What follows belongs to an exercise in optimizing a design on an open flow for small area, a short achievable clock period and few clock cycles per item; a production flow would make more cautious choices. In this exercise RTL edits were held to simulation tests only and were not proved equivalent to the original. Some runs may be left out. An edit can pass the tests and still lose a function that they never use.

--- flow/config.mk ---
export PLATFORM = sky130hd
export DESIGN_NAME = mult
export DESIGN_NICKNAME = mult
export VERILOG_FILES = /design/flow/design.v
export SDC_FILE = /design/flow/constraint.sdc
export NUM_CORES = 4
export LEC_CHECK = 0
export ABC_AREA = 1
export CAP_MARGIN = 20
export CORE_MARGIN = 2
export CORE_UTILIZATION = 40
export CTS_BUF_LIST = sky130_fd_sc_hd__clkbuf_8
export SLEW_MARGIN = 20
export SYNTH_HIERARCHICAL = 1
--- flow/standard.sh ---
#!/bin/bash
# synth_recipe.tcl (not shown) runs the flow's synth.tcl, then flattens the netlist and writes it again
# the make line also repeats each setting of config.mk as NAME=value (left out here)
make -C /OpenROAD-flow-scripts/flow DESIGN_CONFIG=/design/flow/config.mk WORK_HOME=/design/flow/orfs CLKGATE_MAP_FILE= SYNTH_SCRIPT=/design/flow/synth_recipe.tcl "${@:-finish}"
--- flow/flow/run.sh ---
#!/bin/bash
set -euo pipefail
export BUFFER_PORTS_ARGS="-buffer_cell sky130_fd_sc_hd__buf_2"
bash standard.sh > standard.log 2>&1
--- flow/design.v ---
module mult(
	input clk, rst, start, in_is_signed,
	input [31:0] in_a, in_b,
	output mult_status,
	output [63:0] s);
	reg busy;
	reg [32:0] n_b;		 
	reg [7:0] one_b, two_b, neg;	 
	reg [15:0] wlo;		 
	reg [47:0] acc;		 
	assign mult_status = busy;
	wire [32:0] n = ~n_b;
	wire [7:0] one = ~one_b, two = ~two_b;
	wire sha = ~|in_a[31:16] | &in_a[31:15];
	wire shb = ~|in_b[31:16] | &in_b[31:15];
	wire short = sha | shb;
	wire use_a = sha & ~shb;	 
	wire [15:0] mlo = use_a ? in_a[15:0] : in_b[15:0];
	wire mtop = use_a ? in_a[31] : in_b[31];
	wire [31:0] nn = use_a ? in_b : in_a;
	wire [32:0] nx33 = {in_is_signed & nn[31], nn};
	wire c32 = ~in_is_signed & mtop;	 
	wire c16 = short & ~mtop & mlo[15];	 
	wire [47:0] acc0 = (short & c32) ? {nn, 16'b0} :
	                   (c16 | (~short & c32)) ? {{15{nx33[32]}}, nx33} : 48'b0;
	wire [16:0] wn = busy ? {wlo, 1'b0} : short ? {mlo, 1'b0} : in_b[31:15];
	wire [7:0] one_n, two_n, neg_n;
	assign one_n[0] = wn[1] ^ wn[0];
	assign two_n[0] = (wn[2] & ~wn[1] & ~wn[0]) | (~wn[2] & wn[1] & wn[0]);
	assign neg_n[0] = wn[2];
	assign one_n[1] = wn[3] ^ wn[2];
	assign two_n[1] = (wn[4] & ~wn[3] & ~wn[2]) | (~wn[4] & wn[3] & wn[2]);
	assign neg_n[1] = wn[4];
	assign one_n[2] = wn[5] ^ wn[4];
	assign two_n[2] = (wn[6] & ~wn[5] & ~wn[4]) | (~wn[6] & wn[5] & wn[4]);
	assign neg_n[2] = wn[6];
	assign one_n[3] = wn[7] ^ wn[6];
	assign two_n[3] = (wn[8] & ~wn[7] & ~wn[6]) | (~wn[8] & wn[7] & wn[6]);
	assign neg_n[3] = wn[8];
	assign one_n[4] = wn[9] ^ wn[8];
	assign two_n[4] = (wn[10] & ~wn[9] & ~wn[8]) | (~wn[10] & wn[9] & wn[8]);
	assign neg_n[4] = wn[10];
	assign one_n[5] = wn[11] ^ wn[10];
	assign two_n[5] = (wn[12] & ~wn[11] & ~wn[10]) | (~wn[12] & wn[11] & wn[10]);
	assign neg_n[5] = wn[12];
	assign one_n[6] = wn[13] ^ wn[12];
	assign two_n[6] = (wn[14] & ~wn[13] & ~wn[12]) | (~wn[14] & wn[13] & wn[12]);
	assign neg_n[6] = wn[14];
	assign one_n[7] = wn[15] ^ wn[14];
	assign two_n[7] = (wn[16] & ~wn[15] & ~wn[14]) | (~wn[16] & wn[15] & wn[14]);
	assign neg_n[7] = wn[16];
	always @(posedge clk) begin
		if (rst) begin
			busy <= 1'b0;
		end else if (!busy) begin
			if (start) begin
				n_b <= ~nx33;
				one_b <= ~one_n; two_b <= ~two_n; neg <= neg_n;
				acc <= acc0;
				busy <= ~short;
			end
		end else begin
			acc <= s[47:0];
			one_b <= ~one_n; two_b <= ~two_n; neg <= neg_n;
			busy <= 1'b0;
		end
	end
	always @(posedge clk)
		wlo <= mlo;
	wire [34:0] nx = {n[32], n, 1'b0};
	wire [33:0] pp0 = (({34{one[0]}} & nx[34:1]) | ({34{two[0]}} & nx[33:0])) ^ {34{neg[0]}};
	wire [33:0] pp1 = (({34{one[1]}} & nx[34:1]) | ({34{two[1]}} & nx[33:0])) ^ {34{neg[1]}};
	wire [33:0] pp2 = (({34{one[2]}} & nx[34:1]) | ({34{two[2]}} & nx[33:0])) ^ {34{neg[2]}};
	wire [33:0] pp3 = (({34{one[3]}} & nx[34:1]) | ({34{two[3]}} & nx[33:0])) ^ {34{neg[3]}};
	wire [33:0] pp4 = (({34{one[4]}} & nx[34:1]) | ({34{two[4]}} & nx[33:0])) ^ {34{neg[4]}};
	wire [33:0] pp5 = (({34{one[5]}} & nx[34:1]) | ({34{two[5]}} & nx[33:0])) ^ {34{neg[5]}};
	wire [33:0] pp6 = (({34{one[6]}} & nx[34:1]) | ({34{two[6]}} & nx[33:0])) ^ {34{neg[6]}};
	wire [33:0] pp7 = (({34{one[7]}} & nx[34:1]) | ({34{two[7]}} & nx[33:0])) ^ {34{neg[7]}};
	wire hs1;
	wire hc2;
	wire hs3;
	wire hc4;
	wire hs5;
	wire hc6;
	wire hs7;
	wire hc8;
	wire fs9;
	wire fc10;
	wire hs11;
	wire hc12;
	wire fs13;
	wire fc14;
	wire hs15;
	wire hc16;
	wire fs17;
	wire fc18;
	wire fs19;
	wire fc20;
	wire hs21;
	wire hc22;
	wire fs23;
	wire fc24;
	wire fs25;
	wire fc26;
	wire hs27;
	wire hc28;
	wire fs29;
	wire fc30;
	wire fs31;
	wire fc32;
	wire fs33;
	wire fc34;
	wire fs35;
	wire fc36;
	wire fs37;
	wire fc38;
	wire fs39;
	wire fc40;
	wire fs41;
	wire fc42;
	wire fs43;
	wire fc44;
	wire fs45;
	wire fc46;
	wire fs47;
	wire fc48;
	wire fs49;
	wire fc50;
	wire fs51;
	wire fc52;
	wire fs53;
	wire fc54;
	wire fs55;
	wire fc56;
	wire fs57;
	wire fc58;
	wire fs59;
	wire fc60;
	wire fs61;
	wire fc62;
	wire fs63;
	wire fc64;
	wire fs65;
	wire fc66;
	wire fs67;
	wire fc68;
	wire fs69;
	wire fc70;
	wire fs71;
	wire fc72;
	wire fs73;
	wire fc74;
	wire fs75;
	wire fc76;
	wire fs77;
	wire fc78;
	wire fs79;
	wire fc80;
	wire fs81;
	wire fc82;
	wire fs83;
	wire fc84;
	wire fs85;
	wire fc86;
	wire fs87;
	wire fc88;
	wire fs89;
	wire fc90;
	wire fs91;
	wire fc92;
	wire fs93;
	wire fc94;
	wire fs95;
	wire fc96;
	wire fs97;
	wire fc98;
	wire fs99;
	wire fc100;
	wire fs101;
	wire fc102;
	wire fs103;
	wire fc104;
	wire fs105;
	wire fc106;
	wire fs107;
	wire fc108;
	wire fs109;
	wire fc110;
	wire fs111;
	wire fc112;
	wire fs113;
	wire fc114;
	wire fs115;
	wire fc116;
	wire fs117;
	wire fc118;
	wire fs119;
	wire fc120;
	wire fs121;
	wire fc122;
	wire fs123;
	wire fc124;
	wire fs125;
	wire fc126;
	wire fs127;
	wire fc128;
	wire fs129;
	wire fc130;
	wire fs131;
	wire fc132;
	wire fs133;
	wire fc134;
	wire fs135;
	wire fc136;
	wire fs137;
	wire fc138;
	wire fs139;
	wire fc140;
	wire fs141;
	wire fc142;
	wire fs143;
	wire fc144;
	wire fs145;
	wire fc146;
	wire fs147;
	wire fc148;
	wire fs149;
	wire fc150;
	wire fs151;
	wire fc152;
	wire hs153;
	wire hc154;
	wire fs155;
	wire fc156;
	wire fs157;
	wire fc158;
	wire fs159;
	wire fc160;
	wire hs161;
	wire hc162;
	wire fs163;
	wire fc164;
	wire hs165;
	wire hc166;
	wire hs167;
	wire hc168;
	wire hs169;
	wire hc170;
	wire fs171;
	wire fc172;
	wire hs173;
	wire hc174;
	wire fs175;
	wire fc176;
	wire hs177;
	wire hc178;
	wire fs179;
	wire fc180;
	wire fs181;
	wire fc182;
	wire fs183;
	wire fc184;
	wire fs185;
	wire fc186;
	wire fs187;
	wire fc188;
	wire fs189;
	wire fc190;
	wire fs191;
	wire fc192;
	wire fs193;
	wire fc194;
	wire fs195;
	wire fc196;
	wire fs197;
	wire fc198;
	wire fs199;
	wire fc200;
	wire fs201;
	wire fc202;
	wire fs203;
	wire fc204;
	wire fs205;
	wire fc206;
	wire fs207;
	wire fc208;
	wire fs209;
	wire fc210;
	wire fs211;
	wire fc212;
	wire fs213;
	wire fc214;
	wire fs215;
	wire fc216;
	wire fs217;
	wire fc218;
	wire fs219;
	wire fc220;
	wire fs221;
	wire fc222;
	wire fs223;
	wire fc224;
	wire fs225;
	wire fc226;
	wire fs227;
	wire fc228;
	wire fs229;
	wire fc230;
	wire fs231;
	wire fc232;
	wire fs233;
	wire fc234;
	wire fs235;
	wire fc236;
	wire fs237;
	wire fc238;
	wire fs239;
	wire fc240;
	wire fs241;
	wire fc242;
	wire fs243;
	wire fc244;
	wire fs245;
	wire fc246;
	wire fs247;
	wire fc248;
	wire fs249;
	wire fc250;
	wire fs251;
	wire fc252;
	wire fs253;
	wire fc254;
	wire fs255;
	wire fc256;
	wire fs257;
	wire fc258;
	wire fs259;
	wire fc260;
	wire fs261;
	wire fc262;
	wire fs263;
	wire fc264;
	wire fs265;
	wire fc266;
	wire fs267;
	wire fc268;
	wire fs269;
	wire fc270;
	wire fs271;
	wire fc272;
	wire fs273;
	wire fc274;
	wire fs275;
	wire fc276;
	wire fs277;
	wire fc278;
	wire fs279;
	wire fc280;
	wire fs281;
	wire fc282;
	wire fs283;
	wire fc284;
	wire fs285;
	wire fc286;
	wire fs287;
	wire fc288;
	wire fs289;
	wire fc290;
	wire fs291;
	wire fc292;
	wire fs293;
	wire fc294;
	wire fs295;
	wire fc296;
	wire fs297;
	wire fc298;
	wire fs299;
	wire fc300;
	wire fs301;
	wire fc302;
	wire fs303;
	wire fc304;
	wire fs305;
	wire fc306;
	wire fs307;
	wire fc308;
	wire hs309;
	wire hc310;
	wire fs311;
	wire fc312;
	wire hs313;
	wire hc314;
	wire hs315;
	wire hc316;
	wire hs317;
	wire hc318;
	wire fs319;
	wire fc320;
	wire fs321;
	wire fc322;
	wire fs323;
	wire fc324;
	wire fs325;
	wire fc326;
	wire fs327;
	wire fc328;
	wire fs329;
	wire fc330;
	wire fs331;
	wire fc332;
	wire fs333;
	wire fc334;
	wire fs335;
	wire fc336;
	wire fs337;
	wire fc338;
	wire fs339;
	wire fc340;
	wire fs341;
	wire fc342;
	wire fs343;
	wire fc344;
	wire fs345;
	wire fc346;
	wire fs347;
	wire fc348;
	wire fs349;
	wire fc350;
	wire fs351;
	wire fc352;
	wire fs353;
	wire fc354;
	wire fs355;
	wire fc356;
	wire fs357;
	wire fc358;
	wire fs359;
	wire fc360;
	wire fs361;
	wire fc362;
	wire fs363;
	wire fc364;
	wire fs365;
	wire fc366;
	wire fs367;
	wire fc368;
	wire fs369;
	wire fc370;
	wire fs371;
	wire fc372;
	wire fs373;
	wire fc374;
	wire fs375;
	wire fc376;
	wire fs377;
	wire fc378;
	wire fs379;
	wire fc380;
	wire fs381;
	wire fc382;
	wire fs383;
	wire fc384;
	wire fs385;
	wire fc386;
	wire fs387;
	wire fc388;
	wire fs389;
	wire fc390;
	wire fs391;
	wire fc392;
	wire fs393;
	wire fc394;
	wire fs395;
	wire fc396;
	wire fs397;
	wire fc398;
	wire hs399;
	wire hc400;
	wire hs401;
	wire hc402;
	wire hs403;
	wire hc404;
	wire fs405;
	wire fc406;
	wire fs407;
	wire fc408;
	wire fs409;
	wire fc410;
	wire fs411;
	wire fc412;
	wire fs413;
	wire fc414;
	wire fs415;
	wire fc416;
	wire fs417;
	wire fc418;
	wire fs419;
	wire fc420;
	wire fs421;
	wire fc422;
	wire fs423;
	wire fc424;
	wire fs425;
	wire fc426;
	wire fs427;
	wire fc428;
	wire fs429;
	wire fc430;
	wire fs431;
	wire fc432;
	wire fs433;
	wire fc434;
	wire fs435;
	wire fc436;
	wire fs437;
	wire fc438;
	wire fs439;
	wire fc440;
	wire fs441;
	wire fc442;
	wire fs443;
	wire fc444;
	wire fs445;
	wire fc446;
	wire fs447;
	wire fc448;
	wire fs449;
	wire fc450;
	wire fs451;
	wire fc452;
	wire fs453;
	wire fc454;
	wire fs455;
	wire fc456;
	wire fs457;
	wire fc458;
	wire fs459;
	wire fc460;
	wire fs461;
	wire fc462;
	wire fs463;
	wire fc464;
	wire fs465;
	wire fc466;
	wire fs467;
	wire fc468;
	wire fs469;
	wire fc470;
	wire fs471;
	wire fc472;
	wire fs473;
	wire fc474;
	wire fs475;
	wire fc476;
	wire fs477;
	wire fc478;
	wire fs479;
	wire fc480;
	wire fs481;
	wire fc482;
	wire fs483;
	wire fc484;
	wire fs485;
	wire fc486;
	wire fs487;
	wire fc488;
	wire fs489;
	wire fc490;
	wire fs491;
	wire fc492;
	wire hs493;
	wire hc494;
	wire hs495;
	wire hc496;
	wire hs497;
	wire hc498;
	wire hs499;
	wire hc500;
	wire hs501;
	wire hc502;
	wire hs503;
	wire hc504;
	wire hs505;
	wire hc506;
	wire hs507;
	wire hc508;
	wire hs509;
	wire hc510;
	wire hs511;
	wire hc512;
	wire hs513;
	wire hc514;
	wire hs515;
	wire hc516;
	wire hs517;
	wire hc518;
	wire hs519;
	wire hc520;
	wire hs521;
	wire hc522;
	wire hs523;
	wire hc524;
	assign hs1 = ~acc[17];
	assign hc2 = acc[17];
	assign hs3 = ~acc[18];
	assign hc4 = acc[18];
	mult_ha u_hs5 (.a(neg[5]), .b(pp0[10]), .s(hs5), .co(hc6));
	mult_ha u_hs7 (.a(pp0[11]), .b(pp1[9]), .s(hs7), .co(hc8));
	mult_fa u_fs9 (.a(neg[6]), .b(pp0[12]), .c(pp1[10]), .s(fs9), .co(fc10));
	mult_ha u_hs11 (.a(pp2[8]), .b(pp3[6]), .s(hs11), .co(hc12));
	mult_fa u_fs13 (.a(pp0[13]), .b(pp1[11]), .c(pp2[9]), .s(fs13), .co(fc14));
	mult_ha u_hs15 (.a(pp3[7]), .b(pp4[5]), .s(hs15), .co(hc16));
	mult_fa u_fs17 (.a(neg[7]), .b(pp0[14]), .c(pp1[12]), .s(fs17), .co(fc18));
	mult_fa u_fs19 (.a(pp2[10]), .b(pp3[8]), .c(pp4[6]), .s(fs19), .co(fc20));
	mult_ha u_hs21 (.a(pp5[4]), .b(pp6[2]), .s(hs21), .co(hc22));
	mult_fa u_fs23 (.a(pp0[15]), .b(pp1[13]), .c(pp2[11]), .s(fs23), .co(fc24));
	mult_fa u_fs25 (.a(pp3[9]), .b(pp4[7]), .c(pp5[5]), .s(fs25), .co(fc26));
	mult_ha u_hs27 (.a(pp6[3]), .b(pp7[1]), .s(hs27), .co(hc28));
	mult_fa u_fs29 (.a(acc[0]), .b(pp0[16]), .c(pp1[14]), .s(fs29), .co(fc30));
	mult_fa u_fs31 (.a(pp2[12]), .b(pp3[10]), .c(pp4[8]), .s(fs31), .co(fc32));
	mult_fa u_fs33 (.a(pp5[6]), .b(pp6[4]), .c(pp7[2]), .s(fs33), .co(fc34));
	mult_fa u_fs35 (.a(acc[1]), .b(pp0[17]), .c(pp1[15]), .s(fs35), .co(fc36));
	mult_fa u_fs37 (.a(pp2[13]), .b(pp3[11]), .c(pp4[9]), .s(fs37), .co(fc38));
	mult_fa u_fs39 (.a(pp5[7]), .b(pp6[5]), .c(pp7[3]), .s(fs39), .co(fc40));
	mult_fa u_fs41 (.a(acc[2]), .b(pp0[18]), .c(pp1[16]), .s(fs41), .co(fc42));
	mult_fa u_fs43 (.a(pp2[14]), .b(pp3[12]), .c(pp4[10]), .s(fs43), .co(fc44));
	mult_fa u_fs45 (.a(pp5[8]), .b(pp6[6]), .c(pp7[4]), .s(fs45), .co(fc46));
	mult_fa u_fs47 (.a(acc[3]), .b(pp0[19]), .c(pp1[17]), .s(fs47), .co(fc48));
	mult_fa u_fs49 (.a(pp2[15]), .b(pp3[13]), .c(pp4[11]), .s(fs49), .co(fc50));
	mult_fa u_fs51 (.a(pp5[9]), .b(pp6[7]), .c(pp7[5]), .s(fs51), .co(fc52));
	mult_fa u_fs53 (.a(acc[4]), .b(pp0[20]), .c(pp1[18]), .s(fs53), .co(fc54));
	mult_fa u_fs55 (.a(pp2[16]), .b(pp3[14]), .c(pp4[12]), .s(fs55), .co(fc56));
	mult_fa u_fs57 (.a(pp5[10]), .b(pp6[8]), .c(pp7[6]), .s(fs57), .co(fc58));
	mult_fa u_fs59 (.a(acc[5]), .b(pp0[21]), .c(pp1[19]), .s(fs59), .co(fc60));
	mult_fa u_fs61 (.a(pp2[17]), .b(pp3[15]), .c(pp4[13]), .s(fs61), .co(fc62));
	mult_fa u_fs63 (.a(pp5[11]), .b(pp6[9]), .c(pp7[7]), .s(fs63), .co(fc64));
	mult_fa u_fs65 (.a(acc[6]), .b(pp0[22]), .c(pp1[20]), .s(fs65), .co(fc66));
	mult_fa u_fs67 (.a(pp2[18]), .b(pp3[16]), .c(pp4[14]), .s(fs67), .co(fc68));
	mult_fa u_fs69 (.a(pp5[12]), .b(pp6[10]), .c(pp7[8]), .s(fs69), .co(fc70));
	mult_fa u_fs71 (.a(acc[7]), .b(pp0[23]), .c(pp1[21]), .s(fs71), .co(fc72));
	mult_fa u_fs73 (.a(pp2[19]), .b(pp3[17]), .c(pp4[15]), .s(fs73), .co(fc74));
	mult_fa u_fs75 (.a(pp5[13]), .b(pp6[11]), .c(pp7[9]), .s(fs75), .co(fc76));
	mult_fa u_fs77 (.a(acc[8]), .b(pp0[24]), .c(pp1[22]), .s(fs77), .co(fc78));
	mult_fa u_fs79 (.a(pp2[20]), .b(pp3[18]), .c(pp4[16]), .s(fs79), .co(fc80));
	mult_fa u_fs81 (.a(pp5[14]), .b(pp6[12]), .c(pp7[10]), .s(fs81), .co(fc82));
	mult_fa u_fs83 (.a(acc[9]), .b(pp0[25]), .c(pp1[23]), .s(fs83), .co(fc84));
	mult_fa u_fs85 (.a(pp2[21]), .b(pp3[19]), .c(pp4[17]), .s(fs85), .co(fc86));
	mult_fa u_fs87 (.a(pp5[15]), .b(pp6[13]), .c(pp7[11]), .s(fs87), .co(fc88));
	mult_fa u_fs89 (.a(acc[10]), .b(pp0[26]), .c(pp1[24]), .s(fs89), .co(fc90));
	mult_fa u_fs91 (.a(pp2[22]), .b(pp3[20]), .c(pp4[18]), .s(fs91), .co(fc92));
	mult_fa u_fs93 (.a(pp5[16]), .b(pp6[14]), .c(pp7[12]), .s(fs93), .co(fc94));
	mult_fa u_fs95 (.a(acc[11]), .b(pp0[27]), .c(pp1[25]), .s(fs95), .co(fc96));
	mult_fa u_fs97 (.a(pp2[23]), .b(pp3[21]), .c(pp4[19]), .s(fs97), .co(fc98));
	mult_fa u_fs99 (.a(pp5[17]), .b(pp6[15]), .c(pp7[13]), .s(fs99), .co(fc100));
	mult_fa u_fs101 (.a(acc[12]), .b(pp0[28]), .c(pp1[26]), .s(fs101), .co(fc102));
	mult_fa u_fs103 (.a(pp2[24]), .b(pp3[22]), .c(pp4[20]), .s(fs103), .co(fc104));
	mult_fa u_fs105 (.a(pp5[18]), .b(pp6[16]), .c(pp7[14]), .s(fs105), .co(fc106));
	mult_fa u_fs107 (.a(acc[13]), .b(pp0[29]), .c(pp1[27]), .s(fs107), .co(fc108));
	mult_fa u_fs109 (.a(pp2[25]), .b(pp3[23]), .c(pp4[21]), .s(fs109), .co(fc110));
	mult_fa u_fs111 (.a(pp5[19]), .b(pp6[17]), .c(pp7[15]), .s(fs111), .co(fc112));
	mult_fa u_fs113 (.a(acc[14]), .b(pp0[30]), .c(pp1[28]), .s(fs113), .co(fc114));
	mult_fa u_fs115 (.a(pp2[26]), .b(pp3[24]), .c(pp4[22]), .s(fs115), .co(fc116));
	mult_fa u_fs117 (.a(pp5[20]), .b(pp6[18]), .c(pp7[16]), .s(fs117), .co(fc118));
	mult_fa u_fs119 (.a(acc[15]), .b(pp0[31]), .c(pp1[29]), .s(fs119), .co(fc120));
	mult_fa u_fs121 (.a(pp2[27]), .b(pp3[25]), .c(pp4[23]), .s(fs121), .co(fc122));
	mult_fa u_fs123 (.a(pp5[21]), .b(pp6[19]), .c(pp7[17]), .s(fs123), .co(fc124));
	mult_fa u_fs125 (.a(acc[16]), .b(pp0[32]), .c(pp1[30]), .s(fs125), .co(fc126));
	mult_fa u_fs127 (.a(pp2[28]), .b(pp3[26]), .c(pp4[24]), .s(fs127), .co(fc128));
	mult_fa u_fs129 (.a(pp5[22]), .b(pp6[20]), .c(pp7[18]), .s(fs129), .co(fc130));
	mult_fa u_fs131 (.a(hs1), .b(~pp0[33]), .c(pp1[31]), .s(fs131), .co(fc132));
	mult_fa u_fs133 (.a(pp2[29]), .b(pp3[27]), .c(pp4[25]), .s(fs133), .co(fc134));
	mult_fa u_fs135 (.a(pp5[23]), .b(pp6[21]), .c(pp7[19]), .s(fs135), .co(fc136));
	mult_fa u_fs137 (.a(hc2), .b(hs3), .c(pp1[32]), .s(fs137), .co(fc138));
	mult_fa u_fs139 (.a(pp2[30]), .b(pp3[28]), .c(pp4[26]), .s(fs139), .co(fc140));
	mult_fa u_fs141 (.a(pp5[24]), .b(pp6[22]), .c(pp7[20]), .s(fs141), .co(fc142));
	mult_fa u_fs143 (.a(acc[19]), .b(hc4), .c(~pp1[33]), .s(fs143), .co(fc144));
	mult_fa u_fs145 (.a(pp2[31]), .b(pp3[29]), .c(pp4[27]), .s(fs145), .co(fc146));
	mult_fa u_fs147 (.a(pp5[25]), .b(pp6[23]), .c(pp7[21]), .s(fs147), .co(fc148));
	assign fs149 = ~(acc[20] ^ pp2[32]);
	assign fc150 = acc[20] | pp2[32];
	mult_fa u_fs151 (.a(pp3[30]), .b(pp4[28]), .c(pp5[26]), .s(fs151), .co(fc152));
	mult_ha u_hs153 (.a(pp6[24]), .b(pp7[22]), .s(hs153), .co(hc154));
	mult_fa u_fs155 (.a(acc[21]), .b(~pp2[33]), .c(pp3[31]), .s(fs155), .co(fc156));
	mult_fa u_fs157 (.a(pp4[29]), .b(pp5[27]), .c(pp6[25]), .s(fs157), .co(fc158));
	assign fs159 = ~(acc[22] ^ pp3[32]);
	assign fc160 = acc[22] | pp3[32];
	mult_ha u_hs161 (.a(pp4[30]), .b(pp5[28]), .s(hs161), .co(hc162));
	mult_fa u_fs163 (.a(acc[23]), .b(~pp3[33]), .c(pp4[31]), .s(fs163), .co(fc164));
	assign hs165 = ~acc[24];
	assign hc166 = acc[24];
	mult_ha u_hs167 (.a(neg[3]), .b(pp0[6]), .s(hs167), .co(hc168));
	mult_ha u_hs169 (.a(pp0[7]), .b(pp1[5]), .s(hs169), .co(hc170));
	mult_fa u_fs171 (.a(neg[4]), .b(pp0[8]), .c(pp1[6]), .s(fs171), .co(fc172));
	mult_ha u_hs173 (.a(pp2[4]), .b(pp3[2]), .s(hs173), .co(hc174));
	mult_fa u_fs175 (.a(pp0[9]), .b(pp1[7]), .c(pp2[5]), .s(fs175), .co(fc176));
	mult_ha u_hs177 (.a(pp3[3]), .b(pp4[1]), .s(hs177), .co(hc178));
	mult_fa u_fs179 (.a(pp1[8]), .b(pp2[6]), .c(pp3[4]), .s(fs179), .co(fc180));
	mult_fa u_fs181 (.a(pp4[2]), .b(pp5[0]), .c(hs5), .s(fs181), .co(fc182));
	mult_fa u_fs183 (.a(pp2[7]), .b(pp3[5]), .c(pp4[3]), .s(fs183), .co(fc184));
	mult_fa u_fs185 (.a(pp5[1]), .b(hc6), .c(hs7), .s(fs185), .co(fc186));
	mult_fa u_fs187 (.a(pp4[4]), .b(pp5[2]), .c(pp6[0]), .s(fs187), .co(fc188));
	mult_fa u_fs189 (.a(hc8), .b(hs11), .c(fs9), .s(fs189), .co(fc190));
	mult_fa u_fs191 (.a(pp5[3]), .b(pp6[1]), .c(hc12), .s(fs191), .co(fc192));
	mult_fa u_fs193 (.a(hs15), .b(fc10), .c(fs13), .s(fs193), .co(fc194));
	mult_fa u_fs195 (.a(pp7[0]), .b(hc16), .c(hs21), .s(fs195), .co(fc196));
	mult_fa u_fs197 (.a(fc14), .b(fs17), .c(fs19), .s(fs197), .co(fc198));
	mult_fa u_fs199 (.a(hc22), .b(hs27), .c(fc18), .s(fs199), .co(fc200));
	mult_fa u_fs201 (.a(fc20), .b(fs23), .c(fs25), .s(fs201), .co(fc202));
	mult_fa u_fs203 (.a(hc28), .b(fc24), .c(fc26), .s(fs203), .co(fc204));
	mult_fa u_fs205 (.a(fs29), .b(fs31), .c(fs33), .s(fs205), .co(fc206));
	mult_fa u_fs207 (.a(fc30), .b(fc32), .c(fc34), .s(fs207), .co(fc208));
	mult_fa u_fs209 (.a(fs35), .b(fs37), .c(fs39), .s(fs209), .co(fc210));
	mult_fa u_fs211 (.a(fc36), .b(fc38), .c(fc40), .s(fs211), .co(fc212));
	mult_fa u_fs213 (.a(fs41), .b(fs43), .c(fs45), .s(fs213), .co(fc214));
	mult_fa u_fs215 (.a(fc42), .b(fc44), .c(fc46), .s(fs215), .co(fc216));
	mult_fa u_fs217 (.a(fs47), .b(fs49), .c(fs51), .s(fs217), .co(fc218));
	mult_fa u_fs219 (.a(fc48), .b(fc50), .c(fc52), .s(fs219), .co(fc220));
	mult_fa u_fs221 (.a(fs53), .b(fs55), .c(fs57), .s(fs221), .co(fc222));
	mult_fa u_fs223 (.a(fc54), .b(fc56), .c(fc58), .s(fs223), .co(fc224));
	mult_fa u_fs225 (.a(fs59), .b(fs61), .c(fs63), .s(fs225), .co(fc226));
	mult_fa u_fs227 (.a(fc60), .b(fc62), .c(fc64), .s(fs227), .co(fc228));
	mult_fa u_fs229 (.a(fs65), .b(fs67), .c(fs69), .s(fs229), .co(fc230));
	mult_fa u_fs231 (.a(fc66), .b(fc68), .c(fc70), .s(fs231), .co(fc232));
	mult_fa u_fs233 (.a(fs71), .b(fs73), .c(fs75), .s(fs233), .co(fc234));
	mult_fa u_fs235 (.a(fc72), .b(fc74), .c(fc76), .s(fs235), .co(fc236));
	mult_fa u_fs237 (.a(fs77), .b(fs79), .c(fs81), .s(fs237), .co(fc238));
	mult_fa u_fs239 (.a(fc78), .b(fc80), .c(fc82), .s(fs239), .co(fc240));
	mult_fa u_fs241 (.a(fs83), .b(fs85), .c(fs87), .s(fs241), .co(fc242));
	mult_fa u_fs243 (.a(fc84), .b(fc86), .c(fc88), .s(fs243), .co(fc244));
	mult_fa u_fs245 (.a(fs89), .b(fs91), .c(fs93), .s(fs245), .co(fc246));
	mult_fa u_fs247 (.a(fc90), .b(fc92), .c(fc94), .s(fs247), .co(fc248));
	mult_fa u_fs249 (.a(fs95), .b(fs97), .c(fs99), .s(fs249), .co(fc250));
	mult_fa u_fs251 (.a(fc96), .b(fc98), .c(fc100), .s(fs251), .co(fc252));
	mult_fa u_fs253 (.a(fs101), .b(fs103), .c(fs105), .s(fs253), .co(fc254));
	mult_fa u_fs255 (.a(fc102), .b(fc104), .c(fc106), .s(fs255), .co(fc256));
	mult_fa u_fs257 (.a(fs107), .b(fs109), .c(fs111), .s(fs257), .co(fc258));
	mult_fa u_fs259 (.a(fc108), .b(fc110), .c(fc112), .s(fs259), .co(fc260));
	mult_fa u_fs261 (.a(fs113), .b(fs115), .c(fs117), .s(fs261), .co(fc262));
	mult_fa u_fs263 (.a(fc114), .b(fc116), .c(fc118), .s(fs263), .co(fc264));
	mult_fa u_fs265 (.a(fs119), .b(fs121), .c(fs123), .s(fs265), .co(fc266));
	mult_fa u_fs267 (.a(fc120), .b(fc122), .c(fc124), .s(fs267), .co(fc268));
	mult_fa u_fs269 (.a(fs125), .b(fs127), .c(fs129), .s(fs269), .co(fc270));
	mult_fa u_fs271 (.a(fc126), .b(fc128), .c(fc130), .s(fs271), .co(fc272));
	mult_fa u_fs273 (.a(fs131), .b(fs133), .c(fs135), .s(fs273), .co(fc274));
	mult_fa u_fs275 (.a(fc132), .b(fc134), .c(fc136), .s(fs275), .co(fc276));
	mult_fa u_fs277 (.a(fs137), .b(fs139), .c(fs141), .s(fs277), .co(fc278));
	mult_fa u_fs279 (.a(fc138), .b(fc140), .c(fc142), .s(fs279), .co(fc280));
	mult_fa u_fs281 (.a(fs143), .b(fs145), .c(fs147), .s(fs281), .co(fc282));
	mult_fa u_fs283 (.a(hs153), .b(fc144), .c(fc146), .s(fs283), .co(fc284));
	mult_fa u_fs285 (.a(fc148), .b(fs149), .c(fs151), .s(fs285), .co(fc286));
	mult_fa u_fs287 (.a(pp7[23]), .b(hc154), .c(fc150), .s(fs287), .co(fc288));
	mult_fa u_fs289 (.a(fc152), .b(fs155), .c(fs157), .s(fs289), .co(fc290));
	mult_fa u_fs291 (.a(pp6[26]), .b(pp7[24]), .c(hs161), .s(fs291), .co(fc292));
	mult_fa u_fs293 (.a(fc156), .b(fc158), .c(fs159), .s(fs293), .co(fc294));
	mult_fa u_fs295 (.a(pp5[29]), .b(pp6[27]), .c(pp7[25]), .s(fs295), .co(fc296));
	mult_fa u_fs297 (.a(hc162), .b(fc160), .c(fs163), .s(fs297), .co(fc298));
	mult_fa u_fs299 (.a(hs165), .b(pp4[32]), .c(pp5[30]), .s(fs299), .co(fc300));
	mult_fa u_fs301 (.a(pp6[28]), .b(pp7[26]), .c(fc164), .s(fs301), .co(fc302));
	mult_fa u_fs303 (.a(acc[25]), .b(hc166), .c(~pp4[33]), .s(fs303), .co(fc304));
	mult_fa u_fs305 (.a(pp5[31]), .b(pp6[29]), .c(pp7[27]), .s(fs305), .co(fc306));
	assign fs307 = ~(acc[26] ^ pp5[32]);
	assign fc308 = acc[26] | pp5[32];
	mult_ha u_hs309 (.a(pp6[30]), .b(pp7[28]), .s(hs309), .co(hc310));
	mult_fa u_fs311 (.a(acc[27]), .b(~pp5[33]), .c(pp6[31]), .s(fs311), .co(fc312));
	assign hs313 = ~acc[28];
	assign hc314 = acc[28];
	mult_ha u_hs315 (.a(neg[2]), .b(pp0[4]), .s(hs315), .co(hc316));
	mult_ha u_hs317 (.a(pp0[5]), .b(pp1[3]), .s(hs317), .co(hc318));
	mult_fa u_fs319 (.a(pp1[4]), .b(pp2[2]), .c(pp3[0]), .s(fs319), .co(fc320));
	mult_fa u_fs321 (.a(pp2[3]), .b(pp3[1]), .c(hc168), .s(fs321), .co(fc322));
	mult_fa u_fs323 (.a(pp4[0]), .b(hc170), .c(hs173), .s(fs323), .co(fc324));
	mult_fa u_fs325 (.a(hc174), .b(hs177), .c(fc172), .s(fs325), .co(fc326));
	mult_fa u_fs327 (.a(hc178), .b(fc176), .c(fs179), .s(fs327), .co(fc328));
	mult_fa u_fs329 (.a(fc180), .b(fs183), .c(fc182), .s(fs329), .co(fc330));
	mult_fa u_fs331 (.a(fc184), .b(fs187), .c(fc186), .s(fs331), .co(fc332));
	mult_fa u_fs333 (.a(fc188), .b(fs191), .c(fc190), .s(fs333), .co(fc334));
	mult_fa u_fs335 (.a(fc192), .b(fs195), .c(fc194), .s(fs335), .co(fc336));
	mult_fa u_fs337 (.a(fc196), .b(fc198), .c(fs199), .s(fs337), .co(fc338));
	mult_fa u_fs339 (.a(fc200), .b(fc202), .c(fs203), .s(fs339), .co(fc340));
	mult_fa u_fs341 (.a(fc204), .b(fc206), .c(fs207), .s(fs341), .co(fc342));
	mult_fa u_fs343 (.a(fc208), .b(fc210), .c(fs211), .s(fs343), .co(fc344));
	mult_fa u_fs345 (.a(fc212), .b(fc214), .c(fs215), .s(fs345), .co(fc346));
	mult_fa u_fs347 (.a(fc216), .b(fc218), .c(fs219), .s(fs347), .co(fc348));
	mult_fa u_fs349 (.a(fc220), .b(fc222), .c(fs223), .s(fs349), .co(fc350));
	mult_fa u_fs351 (.a(fc224), .b(fc226), .c(fs227), .s(fs351), .co(fc352));
	mult_fa u_fs353 (.a(fc228), .b(fc230), .c(fs231), .s(fs353), .co(fc354));
	mult_fa u_fs355 (.a(fc232), .b(fc234), .c(fs235), .s(fs355), .co(fc356));
	mult_fa u_fs357 (.a(fc236), .b(fc238), .c(fs239), .s(fs357), .co(fc358));
	mult_fa u_fs359 (.a(fc240), .b(fc242), .c(fs243), .s(fs359), .co(fc360));
	mult_fa u_fs361 (.a(fc244), .b(fc246), .c(fs247), .s(fs361), .co(fc362));
	mult_fa u_fs363 (.a(fc248), .b(fc250), .c(fs251), .s(fs363), .co(fc364));
	mult_fa u_fs365 (.a(fc252), .b(fc254), .c(fs255), .s(fs365), .co(fc366));
	mult_fa u_fs367 (.a(fc256), .b(fc258), .c(fs259), .s(fs367), .co(fc368));
	mult_fa u_fs369 (.a(fc260), .b(fc262), .c(fs263), .s(fs369), .co(fc370));
	mult_fa u_fs371 (.a(fc264), .b(fc266), .c(fs267), .s(fs371), .co(fc372));
	mult_fa u_fs373 (.a(fc268), .b(fc270), .c(fs271), .s(fs373), .co(fc374));
	mult_fa u_fs375 (.a(fc272), .b(fc274), .c(fs275), .s(fs375), .co(fc376));
	mult_fa u_fs377 (.a(fc276), .b(fc278), .c(fs279), .s(fs377), .co(fc378));
	mult_fa u_fs379 (.a(fc280), .b(fc282), .c(fs283), .s(fs379), .co(fc380));
	mult_fa u_fs381 (.a(fc284), .b(fc286), .c(fs287), .s(fs381), .co(fc382));
	mult_fa u_fs383 (.a(fs291), .b(fc288), .c(fc290), .s(fs383), .co(fc384));
	mult_fa u_fs385 (.a(fs295), .b(fc292), .c(fc294), .s(fs385), .co(fc386));
	mult_fa u_fs387 (.a(fc296), .b(fs299), .c(fc298), .s(fs387), .co(fc388));
	mult_fa u_fs389 (.a(fc300), .b(fs303), .c(fs305), .s(fs389), .co(fc390));
	mult_fa u_fs391 (.a(hs309), .b(fc304), .c(fc306), .s(fs391), .co(fc392));
	mult_fa u_fs393 (.a(pp7[29]), .b(hc310), .c(fc308), .s(fs393), .co(fc394));
	mult_fa u_fs395 (.a(hs313), .b(pp6[32]), .c(pp7[30]), .s(fs395), .co(fc396));
	mult_fa u_fs397 (.a(acc[29]), .b(hc314), .c(~pp6[33]), .s(fs397), .co(fc398));
	assign hs399 = ~acc[30];
	assign hc400 = acc[30];
	mult_ha u_hs401 (.a(neg[1]), .b(pp0[2]), .s(hs401), .co(hc402));
	mult_ha u_hs403 (.a(pp0[3]), .b(pp1[1]), .s(hs403), .co(hc404));
	mult_fa u_fs405 (.a(pp1[2]), .b(pp2[0]), .c(hs315), .s(fs405), .co(fc406));
	mult_fa u_fs407 (.a(pp2[1]), .b(hc316), .c(hs317), .s(fs407), .co(fc408));
	mult_fa u_fs409 (.a(hc318), .b(hs167), .c(fs319), .s(fs409), .co(fc410));
	mult_fa u_fs411 (.a(hs169), .b(fc320), .c(fs321), .s(fs411), .co(fc412));
	mult_fa u_fs413 (.a(fs171), .b(fc322), .c(fs323), .s(fs413), .co(fc414));
	mult_fa u_fs415 (.a(fs175), .b(fc324), .c(fs325), .s(fs415), .co(fc416));
	mult_fa u_fs417 (.a(fs181), .b(fc326), .c(fs327), .s(fs417), .co(fc418));
	mult_fa u_fs419 (.a(fs185), .b(fc328), .c(fs329), .s(fs419), .co(fc420));
	mult_fa u_fs421 (.a(fs189), .b(fc330), .c(fs331), .s(fs421), .co(fc422));
	mult_fa u_fs423 (.a(fs193), .b(fc332), .c(fs333), .s(fs423), .co(fc424));
	mult_fa u_fs425 (.a(fs197), .b(fc334), .c(fs335), .s(fs425), .co(fc426));
	mult_fa u_fs427 (.a(fs201), .b(fc336), .c(fs337), .s(fs427), .co(fc428));
	mult_fa u_fs429 (.a(fs205), .b(fc338), .c(fs339), .s(fs429), .co(fc430));
	mult_fa u_fs431 (.a(fs209), .b(fc340), .c(fs341), .s(fs431), .co(fc432));
	mult_fa u_fs433 (.a(fs213), .b(fc342), .c(fs343), .s(fs433), .co(fc434));
	mult_fa u_fs435 (.a(fs217), .b(fc344), .c(fs345), .s(fs435), .co(fc436));
	mult_fa u_fs437 (.a(fs221), .b(fc346), .c(fs347), .s(fs437), .co(fc438));
	mult_fa u_fs439 (.a(fs225), .b(fc348), .c(fs349), .s(fs439), .co(fc440));
	mult_fa u_fs441 (.a(fs229), .b(fc350), .c(fs351), .s(fs441), .co(fc442));
	mult_fa u_fs443 (.a(fs233), .b(fc352), .c(fs353), .s(fs443), .co(fc444));
	mult_fa u_fs445 (.a(fs237), .b(fc354), .c(fs355), .s(fs445), .co(fc446));
	mult_fa u_fs447 (.a(fs241), .b(fc356), .c(fs357), .s(fs447), .co(fc448));
	mult_fa u_fs449 (.a(fs245), .b(fc358), .c(fs359), .s(fs449), .co(fc450));
	mult_fa u_fs451 (.a(fs249), .b(fc360), .c(fs361), .s(fs451), .co(fc452));
	mult_fa u_fs453 (.a(fs253), .b(fc362), .c(fs363), .s(fs453), .co(fc454));
	mult_fa u_fs455 (.a(fs257), .b(fc364), .c(fs365), .s(fs455), .co(fc456));
	mult_fa u_fs457 (.a(fs261), .b(fc366), .c(fs367), .s(fs457), .co(fc458));
	mult_fa u_fs459 (.a(fs265), .b(fc368), .c(fs369), .s(fs459), .co(fc460));
	mult_fa u_fs461 (.a(fs269), .b(fc370), .c(fs371), .s(fs461), .co(fc462));
	mult_fa u_fs463 (.a(fs273), .b(fc372), .c(fs373), .s(fs463), .co(fc464));
	mult_fa u_fs465 (.a(fs277), .b(fc374), .c(fs375), .s(fs465), .co(fc466));
	mult_fa u_fs467 (.a(fs281), .b(fc376), .c(fs377), .s(fs467), .co(fc468));
	mult_fa u_fs469 (.a(fs285), .b(fc378), .c(fs379), .s(fs469), .co(fc470));
	mult_fa u_fs471 (.a(fs289), .b(fc380), .c(fs381), .s(fs471), .co(fc472));
	mult_fa u_fs473 (.a(fs293), .b(fc382), .c(fs383), .s(fs473), .co(fc474));
	mult_fa u_fs475 (.a(fs297), .b(fc384), .c(fs385), .s(fs475), .co(fc476));
	mult_fa u_fs477 (.a(fs301), .b(fc386), .c(fs387), .s(fs477), .co(fc478));
	mult_fa u_fs479 (.a(fc302), .b(fs389), .c(fc388), .s(fs479), .co(fc480));
	mult_fa u_fs481 (.a(fs307), .b(fc390), .c(fs391), .s(fs481), .co(fc482));
	mult_fa u_fs483 (.a(fs311), .b(fc392), .c(fs393), .s(fs483), .co(fc484));
	mult_fa u_fs485 (.a(fc312), .b(fs395), .c(fc394), .s(fs485), .co(fc486));
	mult_fa u_fs487 (.a(pp7[31]), .b(fc396), .c(fs397), .s(fs487), .co(fc488));
	mult_fa u_fs489 (.a(hs399), .b(pp7[32]), .c(fc398), .s(fs489), .co(fc490));
	mult_fa u_fs491 (.a(acc[31]), .b(hc400), .c(~pp7[33]), .s(fs491), .co(fc492));
	assign hs493 = ~acc[32];
	assign hc494 = acc[32];
	assign hs495 = ~acc[33];
	assign hc496 = acc[33];
	assign hs497 = ~acc[34];
	assign hc498 = acc[34];
	assign hs499 = ~acc[35];
	assign hc500 = acc[35];
	assign hs501 = ~acc[36];
	assign hc502 = acc[36];
	assign hs503 = ~acc[37];
	assign hc504 = acc[37];
	assign hs505 = ~acc[38];
	assign hc506 = acc[38];
	assign hs507 = ~acc[39];
	assign hc508 = acc[39];
	assign hs509 = ~acc[40];
	assign hc510 = acc[40];
	assign hs511 = ~acc[41];
	assign hc512 = acc[41];
	assign hs513 = ~acc[42];
	assign hc514 = acc[42];
	assign hs515 = ~acc[43];
	assign hc516 = acc[43];
	assign hs517 = ~acc[44];
	assign hc518 = acc[44];
	assign hs519 = ~acc[45];
	assign hc520 = acc[45];
	assign hs521 = ~acc[46];
	assign hc522 = acc[46];
	assign hs523 = ~acc[47];
	assign hc524 = acc[47];
	wire [63:0] rx = {hc522, hc520, hc518, hc516, hc514, hc512, hc510, hc508, hc506, hc504, hc502, hc500, hc498, hc496, hc494, fc492, fc490, fc488, fc486, fc484, fc482, fc480, fc478, fc476, fc474, fc472, fc470, fc468, fc466, fc464, fc462, fc460, fc458, fc456, fc454, fc452, fc450, fc448, fc446, fc444, fc442, fc440, fc438, fc436, fc434, fc432, fc430, fc428, fc426, fc424, fc422, fc420, fc418, fc416, fc414, fc412, fc410, fc408, fc406, hc404, hc402, hs401, pp0[1], neg[0]};
	wire [63:0] ry = {hs523, hs521, hs519, hs517, hs515, hs513, hs511, hs509, hs507, hs505, hs503, hs501, hs499, hs497, hs495, hs493, fs491, fs489, fs487, fs485, fs483, fs481, fs479, fs477, fs475, fs473, fs471, fs469, fs467, fs465, fs463, fs461, fs459, fs457, fs455, fs453, fs451, fs449, fs447, fs445, fs443, fs441, fs439, fs437, fs435, fs433, fs431, fs429, fs427, fs425, fs423, fs421, fs419, fs417, fs415, fs413, fs411, fs409, fs407, fs405, hs403, pp1[0], 1'b0, pp0[0]};
	wire [63:0] g0, p0;
	mult_ha u_pg0 (.a(rx[0]), .b(ry[0]), .s(p0[0]), .co(g0[0]));
	assign p0[1] = rx[1];
	assign g0[1] = 1'b0;
	mult_ha u_pg2 (.a(rx[2]), .b(ry[2]), .s(p0[2]), .co(g0[2]));
	mult_ha u_pg3 (.a(rx[3]), .b(ry[3]), .s(p0[3]), .co(g0[3]));
	mult_ha u_pg4 (.a(rx[4]), .b(ry[4]), .s(p0[4]), .co(g0[4]));
	mult_ha u_pg5 (.a(rx[5]), .b(ry[5]), .s(p0[5]), .co(g0[5]));
	mult_ha u_pg6 (.a(rx[6]), .b(ry[6]), .s(p0[6]), .co(g0[6]));
	mult_ha u_pg7 (.a(rx[7]), .b(ry[7]), .s(p0[7]), .co(g0[7]));
	mult_ha u_pg8 (.a(rx[8]), .b(ry[8]), .s(p0[8]), .co(g0[8]));
	mult_ha u_pg9 (.a(rx[9]), .b(ry[9]), .s(p0[9]), .co(g0[9]));
	mult_ha u_pg10 (.a(rx[10]), .b(ry[10]), .s(p0[10]), .co(g0[10]));
	mult_ha u_pg11 (.a(rx[11]), .b(ry[11]), .s(p0[11]), .co(g0[11]));
	mult_ha u_pg12 (.a(rx[12]), .b(ry[12]), .s(p0[12]), .co(g0[12]));
	mult_ha u_pg13 (.a(rx[13]), .b(ry[13]), .s(p0[13]), .co(g0[13]));
	mult_ha u_pg14 (.a(rx[14]), .b(ry[14]), .s(p0[14]), .co(g0[14]));
	mult_ha u_pg15 (.a(rx[15]), .b(ry[15]), .s(p0[15]), .co(g0[15]));
	mult_ha u_pg16 (.a(rx[16]), .b(ry[16]), .s(p0[16]), .co(g0[16]));
	mult_ha u_pg17 (.a(rx[17]), .b(ry[17]), .s(p0[17]), .co(g0[17]));
	mult_ha u_pg18 (.a(rx[18]), .b(ry[18]), .s(p0[18]), .co(g0[18]));
	mult_ha u_pg19 (.a(rx[19]), .b(ry[19]), .s(p0[19]), .co(g0[19]));
	mult_ha u_pg20 (.a(rx[20]), .b(ry[20]), .s(p0[20]), .co(g0[20]));
	mult_ha u_pg21 (.a(rx[21]), .b(ry[21]), .s(p0[21]), .co(g0[21]));
	mult_ha u_pg22 (.a(rx[22]), .b(ry[22]), .s(p0[22]), .co(g0[22]));
	mult_ha u_pg23 (.a(rx[23]), .b(ry[23]), .s(p0[23]), .co(g0[23]));
	mult_ha u_pg24 (.a(rx[24]), .b(ry[24]), .s(p0[24]), .co(g0[24]));
	mult_ha u_pg25 (.a(rx[25]), .b(ry[25]), .s(p0[25]), .co(g0[25]));
	mult_ha u_pg26 (.a(rx[26]), .b(ry[26]), .s(p0[26]), .co(g0[26]));
	mult_ha u_pg27 (.a(rx[27]), .b(ry[27]), .s(p0[27]), .co(g0[27]));
	mult_ha u_pg28 (.a(rx[28]), .b(ry[28]), .s(p0[28]), .co(g0[28]));
	mult_ha u_pg29 (.a(rx[29]), .b(ry[29]), .s(p0[29]), .co(g0[29]));
	mult_ha u_pg30 (.a(rx[30]), .b(ry[30]), .s(p0[30]), .co(g0[30]));
	mult_ha u_pg31 (.a(rx[31]), .b(ry[31]), .s(p0[31]), .co(g0[31]));
	mult_ha u_pg32 (.a(rx[32]), .b(ry[32]), .s(p0[32]), .co(g0[32]));
	mult_ha u_pg33 (.a(rx[33]), .b(ry[33]), .s(p0[33]), .co(g0[33]));
	mult_ha u_pg34 (.a(rx[34]), .b(ry[34]), .s(p0[34]), .co(g0[34]));
	mult_ha u_pg35 (.a(rx[35]), .b(ry[35]), .s(p0[35]), .co(g0[35]));
	mult_ha u_pg36 (.a(rx[36]), .b(ry[36]), .s(p0[36]), .co(g0[36]));
	mult_ha u_pg37 (.a(rx[37]), .b(ry[37]), .s(p0[37]), .co(g0[37]));
	mult_ha u_pg38 (.a(rx[38]), .b(ry[38]), .s(p0[38]), .co(g0[38]));
	mult_ha u_pg39 (.a(rx[39]), .b(ry[39]), .s(p0[39]), .co(g0[39]));
	mult_ha u_pg40 (.a(rx[40]), .b(ry[40]), .s(p0[40]), .co(g0[40]));
	mult_ha u_pg41 (.a(rx[41]), .b(ry[41]), .s(p0[41]), .co(g0[41]));
	mult_ha u_pg42 (.a(rx[42]), .b(ry[42]), .s(p0[42]), .co(g0[42]));
	mult_ha u_pg43 (.a(rx[43]), .b(ry[43]), .s(p0[43]), .co(g0[43]));
	mult_ha u_pg44 (.a(rx[44]), .b(ry[44]), .s(p0[44]), .co(g0[44]));
	mult_ha u_pg45 (.a(rx[45]), .b(ry[45]), .s(p0[45]), .co(g0[45]));
	mult_ha u_pg46 (.a(rx[46]), .b(ry[46]), .s(p0[46]), .co(g0[46]));
	mult_ha u_pg47 (.a(rx[47]), .b(ry[47]), .s(p0[47]), .co(g0[47]));
	mult_ha u_pg48 (.a(rx[48]), .b(ry[48]), .s(p0[48]), .co(g0[48]));
	mult_ha u_pg49 (.a(rx[49]), .b(ry[49]), .s(p0[49]), .co(g0[49]));
	mult_ha u_pg50 (.a(rx[50]), .b(ry[50]), .s(p0[50]), .co(g0[50]));
	mult_ha u_pg51 (.a(rx[51]), .b(ry[51]), .s(p0[51]), .co(g0[51]));
	mult_ha u_pg52 (.a(rx[52]), .b(ry[52]), .s(p0[52]), .co(g0[52]));
	mult_ha u_pg53 (.a(rx[53]), .b(ry[53]), .s(p0[53]), .co(g0[53]));
	mult_ha u_pg54 (.a(rx[54]), .b(ry[54]), .s(p0[54]), .co(g0[54]));
	mult_ha u_pg55 (.a(rx[55]), .b(ry[55]), .s(p0[55]), .co(g0[55]));
	mult_ha u_pg56 (.a(rx[56]), .b(ry[56]), .s(p0[56]), .co(g0[56]));
	mult_ha u_pg57 (.a(rx[57]), .b(ry[57]), .s(p0[57]), .co(g0[57]));
	mult_ha u_pg58 (.a(rx[58]), .b(ry[58]), .s(p0[58]), .co(g0[58]));
	mult_ha u_pg59 (.a(rx[59]), .b(ry[59]), .s(p0[59]), .co(g0[59]));
	mult_ha u_pg60 (.a(rx[60]), .b(ry[60]), .s(p0[60]), .co(g0[60]));
	mult_ha u_pg61 (.a(rx[61]), .b(ry[61]), .s(p0[61]), .co(g0[61]));
	mult_ha u_pg62 (.a(rx[62]), .b(ry[62]), .s(p0[62]), .co(g0[62]));
	mult_ha u_pg63 (.a(rx[63]), .b(ry[63]), .s(p0[63]), .co(g0[63]));
	wire gu1_1 = g0[1] | (p0[1] & g0[0]);
	wire pu1_1 = p0[1] & p0[0];
	wire gu1_3 = g0[3] | (p0[3] & g0[2]);
	wire pu1_3 = p0[3] & p0[2];
	wire gu1_5 = g0[5] | (p0[5] & g0[4]);
	wire pu1_5 = p0[5] & p0[4];
	wire gu1_7 = g0[7] | (p0[7] & g0[6]);
	wire pu1_7 = p0[7] & p0[6];
	wire gu1_9 = g0[9] | (p0[9] & g0[8]);
	wire pu1_9 = p0[9] & p0[8];
	wire gu1_11 = g0[11] | (p0[11] & g0[10]);
	wire pu1_11 = p0[11] & p0[10];
	wire gu1_13 = g0[13] | (p0[13] & g0[12]);
	wire pu1_13 = p0[13] & p0[12];
	wire gu1_15 = g0[15] | (p0[15] & g0[14]);
	wire pu1_15 = p0[15] & p0[14];
	wire gu1_17 = g0[17] | (p0[17] & g0[16]);
	wire pu1_17 = p0[17] & p0[16];
	wire gu1_19 = g0[19] | (p0[19] & g0[18]);
	wire pu1_19 = p0[19] & p0[18];
	wire gu1_21 = g0[21] | (p0[21] & g0[20]);
	wire pu1_21 = p0[21] & p0[20];
	wire gu1_23 = g0[23] | (p0[23] & g0[22]);
	wire pu1_23 = p0[23] & p0[22];
	wire gu1_25 = g0[25] | (p0[25] & g0[24]);
	wire pu1_25 = p0[25] & p0[24];
	wire gu1_27 = g0[27] | (p0[27] & g0[26]);
	wire pu1_27 = p0[27] & p0[26];
	wire gu1_29 = g0[29] | (p0[29] & g0[28]);
	wire pu1_29 = p0[29] & p0[28];
	wire gu1_31 = g0[31] | (p0[31] & g0[30]);
	wire pu1_31 = p0[31] & p0[30];
	wire gu1_33 = g0[33] | (p0[33] & g0[32]);
	wire pu1_33 = p0[33] & p0[32];
	wire gu1_35 = g0[35] | (p0[35] & g0[34]);
	wire pu1_35 = p0[35] & p0[34];
	wire gu1_37 = g0[37] | (p0[37] & g0[36]);
	wire pu1_37 = p0[37] & p0[36];
	wire gu1_39 = g0[39] | (p0[39] & g0[38]);
	wire pu1_39 = p0[39] & p0[38];
	wire gu1_41 = g0[41] | (p0[41] & g0[40]);
	wire pu1_41 = p0[41] & p0[40];
	wire gu1_43 = g0[43] | (p0[43] & g0[42]);
	wire pu1_43 = p0[43] & p0[42];
	wire gu1_45 = g0[45] | (p0[45] & g0[44]);
	wire pu1_45 = p0[45] & p0[44];
	wire gu1_47 = g0[47] | (p0[47] & g0[46]);
	wire pu1_47 = p0[47] & p0[46];
	wire gu1_49 = g0[49] | (p0[49] & g0[48]);
	wire pu1_49 = p0[49] & p0[48];
	wire gu1_51 = g0[51] | (p0[51] & g0[50]);
	wire pu1_51 = p0[51] & p0[50];
	wire gu1_53 = g0[53] | (p0[53] & g0[52]);
	wire pu1_53 = p0[53] & p0[52];
	wire gu1_55 = g0[55] | (p0[55] & g0[54]);
	wire pu1_55 = p0[55] & p0[54];
	wire gu1_57 = g0[57] | (p0[57] & g0[56]);
	wire pu1_57 = p0[57] & p0[56];
	wire gu1_59 = g0[59] | (p0[59] & g0[58]);
	wire pu1_59 = p0[59] & p0[58];
	wire gu1_61 = g0[61] | (p0[61] & g0[60]);
	wire pu1_61 = p0[61] & p0[60];
	wire gu1_63 = g0[63] | (p0[63] & g0[62]);
	wire pu1_63 = p0[63] & p0[62];
	wire gu2_3 = gu1_3 | (pu1_3 & gu1_1);
	wire pu2_3 = pu1_3 & pu1_1;
	wire gu2_7 = gu1_7 | (pu1_7 & gu1_5);
	wire pu2_7 = pu1_7 & pu1_5;
	wire gu2_11 = gu1_11 | (pu1_11 & gu1_9);
	wire pu2_11 = pu1_11 & pu1_9;
	wire gu2_15 = gu1_15 | (pu1_15 & gu1_13);
	wire pu2_15 = pu1_15 & pu1_13;
	wire gu2_19 = gu1_19 | (pu1_19 & gu1_17);
	wire pu2_19 = pu1_19 & pu1_17;
	wire gu2_23 = gu1_23 | (pu1_23 & gu1_21);
	wire pu2_23 = pu1_23 & pu1_21;
	wire gu2_27 = gu1_27 | (pu1_27 & gu1_25);
	wire pu2_27 = pu1_27 & pu1_25;
	wire gu2_31 = gu1_31 | (pu1_31 & gu1_29);
	wire pu2_31 = pu1_31 & pu1_29;
	wire gu2_35 = gu1_35 | (pu1_35 & gu1_33);
	wire pu2_35 = pu1_35 & pu1_33;
	wire gu2_39 = gu1_39 | (pu1_39 & gu1_37);
	wire pu2_39 = pu1_39 & pu1_37;
	wire gu2_43 = gu1_43 | (pu1_43 & gu1_41);
	wire pu2_43 = pu1_43 & pu1_41;
	wire gu2_47 = gu1_47 | (pu1_47 & gu1_45);
	wire pu2_47 = pu1_47 & pu1_45;
	wire gu2_51 = gu1_51 | (pu1_51 & gu1_49);
	wire pu2_51 = pu1_51 & pu1_49;
	wire gu2_55 = gu1_55 | (pu1_55 & gu1_53);
	wire pu2_55 = pu1_55 & pu1_53;
	wire gu2_59 = gu1_59 | (pu1_59 & gu1_57);
	wire pu2_59 = pu1_59 & pu1_57;
	wire gu2_63 = gu1_63 | (pu1_63 & gu1_61);
	wire pu2_63 = pu1_63 & pu1_61;
	wire gu3_7 = gu2_7 | (pu2_7 & gu2_3);
	wire pu3_7 = pu2_7 & pu2_3;
	wire gu3_15 = gu2_15 | (pu2_15 & gu2_11);
	wire pu3_15 = pu2_15 & pu2_11;
	wire gu3_23 = gu2_23 | (pu2_23 & gu2_19);
	wire pu3_23 = pu2_23 & pu2_19;
	wire gu3_31 = gu2_31 | (pu2_31 & gu2_27);
	wire pu3_31 = pu2_31 & pu2_27;
	wire gu3_39 = gu2_39 | (pu2_39 & gu2_35);
	wire pu3_39 = pu2_39 & pu2_35;
	wire gu3_47 = gu2_47 | (pu2_47 & gu2_43);
	wire pu3_47 = pu2_47 & pu2_43;
	wire gu3_55 = gu2_55 | (pu2_55 & gu2_51);
	wire pu3_55 = pu2_55 & pu2_51;
	wire gu3_63 = gu2_63 | (pu2_63 & gu2_59);
	wire pu3_63 = pu2_63 & pu2_59;
	wire gu4_15 = gu3_15 | (pu3_15 & gu3_7);
	wire pu4_15 = pu3_15 & pu3_7;
	wire gu4_31 = gu3_31 | (pu3_31 & gu3_23);
	wire pu4_31 = pu3_31 & pu3_23;
	wire gu4_47 = gu3_47 | (pu3_47 & gu3_39);
	wire pu4_47 = pu3_47 & pu3_39;
	wire gu4_63 = gu3_63 | (pu3_63 & gu3_55);
	wire pu4_63 = pu3_63 & pu3_55;
	wire gu5_31 = gu4_31 | (pu4_31 & gu4_15);
	wire pu5_31 = pu4_31 & pu4_15;
	wire gu5_63 = gu4_63 | (pu4_63 & gu4_47);
	wire pu5_63 = pu4_63 & pu4_47;
	wire gu6_63 = gu5_63 | (pu5_63 & gu5_31);
	wire pu6_63 = pu5_63 & pu5_31;
	wire gd8_47 = gu4_47 | (pu4_47 & gu5_31);
	wire gd9_23 = gu3_23 | (pu3_23 & gu4_15);
	wire gd9_39 = gu3_39 | (pu3_39 & gu5_31);
	wire gd9_55 = gu3_55 | (pu3_55 & gd8_47);
	wire gd10_11 = gu2_11 | (pu2_11 & gu3_7);
	wire gd10_19 = gu2_19 | (pu2_19 & gu4_15);
	wire gd10_27 = gu2_27 | (pu2_27 & gd9_23);
	wire gd10_35 = gu2_35 | (pu2_35 & gu5_31);
	wire gd10_43 = gu2_43 | (pu2_43 & gd9_39);
	wire gd10_51 = gu2_51 | (pu2_51 & gd8_47);
	wire gd10_59 = gu2_59 | (pu2_59 & gd9_55);
	wire gd11_5 = gu1_5 | (pu1_5 & gu2_3);
	wire gd11_9 = gu1_9 | (pu1_9 & gu3_7);
	wire gd11_13 = gu1_13 | (pu1_13 & gd10_11);
	wire gd11_17 = gu1_17 | (pu1_17 & gu4_15);
	wire gd11_21 = gu1_21 | (pu1_21 & gd10_19);
	wire gd11_25 = gu1_25 | (pu1_25 & gd9_23);
	wire gd11_29 = gu1_29 | (pu1_29 & gd10_27);
	wire gd11_33 = gu1_33 | (pu1_33 & gu5_31);
	wire gd11_37 = gu1_37 | (pu1_37 & gd10_35);
	wire gd11_41 = gu1_41 | (pu1_41 & gd9_39);
	wire gd11_45 = gu1_45 | (pu1_45 & gd10_43);
	wire gd11_49 = gu1_49 | (pu1_49 & gd8_47);
	wire gd11_53 = gu1_53 | (pu1_53 & gd10_51);
	wire gd11_57 = gu1_57 | (pu1_57 & gd9_55);
	wire gd11_61 = gu1_61 | (pu1_61 & gd10_59);
	wire gd12_2 = g0[2] | (p0[2] & gu1_1);
	wire gd12_4 = g0[4] | (p0[4] & gu2_3);
	wire gd12_6 = g0[6] | (p0[6] & gd11_5);
	wire gd12_8 = g0[8] | (p0[8] & gu3_7);
	wire gd12_10 = g0[10] | (p0[10] & gd11_9);
	wire gd12_12 = g0[12] | (p0[12] & gd10_11);
	wire gd12_14 = g0[14] | (p0[14] & gd11_13);
	wire gd12_16 = g0[16] | (p0[16] & gu4_15);
	wire gd12_18 = g0[18] | (p0[18] & gd11_17);
	wire gd12_20 = g0[20] | (p0[20] & gd10_19);
	wire gd12_22 = g0[22] | (p0[22] & gd11_21);
	wire gd12_24 = g0[24] | (p0[24] & gd9_23);
	wire gd12_26 = g0[26] | (p0[26] & gd11_25);
	wire gd12_28 = g0[28] | (p0[28] & gd10_27);
	wire gd12_30 = g0[30] | (p0[30] & gd11_29);
	wire gd12_32 = g0[32] | (p0[32] & gu5_31);
	wire gd12_34 = g0[34] | (p0[34] & gd11_33);
	wire gd12_36 = g0[36] | (p0[36] & gd10_35);
	wire gd12_38 = g0[38] | (p0[38] & gd11_37);
	wire gd12_40 = g0[40] | (p0[40] & gd9_39);
	wire gd12_42 = g0[42] | (p0[42] & gd11_41);
	wire gd12_44 = g0[44] | (p0[44] & gd10_43);
	wire gd12_46 = g0[46] | (p0[46] & gd11_45);
	wire gd12_48 = g0[48] | (p0[48] & gd8_47);
	wire gd12_50 = g0[50] | (p0[50] & gd11_49);
	wire gd12_52 = g0[52] | (p0[52] & gd10_51);
	wire gd12_54 = g0[54] | (p0[54] & gd11_53);
	wire gd12_56 = g0[56] | (p0[56] & gd9_55);
	wire gd12_58 = g0[58] | (p0[58] & gd11_57);
	wire gd12_60 = g0[60] | (p0[60] & gd10_59);
	wire gd12_62 = g0[62] | (p0[62] & gd11_61);
	assign s[0] = p0[0];
	assign s[1] = p0[1] ^ g0[0];
	assign s[2] = p0[2] ^ gu1_1;
	assign s[3] = p0[3] ^ gd12_2;
	assign s[4] = p0[4] ^ gu2_3;
	assign s[5] = p0[5] ^ gd12_4;
	assign s[6] = p0[6] ^ gd11_5;
	assign s[7] = p0[7] ^ gd12_6;
	assign s[8] = p0[8] ^ gu3_7;
	assign s[9] = p0[9] ^ gd12_8;
	assign s[10] = p0[10] ^ gd11_9;
	assign s[11] = p0[11] ^ gd12_10;
	assign s[12] = p0[12] ^ gd10_11;
	assign s[13] = p0[13] ^ gd12_12;
	assign s[14] = p0[14] ^ gd11_13;
	assign s[15] = p0[15] ^ gd12_14;
	assign s[16] = p0[16] ^ gu4_15;
	assign s[17] = p0[17] ^ gd12_16;
	assign s[18] = p0[18] ^ gd11_17;
	assign s[19] = p0[19] ^ gd12_18;
	assign s[20] = p0[20] ^ gd10_19;
	assign s[21] = p0[21] ^ gd12_20;
	assign s[22] = p0[22] ^ gd11_21;
	assign s[23] = p0[23] ^ gd12_22;
	assign s[24] = p0[24] ^ gd9_23;
	assign s[25] = p0[25] ^ gd12_24;
	assign s[26] = p0[26] ^ gd11_25;
	assign s[27] = p0[27] ^ gd12_26;
	assign s[28] = p0[28] ^ gd10_27;
	assign s[29] = p0[29] ^ gd12_28;
	assign s[30] = p0[30] ^ gd11_29;
	assign s[31] = p0[31] ^ gd12_30;
	assign s[32] = p0[32] ^ gu5_31;
	assign s[33] = p0[33] ^ gd12_32;
	assign s[34] = p0[34] ^ gd11_33;
	assign s[35] = p0[35] ^ gd12_34;
	assign s[36] = p0[36] ^ gd10_35;
	assign s[37] = p0[37] ^ gd12_36;
	assign s[38] = p0[38] ^ gd11_37;
	assign s[39] = p0[39] ^ gd12_38;
	assign s[40] = p0[40] ^ gd9_39;
	assign s[41] = p0[41] ^ gd12_40;
	assign s[42] = p0[42] ^ gd11_41;
	assign s[43] = p0[43] ^ gd12_42;
	assign s[44] = p0[44] ^ gd10_43;
	assign s[45] = p0[45] ^ gd12_44;
	assign s[46] = p0[46] ^ gd11_45;
	assign s[47] = p0[47] ^ gd12_46;
	assign s[48] = p0[48] ^ gd8_47;
	assign s[49] = p0[49] ^ gd12_48;
	assign s[50] = p0[50] ^ gd11_49;
	assign s[51] = p0[51] ^ gd12_50;
	assign s[52] = p0[52] ^ gd10_51;
	assign s[53] = p0[53] ^ gd12_52;
	assign s[54] = p0[54] ^ gd11_53;
	assign s[55] = p0[55] ^ gd12_54;
	assign s[56] = p0[56] ^ gd9_55;
	assign s[57] = p0[57] ^ gd12_56;
	assign s[58] = p0[58] ^ gd11_57;
	assign s[59] = p0[59] ^ gd12_58;
	assign s[60] = p0[60] ^ gd10_59;
	assign s[61] = p0[61] ^ gd12_60;
	assign s[62] = p0[62] ^ gd11_61;
	assign s[63] = p0[63] ^ gd12_62;
endmodule
module mult_fa(input a, b, c, output s, co);
	assign s = a ^ b ^ c;
	assign co = (a & b) | (c & (a ^ b));
endmodule
module mult_ha(input a, b, output s, co);
	assign s = a ^ b;
	assign co = a & b;
endmodule
--- flow/constraint.sdc ---
create_clock -name core_clock -period 50.0 [get_ports {clk}]
set_input_delay 10.0000 -clock core_clock [delete_from_list [all_inputs] [get_ports {clk}]]
set_output_delay 10.0000 -clock core_clock [all_outputs]
set_load 0.01 [all_outputs]
**Run 1: placement by cell class**

Drawn at 2 px/micron. Fill, decap, tap and diode cells in grey.
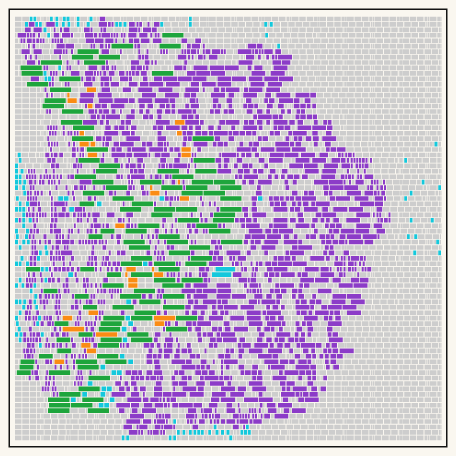
orange -> clock drivers and dummy loads  # cells 32, share of their area 2.2%
purple -> all other logic  # cells 1776, share of their area 74%
green -> flip-flops  # cells 122, share of their area 19%
cyan -> other buffers and delay cells  # cells 161, share of their area 4.9%
row count: 78
CORE AREA: 45300 sq um
final core occ: 43.3%
Seq area share: 17.8%

**Run 1: finished layout with every layer on**

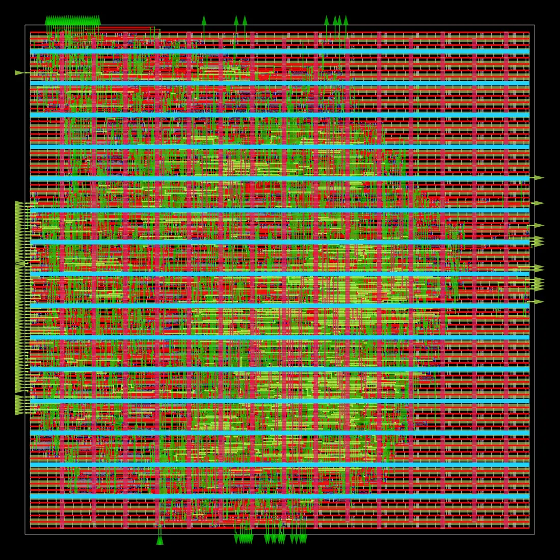
final wirelength: 60.9 mm
Die Area: 47500 sq um
design area: 19600 sq um
DIE HEIGHT: 218 microns
Die Span X: 218 microns

**Run 1: cell density map**

Drawn at 1.5 px/micron. The die is cut into 22 by 22 equal tiles; black is low, pale yellow is high, 0 to 100% covered.
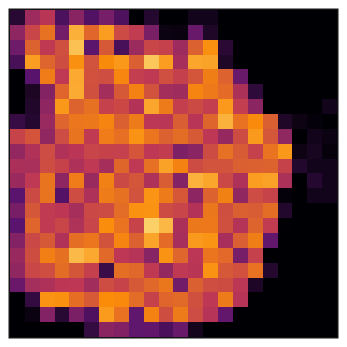
tiles over 75% full = 8.5%
mean over tiles = 40%
densest ninth of the die = middle
nearly empty tiles = 23%
initial core utilization: 40.5%

==> impl_results.md, run 1 <==
- Outcome: no timing/DRC/antenna violations
- Synth Flop Type: edfxtp_1
- Critical Path Source: one_b[0]$_DFFE_PP_
- Synthesis-to-layout area growth: 7.00%
- GRT met3 Usage: 5.84%
- WHS Path Cells: 2
- Multi-input combinational area share: 69.0%
- DRC viols: 0
- Syn Inst Count: 2099
- H-tree Lvls: 4
- GRT busiest layer: met2
- Placed cell areas: 19200 sq um
- Dpl hpwl: 43.1 mm
- Max stage delay on crit path: 0.81 ns
- Worst-path clk slew: 0.08 ns
- Post-synth top area cell: fa_1
- Max Slew Vio Count: 0
- Regs by FF count: acc x48, n_b x33, wlo x16
- Worst-Margin Slew: 0.980 ns
- Layout Cells excl Fill: 2691
- Initial antenna violation count: 0
- Synth area leaders: fa_1 24%, edfxtp_1 17%, xor2_1 13%
- Synth cell count leaders: 367 x nand2_1, 262 x xor2_1, 256 x o22ai_1, 221 x fa_1, 160 x clkbuf_1
- CP Cell Sequence: buf_16 -> o22ai_1 -> xor2_1 -> fa_1 -> fa_1 -> fa_1 -> fa_1 -> ha_1 -> nand2_1 -> nor2_1 -> inv_1 -> nor2_1 -> nand2_1 -> nand2_1 -> nand2_1 -> nand2_2 -> a21oi_1 -> o21bai_1 -> nand3_1 -> nand2_1 -> ha_1 -> nor2_1 -> xnor2_1 -> buf_2
- Minimum clock period: 16.28 ns
- Setup TNS: 0 ns
- Inverters: 133
- Total nets after synthesis: 2503
- First-pass GRT wire length: 93.8 mm
- Nets@finish: 2482
- Hold EP: neg[4]$_DFFE_PP_
- FF+latch count, synth: 122
- Comb_multi_in: 1643
- Clock-cell share: 2.11%
- EDFF count, synth: 105
- N_diodes: 0
- Flip-flop and latch area: 3490 sq um
- Largest class: multi-input combinational cells
- Hold WS: 0.574 ns
- Post-CTS Repair Setup Buffers: 0
- Tap Cells: 600
- DR vias: 16.0k
Testbench counts for the RTL of run 1, summed over its fixed seeds: cycles 4,019, items 3,200.
**Run 1: metal layers overlaid**

Drawn at 2 px/micron.
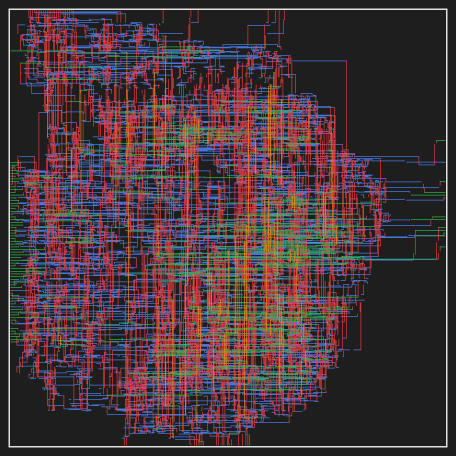

==> run 2: changes to the inputs <==
--- a/flow/config.mk
+++ b/flow/config.mk
@@ -8,7 +8,7 @@
 export ABC_AREA = 1
 export CAP_MARGIN = 20
 export CORE_MARGIN = 2
-export CORE_UTILIZATION = 40
+export CORE_UTILIZATION = 55
 export CTS_BUF_LIST = sky130_fd_sc_hd__clkbuf_8
-export SLEW_MARGIN = 20
+export SLEW_MARGIN = 40
 export SYNTH_HIERARCHICAL = 1
**Run 2: metal layers overlaid**

Drawn at 2 px/micron.
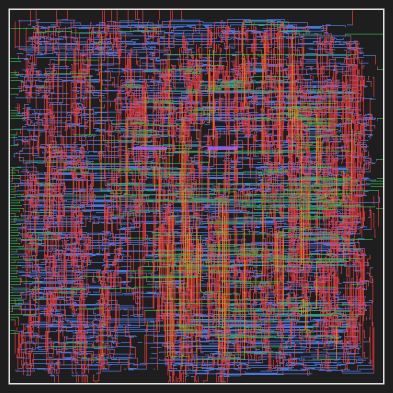
green -> met3  # wire length 5690 microns
red -> met2  # wire length 27.4 mm
blue -> met1  # wire length 25.1 mm
purple -> met5  # wire length 28.5 microns
orange -> met4  # wire length 2350 microns

**Run 2: cell density map**

Drawn at 2 px/micron. The die is cut into 19 by 19 equal tiles; black is low, pale yellow is high, 0 to 100% covered.
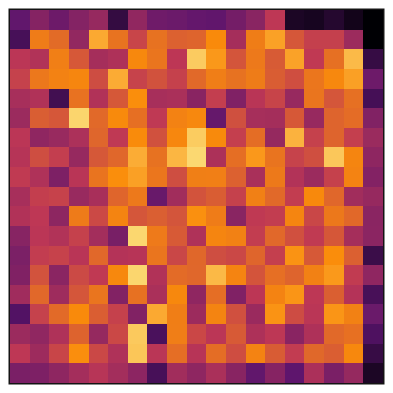
nearly empty tiles = 0.60%
densest ninth of the die = middle
tiles over 75% full = 9.1%

**Run 2: placement by cell class**

Drawn at 2 px/micron. Fill, decap, tap and diode cells in grey.
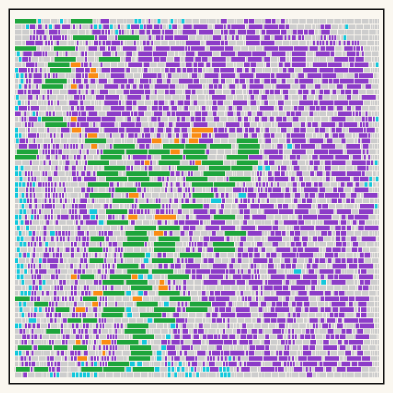
green -> flip-flops  # cells 122, share of their area 19%
purple -> all other logic  # cells 1776, share of their area 74%
orange -> clock drivers and dummy loads  # cells 32, share of their area 2.1%
cyan -> other buffers and delay cells  # cells 164, share of their area 4.9%

==> impl_results.md, run 2 <==
- Outcome: no timing/DRC/antenna violations
- Multi-input combinational area share: 69.7% (+0.72 points)
- Syn Inst Count: 2099 (unchanged)
- Hold WS: 0.592 ns (+0.0184 ns)
- Initial core utilization: 56.0% (+16 points)
- Nets@finish: 2485 (+0.12%)
- Worst-Margin Slew: 0.930 ns (-0.0497 ns)
- Synth area leaders: fa_1 24%, edfxtp_1 17%, xor2_1 13%
- Clock root buffer master: clkbuf_8
- Hold EP: neg[1]$_DFFE_PP_
- FF+latch count, synth: 122 (unchanged)
- Critical Path Source: one_b[0]$_DFFE_PP_
- Minimum clock period: 16.37 ns (+0.0942 ns)
- EDFF count, synth: 105 (unchanged)
- WHS Path Cells: 2 (unchanged)
- Largest class: multi-input combinational cells
- # IOs: 133
- H-tree Lvls: 4 (unchanged)
- Buffer and inverter count on the worst path: 2
- Placed cell areas: 19000 sq um (-1.1%)
- Die Area: 34800 sq um (-27%)
- Max stage delay on crit path: 0.75 ns (-0.06 ns)
- Seq area share: 18.0% (+0.19 points)
- Synth Flop Type: edfxtp_1
- DIE HEIGHT: 187 microns (-14%)
- Die Span X: 187 microns (-14%)
- Total nets after synthesis: 2503 (unchanged)
- Final wirelength: 60.5 mm (-0.74%)
- Flip-flop and latch area: 3490 sq um (unchanged)
- Clock-cell share: 2.06% (-0.055 points)
- Regs by FF count: acc x48, n_b x33, wlo x16
- N_diodes: 2 (+2)
- Worst-path clk slew: 0.08 ns (about the same)
- Comb_multi_in: 1643 (unchanged)
- GRT met3 Usage: 6.36% (+0.51 points)
- First-pass GRT wire length: 94.0 mm (+0.21%)
- CORE AREA: 32700 sq um (-28%)
- Dpl hpwl: 42.4 mm (-1.6%)
- # clock sinks: 122
- DRC viols: 0 (unchanged)
- Row count: 66 (-15%)
- Max Slew Vio Count: 0 (unchanged)
- Worst-Skew Late Latency: 0.46 ns
- Inverters: 133 (unchanged)
- Layout Cells excl Fill: 2538 (-5.7%)
- Design area: 19400 sq um (-1.0%)
- Synth cell count leaders: 367 x nand2_1, 262 x xor2_1, 256 x o22ai_1, 221 x fa_1, 160 x clkbuf_1
- Final core occ: 59.3% (+16 points)
- DR vias: 15.8k (-1.4%)
- Post-synth top area cell: fa_1
**Run 2: the clock network**

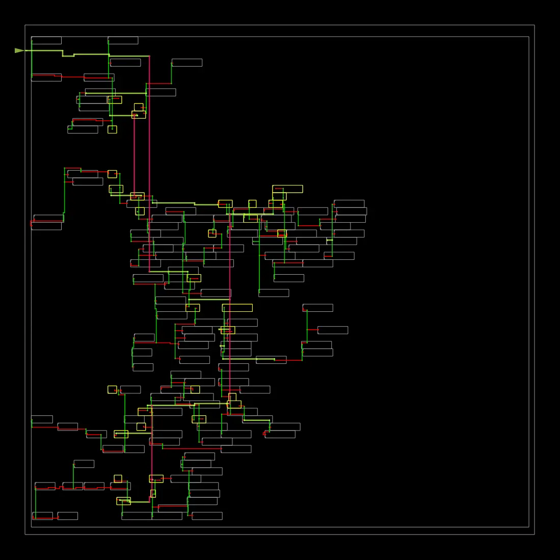

==> run 3: changes to the inputs <==
--- a/flow/config.mk
+++ b/flow/config.mk
@@ -8,7 +8,7 @@
 export ABC_AREA = 1
 export CAP_MARGIN = 20
 export CORE_MARGIN = 2
-export CORE_UTILIZATION = 55
+export CORE_UTILIZATION = 40
 export CTS_BUF_LIST = sky130_fd_sc_hd__clkbuf_8
 export SLEW_MARGIN = 40
 export SYNTH_HIERARCHICAL = 1
**Run 3: the clock network**

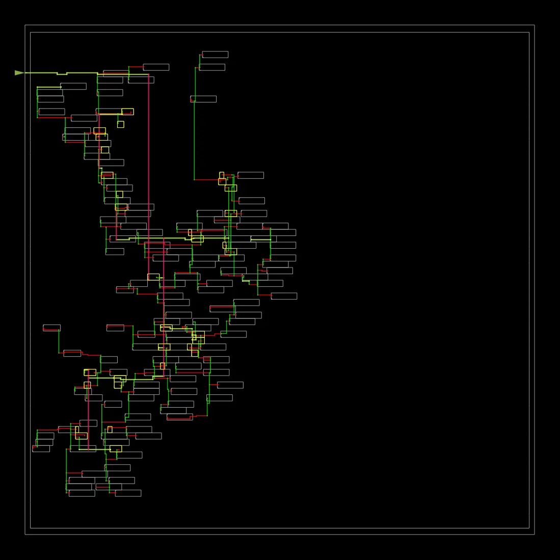
# clock sinks: 122
CLK BUF: 18

**Run 3: finished layout with every layer on**

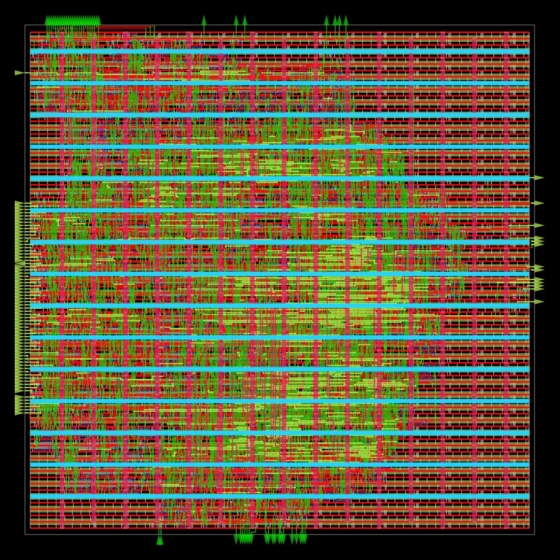
Layout Cells excl Fill: 2695
# IOs: 133
final wirelength: 60.2 mm

==> impl_results.md, run 3 <==
- Clock root buffer master: clkbuf_8
- Row count: 78 (+18%)
- Clock-cell share: 1.72% (-0.34 points)
- Total nets after synthesis: 2503 (unchanged)
- Outcome: no timing/DRC/antenna violations
- Worst-Skew Late Latency: 0.46 ns (about the same)
- Synth area leaders: fa_1 24%, edfxtp_1 17%, xor2_1 13%
- Syn Inst Count: 2099 (unchanged)
- DR vias: 15.9k (+0.70%)
- H-tree Lvls: 4 (unchanged)
- Seq area share: 17.9% (-0.14 points)
- Final core occ: 43.2% (-16 points)
- Post-synth top area cell: fa_1
- DRC viols: 0 (unchanged)
- GRT met3 Usage: 4.69% (-1.7 points)
- Nets@finish: 2486 (+0.040%)
- Buffer and inverter count on the worst path: 2 (unchanged)
- Worst-path clk slew: 0.08 ns (about the same)
- EDFF count, synth: 105 (unchanged)
- Largest class: multi-input combinational cells
- Max stage delay on crit path: 0.94 ns (+0.19 ns)
- Flip-flop and latch area: 3490 sq um (unchanged)
- CORE AREA: 45300 sq um (+38%)
- Inverters: 133 (unchanged)
- Synth cell count leaders: 367 x nand2_1, 262 x xor2_1, 256 x o22ai_1, 221 x fa_1, 160 x clkbuf_1
- Multi-input combinational area share: 69.2% (-0.53 points)
**Run 3: placement by cell class**

Drawn at 2 px/micron. Fill, decap, tap and diode cells in grey.
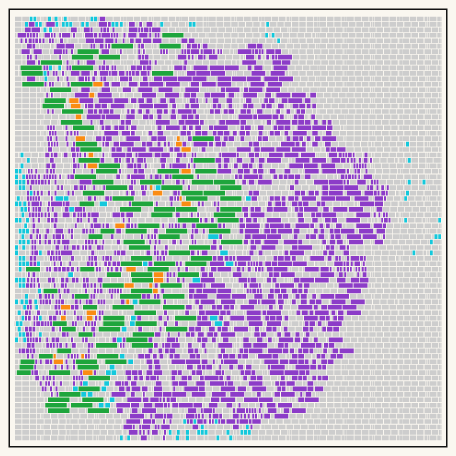
orange -> clock drivers and dummy loads  # cells 32, share of their area 1.8%
green -> flip-flops  # cells 122, share of their area 19%
cyan -> other buffers and delay cells  # cells 165, share of their area 5.0%
purple -> all other logic  # cells 1776, share of their area 75%

**Run 3: cell density map**

Drawn at 1.5 px/micron. The die is cut into 22 by 22 equal tiles; black is low, pale yellow is high, 0 to 100% covered.
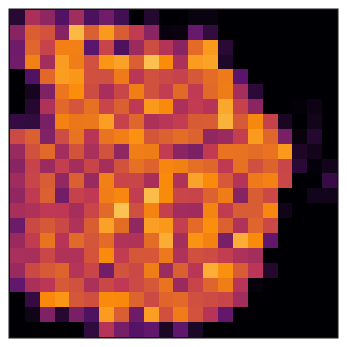

==> run 4: changes to the inputs <==
--- a/flow/config.mk
+++ b/flow/config.mk
@@ -5,7 +5,7 @@
 export SDC_FILE = /design/flow/constraint.sdc
 export NUM_CORES = 4
 export LEC_CHECK = 0
-export ABC_AREA = 1
+export ABC_AREA = 0
 export CAP_MARGIN = 20
 export CORE_MARGIN = 2
 export CORE_UTILIZATION = 40
**Run 4: cell density map**

Drawn at 2 px/micron. The die is cut into 21 by 21 equal tiles; black is low, pale yellow is high, 0 to 100% covered.
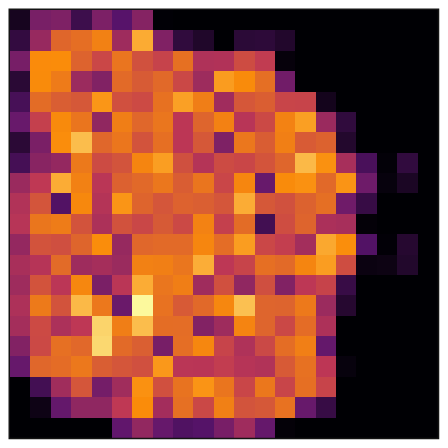
fullest tile = 99%
tiles over 75% full = 7.3%
emptiest ninth of the die = top right
mean over tiles = 40%
densest ninth of the die = middle
final core occ: 44.0%
initial core utilization: 40.7%
CORE AREA: 43300 sq um

**Run 4: the clock network**

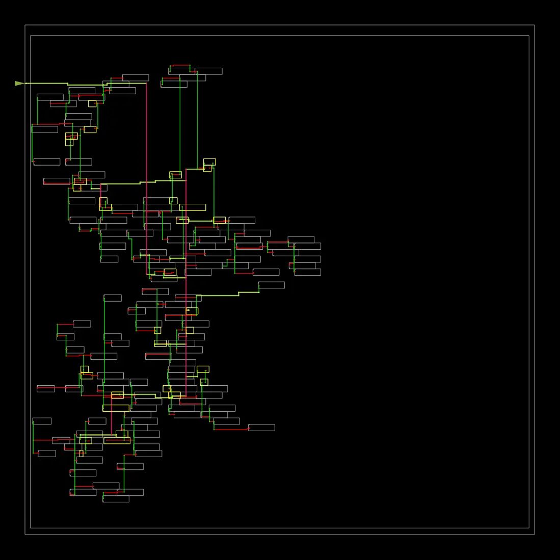
CTS Buf Count: 17
CLK BUF: 17

==> impl_results.md, run 4 <==
- Final wirelength: 58.9 mm (-2.3%)
- # clock sinks: 122 (unchanged)
- Fin Clk Skew: 0.0178 ns
- Vias in the first global route: 14.9k
- Commonest non-fill, non-tap cells in the layout: 262 x o22ai_1, 261 x xor2_1, 221 x fa_1, 132 x buf_2, 115 x ha_1
- Seq area share: 18.3% (+0.47 points)
- DRC viols: 0 (unchanged)
- Outcome: no timing/DRC/antenna violations
- Total nets after synthesis: 2136 (-15%)
- Multi-input combinational area share: 69.3% (+0.13 points)
- GRT busiest layer: met2
- Synth cell count leaders: 262 x o22ai_1, 261 x xor2_1, 221 x fa_1, 148 x clkbuf_1, 115 x ha_1
- H-tree Lvls: 4 (unchanged)
- Congestion Overflow GR: 0
- WHS Path Cells: 1
- Critical Path Start Type: flop
- CTS tree: yes
- Largest class: multi-input combinational cells
- Worst-path clk slew: 0.09 ns (about the same)
- Max stage delay on crit path: 0.93 ns (about the same)
- Worst path most repeated cell: fa_1
- Final WS setup: 32.78 ns
- Row count: 76 (-2.6%)
- Nets@finish: 2134 (-14%)
- Crit share post-route: 34.4%
- Placed cell areas: 18600 sq um
- Place WS: 33.32 ns
- Inverters: 55 (-59%)
- Clock-cell share: 2.22% (+0.51 points)
- First-pass GRT wire length: 90.4 mm
- Syn Inst Count: 1732 (-17%)
- R2R Path Start: one_b[2]$_DFFE_PP_
- DR vias: 14.5k (-9.0%)
- EDFF count, synth: 105 (unchanged)
- Clock root buffer master: clkbuf_8
- Worst-Skew Late Latency: 0.46 ns (about the same)
- Layout Cells excl Fill: 2330 (-14%)
- Post-synth top area share: 25.1%
- Design area: 19000 sq um
- # IOs: 133 (unchanged)
- Post-synth top area cell: fa_1
- Minimum clock period: 17.22 ns
- Flip-flop and latch area: 3490 sq um (unchanged)
- FF-to-FF path depth: 20
- Synth area leaders: fa_1 25%, edfxtp_1 18%, xor2_1 13%
- GRT met3 Usage: 4.81% (+0.13 points)
**Run 4: sequential cells grouped by signal name**

Drawn at 2 px/micron. Other sequential cells in the stronger grey, the rest of the logic in the fainter grey.
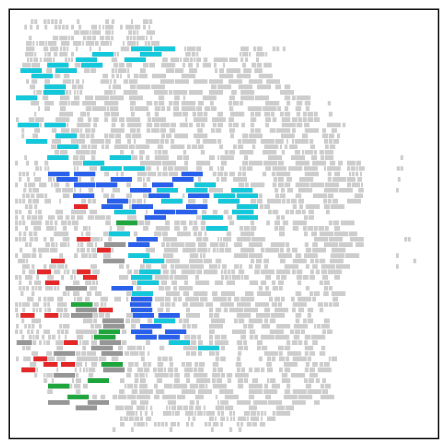
blue -> n_b  # placed flops 33
red -> wlo  # placed flops 16
green -> neg  # placed flops 8, where bottom left
cyan -> acc  # placed flops 48
not coloured = 17

**Run 4: finished layout with every layer on**

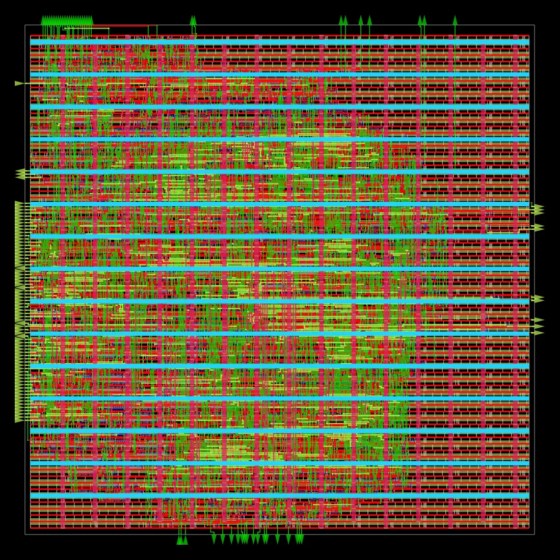

==> run 5: changes to the inputs <==
==> flow/flow/run.sh (replaced) <==
#!/bin/bash
set -euo pipefail
export BUFFER_PORTS_ARGS="-buffer_cell sky130_fd_sc_hd__buf_2"
export PRE_RESIZE_TCL="$PWD/flow/fanout.tcl"
bash standard.sh > standard.log 2>&1
==> flow/flow/fanout.tcl (new file) <==
set_max_fanout 12 [current_design]
--- a/flow/config.mk
+++ b/flow/config.mk
@@ -5,7 +5,7 @@
 export SDC_FILE = /design/flow/constraint.sdc
 export NUM_CORES = 4
 export LEC_CHECK = 0
-export ABC_AREA = 0
+export ABC_AREA = 1
 export CAP_MARGIN = 20
 export CORE_MARGIN = 2
 export CORE_UTILIZATION = 40
**Run 5: finished layout with every layer on**

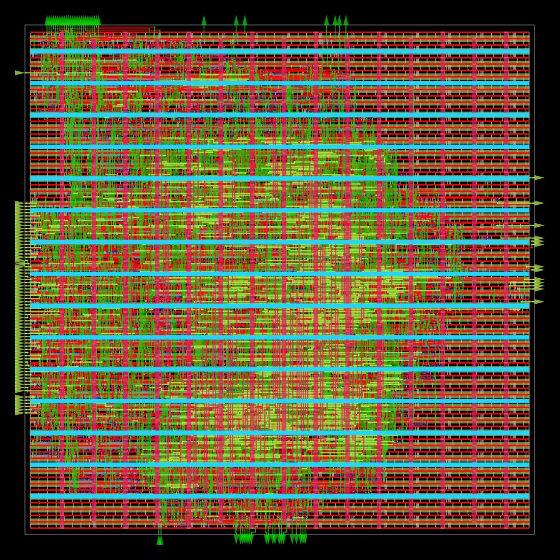
design area: 21200 sq um
Layout Cells excl Fill: 2857

**Run 5: placement by cell class**

Drawn at 2 px/micron. Fill, decap, tap and diode cells in grey.
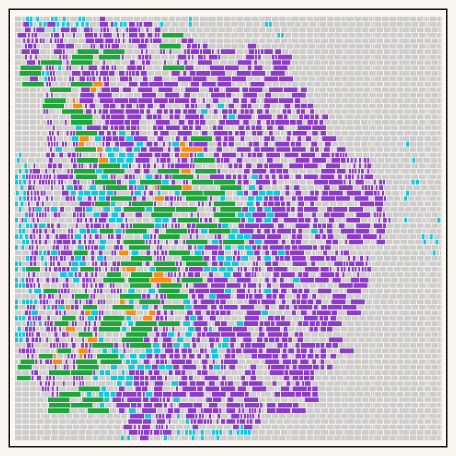
green -> flip-flops  # cells 122, share of their area 17%
cyan -> other buffers and delay cells  # cells 325, share of their area 12%
purple -> all other logic  # cells 1776, share of their area 69%
orange -> clock drivers and dummy loads  # cells 32, share of their area 1.9%
final core occ: 46.7%
CORE AREA: 45300 sq um
Seq area share: 16.5%

==> impl_results.md, run 5 <==
- Outcome: no timing/DRC/antenna violations
- Clock root buffer master: clkbuf_8
- WHS Path Cells: 2 (+1)
- R2R Path Start: neg[0]$_DFFE_PP_
- Worst-path clk slew: 0.08 ns (about the same)
- Nets@finish: 2646 (+24%)
- Commonest non-fill, non-tap cells in the layout: 367 x nand2_1, 262 x xor2_1, 256 x o22ai_1, 221 x fa_1, 161 x clkdlybuf4s50_1
- Inverters: 133 (+140%)
- CTS tree: yes
- Row count: 78 (+2.6%)
- First-pass GRT wire length: 102 mm (+13%)
- Final WS setup: 31.27 ns (-1.52 ns)
- Critical Path Source: neg[0]$_DFFE_PP_
- Tap Cells: 600
- Initial core utilization: 40.5% (-0.28 points)
- Minimum clock period: 18.73 ns (+1.52 ns)
- Flip-flop and latch area: 3490 sq um (unchanged)
- H-tree Lvls: 4 (unchanged)
- # clock sinks: 122 (unchanged)
- Layout cells sized above 1: 11.4%
- Synth Flop Type: edfxtp_1
- Largest class: multi-input combinational cells
- # IOs: 133 (unchanged)
- EDFF count, synth: 105 (unchanged)
- Place WS: 31.82 ns (-1.50 ns)
- Placed cell areas: 20800 sq um (+12%)
- Total nets after synthesis: 2503 (+17%)
- Met2 usage: 43.7%
- Multi-input combinational area share: 63.9% (-5.4 points)
- FF-to-FF path depth: 25 (+25%)
- CLK BUF: 17 (unchanged)
- Syn Inst Count: 2099 (+21%)
- Buffer share of cell area: 11.8%
- Post-synth top area cell: fa_1
- Critical Path Start Type: flop
- DR vias: 17.1k (+18%)
- Vias in the first global route: 17.2k (+15%)
- CP max stage cell: clkdlybuf4s50_1
- RSZ-0062 raised after global routing: no
- Worst path most repeated cell: nand2_1
- Fmax: 0.0534 GHz
- Largest net degree at the start of global routing: 17
- Crit share post-route: 37.5% (+3.0 points)
- Max stage delay on crit path: 1.16 ns (+0.23 ns)
- Congestion Overflow GR: 0 (unchanged)
- Synth area leaders: fa_1 24%, edfxtp_1 17%, xor2_1 13%
- CTS Buf Count: 17 (unchanged)
- DRC viols: 0 (unchanged)
- Synth cell count leaders: 367 x nand2_1, 262 x xor2_1, 256 x o22ai_1, 221 x fa_1, 160 x clkbuf_1
- Post-synth top area share: 24.1% (-0.95 points)
- GRT busiest layer: met2
- Final wirelength: 67.2 mm (+14%)
- Final Hold Viols: 0
- GRT met3 Usage: 8.35% (+3.5 points)
**Run 5: the clock network**

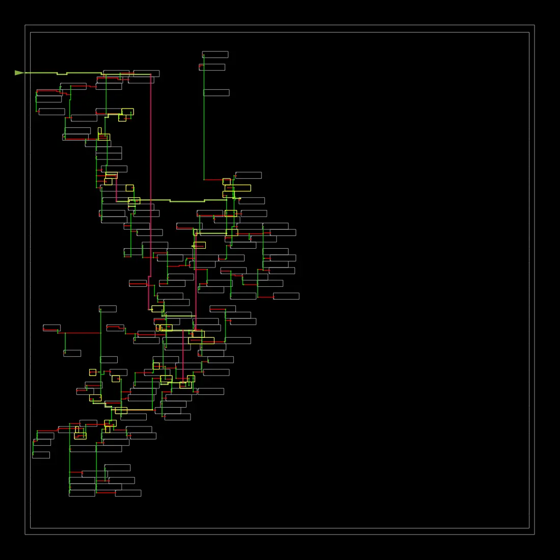
sequential cells: 122
Worst-Skew Late Latency: 0.45 ns
Fin Clk Skew: 0.0116 ns

**Run 5: metal layers overlaid**

Drawn at 2 px/micron.
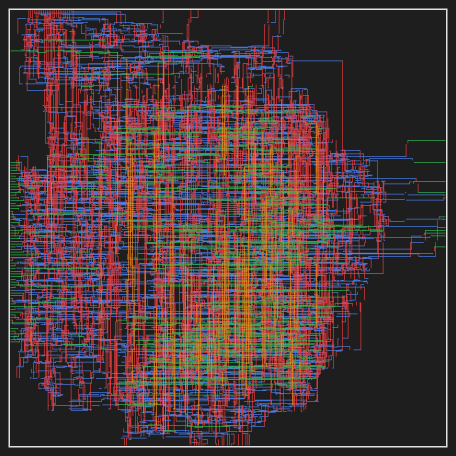

==> run 6: changes to the inputs <==
==> flow/flow/run.sh (replaced) <==
#!/bin/bash
set -euo pipefail
export BUFFER_PORTS_ARGS="-buffer_cell sky130_fd_sc_hd__buf_2"
bash standard.sh > standard.log 2>&1
--- a/flow/config.mk
+++ b/flow/config.mk
@@ -10,5 +10,7 @@
 export CORE_MARGIN = 2
 export CORE_UTILIZATION = 40
 export CTS_BUF_LIST = sky130_fd_sc_hd__clkbuf_8
+export CTS_CLUSTER_DIAMETER = 100
+export CTS_CLUSTER_SIZE = 30
 export SLEW_MARGIN = 40
 export SYNTH_HIERARCHICAL = 1
removed: flow/flow/fanout.tcl
**Run 6: metal layers overlaid**

Drawn at 2 px/micron.
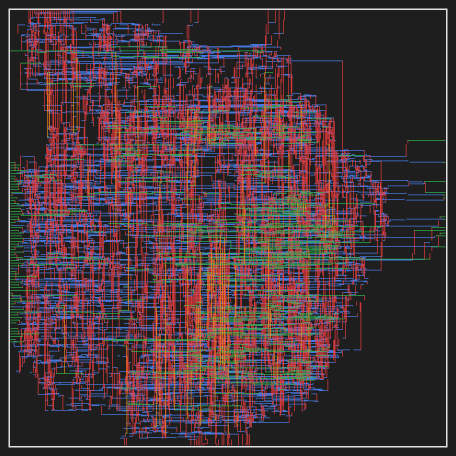
orange -> met4  # wire length 2000 microns
blue -> met1  # wire length 24.8 mm
green -> met3  # wire length 5980 microns
red -> met2  # wire length 27.5 mm
GRT Total Usage: 25.6%
DR vias: 15.9k

**Run 6: sequential cells grouped by signal name**

Drawn at 1.5 px/micron. Other sequential cells in the stronger grey, the rest of the logic in the fainter grey.
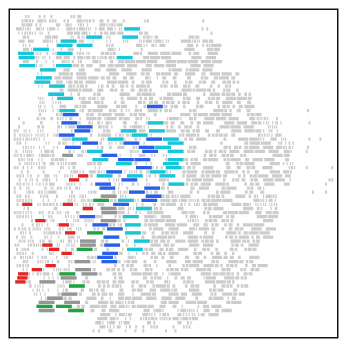
cyan -> acc  # placed flops 48
green -> neg  # placed flops 8, where bottom left
red -> wlo  # placed flops 16
blue -> n_b  # placed flops 33
not coloured = 17

==> impl_results.md, run 6 <==
- Outcome: no timing/DRC/antenna violations
- # clock sinks: 122 (unchanged)
- GRT met3 Usage: 4.69% (-3.7 points)
- FF-to-FF path depth: 25 (unchanged)
- Final wirelength: 60.2 mm (-10%)
- DRC viols: 0 (unchanged)
- RSZ-0062 raised after global routing: no
- Layout Cells excl Fill: 2695 (-5.7%)
- Multi-input combinational area share: 69.2% (+5.3 points)
- CP max stage cell: edfxtp_1
- Initial core utilization: 40.5% (unchanged)
- Worst-Skew Late Latency: 0.46 ns (about the same)
- Met2 usage: 40.4% (-3.3 points)
- H-tree Lvls: 4 (unchanged)
- EDFF count, synth: 105 (unchanged)
- Syn Inst Count: 2099 (unchanged)
- # IOs: 133 (unchanged)
- Fmax: 0.0616 GHz (+15%)
- Row count: 78 (unchanged)
- Worst-path clk slew: 0.08 ns (about the same)
- Vias in the first global route: 16.0k (-7.2%)
- Synth Flop Type: edfxtp_1
- CTS tree: yes
- CLK BUF: 18 (+1)
- Final Hold Viols: 0 (unchanged)
- Crit share post-route: 32.5% (-5.0 points)
- Final WS setup: 33.77 ns (+2.51 ns)
- Layout cells sized above 1: 12.3% (+0.96 points)
- Largest class: multi-input combinational cells
- Largest net degree at the start of global routing: 88 (+71)
- Critical Path Source: two_b[7]$_DFFE_PP_
- Flip-flop and latch area: 3490 sq um (unchanged)
- Clock root buffer master: clkbuf_8
- Synth area leaders: fa_1 24%, edfxtp_1 17%, xor2_1 13%
- First-pass GRT wire length: 93.0 mm (-8.9%)
- Final core occ: 43.2% (-3.6 points)
==> run 7: changes to the inputs <==
==> flow/flow/run.sh (replaced) <==
#!/bin/bash
set -euo pipefail
export BUFFER_PORTS_ARGS="-buffer_cell sky130_fd_sc_hd__buf_1"
export PRE_RESIZE_TCL="$PWD/flow/outbuf.tcl"
bash standard.sh > standard.log 2>&1
==> flow/flow/outbuf.tcl (new file) <==
# Make the buffer that drives each output port a buf_2.
set n 0
foreach port [get_ports -filter "direction == output"] {
  foreach pin [get_pins -of_objects [get_nets -of_objects $port] -filter "direction == output"] {
    set inst [get_cells -of_objects $pin]
    if { [get_property [get_lib_cells -of_objects $inst] name] == "sky130_fd_sc_hd__buf_1" } {
      replace_cell $inst sky130_fd_sc_hd__buf_2
      incr n
    }
  }
}
puts "outbuf.tcl: $n output buffers made buf_2"
--- a/flow/config.mk
+++ b/flow/config.mk
@@ -10,7 +10,5 @@
 export CORE_MARGIN = 2
 export CORE_UTILIZATION = 40
 export CTS_BUF_LIST = sky130_fd_sc_hd__clkbuf_8
-export CTS_CLUSTER_DIAMETER = 100
-export CTS_CLUSTER_SIZE = 30
 export SLEW_MARGIN = 40
 export SYNTH_HIERARCHICAL = 1
==> impl_results.md, run 7 <==
- Post-synth top area share: 24.1%
- Outcome: did not finish
- Total nets after synthesis: 2503
- Dominant combinational cell family by area after synthesis: adder cells
- Synth area leaders: fa_1 24%, edfxtp_1 17%, xor2_1 13%
- Synth Flop Type: edfxtp_1
- Ys async rst share: 0%
- Synth cell count leaders: 367 x nand2_1, 262 x xor2_1, 256 x o22ai_1, 221 x fa_1, 160 x clkbuf_1
- Count leader, synth: nand2_1
- Synth Area in Compound Gates: 12.5%
- Xor and xnor fraction of the mapped netlist area: 14.1%
- Initial core utilization: 40.5% (unchanged)
- Post-synth top area cell: fa_1
- EDFF count, synth: 105 (unchanged)
- Syn Inst Count: 2099 (unchanged)
- IO buf count: 132
- Die Span X: 218 microns
- Register area share after synthesis: 19.1%
- Synth Area in Simple Gates: 15.2%
- # IOs: 133 (unchanged)
- DIE HEIGHT: 218 microns
- YS warnings: 7
- Adder-cell share of the synthesized area: 32.0%
- Routability congestion estimate: 0.887
- Exit stage: 3_4_place_resized
- Synthesized area per cell: 8.73 sq um
- FF+latch count, synth: 122
- Mapped Area: 18300 sq um
- First error: [ERROR STA-0100] unsupported object type Port.
- Row count: 78 (unchanged)
- Mux contribution to synthesized area: 0%
- Synth cell types: 41
==> run 8: changes to the inputs <==
==> flow/flow/outbuf.tcl (replaced) <==
# Make the buffer that drives each output port a buf_2.
set n 0
foreach bterm [[ord::get_db_block] getBTerms] {
  if { [$bterm getIoType] != "OUTPUT" } { continue }
  foreach iterm [[$bterm getNet] getITerms] {
    if { ![$iterm isOutputSignal] } { continue }
    set inst [$iterm getInst]
    if { [[$inst getMaster] getName] == "sky130_fd_sc_hd__buf_1" } {
      replace_cell [get_cells [$inst getName]] sky130_fd_sc_hd__buf_2
      incr n
    }
  }
}
puts "outbuf.tcl: $n output buffers made buf_2"
**Run 8: cell density map**

Drawn at 1.5 px/micron. The die is cut into 22 by 22 equal tiles; black is low, pale yellow is high, 0 to 100% covered.
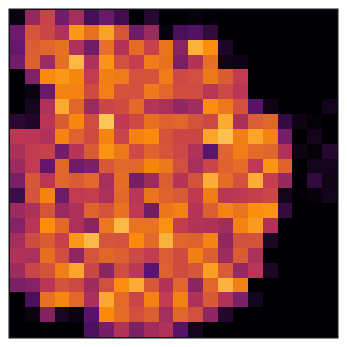
densest ninth of the die = middle
fullest tile = 88%
emptiest ninth of the die = top right
nearly empty tiles = 24%
mean over tiles = 39%

**Run 8: sequential cells grouped by signal name**

Drawn at 1.5 px/micron. Other sequential cells in the stronger grey, the rest of the logic in the fainter grey.
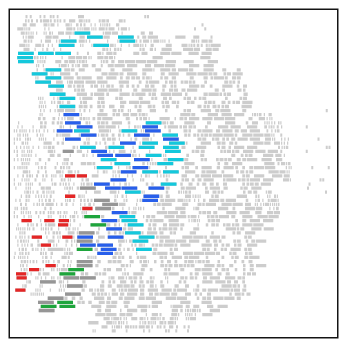
cyan -> acc  # placed flops 48
blue -> n_b  # placed flops 33
red -> wlo  # placed flops 16
green -> neg  # placed flops 8, where bottom left
not coloured = 17

==> impl_results.md, run 8 <==
- Die Span X: 218 microns (unchanged)
- Register area share after synthesis: 19.1% (unchanged)
- Worst-Margin Slew: 0.868 ns
- Synth Flop Type: edfxtp_1
- Total nets after synthesis: 2503 (unchanged)
- # setup viols final: 0
- IO buf count: 132 (unchanged)
- Post-synth top area share: 24.1% (unchanged)
- DIE HEIGHT: 218 microns (unchanged)
- Synthesized area per cell: 8.73 sq um (unchanged)
- Worst EP required: 40.00 ns
- Syn Inst Count: 2099 (unchanged)
- Mux contribution to synthesized area: 0% (unchanged)
- Critical Path Source: two_b[7]$_DFFE_PP_
- Row count: 78 (unchanged)
- Setup TNS: 0 ns
- Routability congestion estimate: 0.887 (unchanged)
- Worst Path Max Fanout: 19
- Post-synth top area cell: fa_1
- Count leader, synth: nand2_1
- Synth cell types: 41 (unchanged)
- Nets@finish: 2486
- EDFF count, synth: 105 (unchanged)
- Synth cell count leaders: 367 x nand2_1, 262 x xor2_1, 256 x o22ai_1, 221 x fa_1, 160 x clkbuf_1
- Synth Area in Compound Gates: 12.5% (unchanged)
- Outcome: no timing/DRC/antenna violations
- Adder-cell share of the synthesized area: 32.0% (unchanged)
- # IOs: 133 (unchanged)
- Mapped Area: 18300 sq um (unchanged)
- Synthesis-to-layout area growth: 6.43%
- Met2 usage: 40.0%
- Wl on met1: 24.8 mm
- Xor and xnor fraction of the mapped netlist area: 14.1% (unchanged)
- FF+latch count, synth: 122 (unchanged)
- Dominant combinational cell family by area after synthesis: adder cells
- Ys async rst share: 0% (unchanged)
- Initial core utilization: 40.5% (unchanged)
- YS warnings: 7 (unchanged)
- Fin Clk Skew: 0.0184 ns
- Synth Area in Simple Gates: 15.2% (unchanged)
**Run 8: placement by cell class**

Drawn at 2 px/micron. Fill, decap, tap and diode cells in grey.
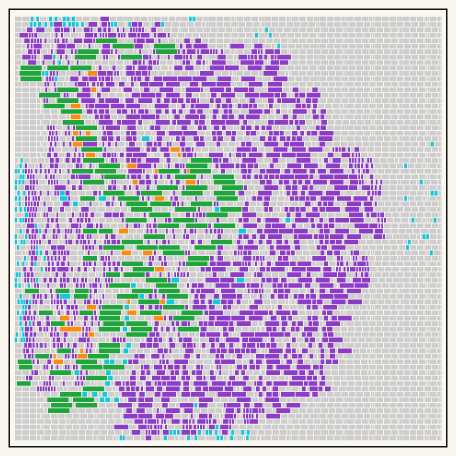
green -> flip-flops  # cells 122, share of their area 19%
purple -> all other logic  # cells 1776, share of their area 75%
cyan -> other buffers and delay cells  # cells 165, share of their area 4.6%
orange -> clock drivers and dummy loads  # cells 32, share of their area 2.0%

[separate check: timing with driven ports]
In the flow no input, the clock included, has a driving cell. The finished layouts below were timed again as built, in two steps. Step 1 sets driving cells, clkbuf_16 on the clock port and buf_2 on the other inputs (assumed; they add their load-dependent delay and slew). Step 2 also shifts input and output timing later by t, the mid clock arrival at the registers, as if the neighbouring blocks saw the same clock. Three values: ideal, step 1, step 2; two values: the first two.
run | shift t [ns] | setup slack, ns | hold slack, ns | worst setup path after step 2 | cell pins on the clock port's net
run 1 | 0.495 | 33.723 / 33.678 / 34.173 | 0.574 / 0.574 / 0.574 | register to output | 1
run 2 | 0.494 | 33.629 / 33.585 / 34.079 | 0.592 / 0.592 / 0.592 | register to output | 1
run 3 | 0.490 | 33.773 / 33.727 / 34.217 | 0.574 / 0.574 / 0.574 | register to output | 1
run 4 | 0.492 | 32.784 / 32.740 / 33.232 | 0.644 / 0.644 / 0.644 | register to output | 1
run 5 | 0.488 | 31.267 / 31.221 / 31.709 | 0.573 / 0.573 / 0.573 | register to output | 1
run 6 | 0.490 | 33.773 / 33.727 / 34.217 | 0.574 / 0.574 / 0.574 | register to output | 1
run 8 | 0.488 | 33.674 / 33.630 / 34.118 | 0.589 / 0.589 / 0.589 | register to output | 1
After both steps every run listed still meets setup and hold.
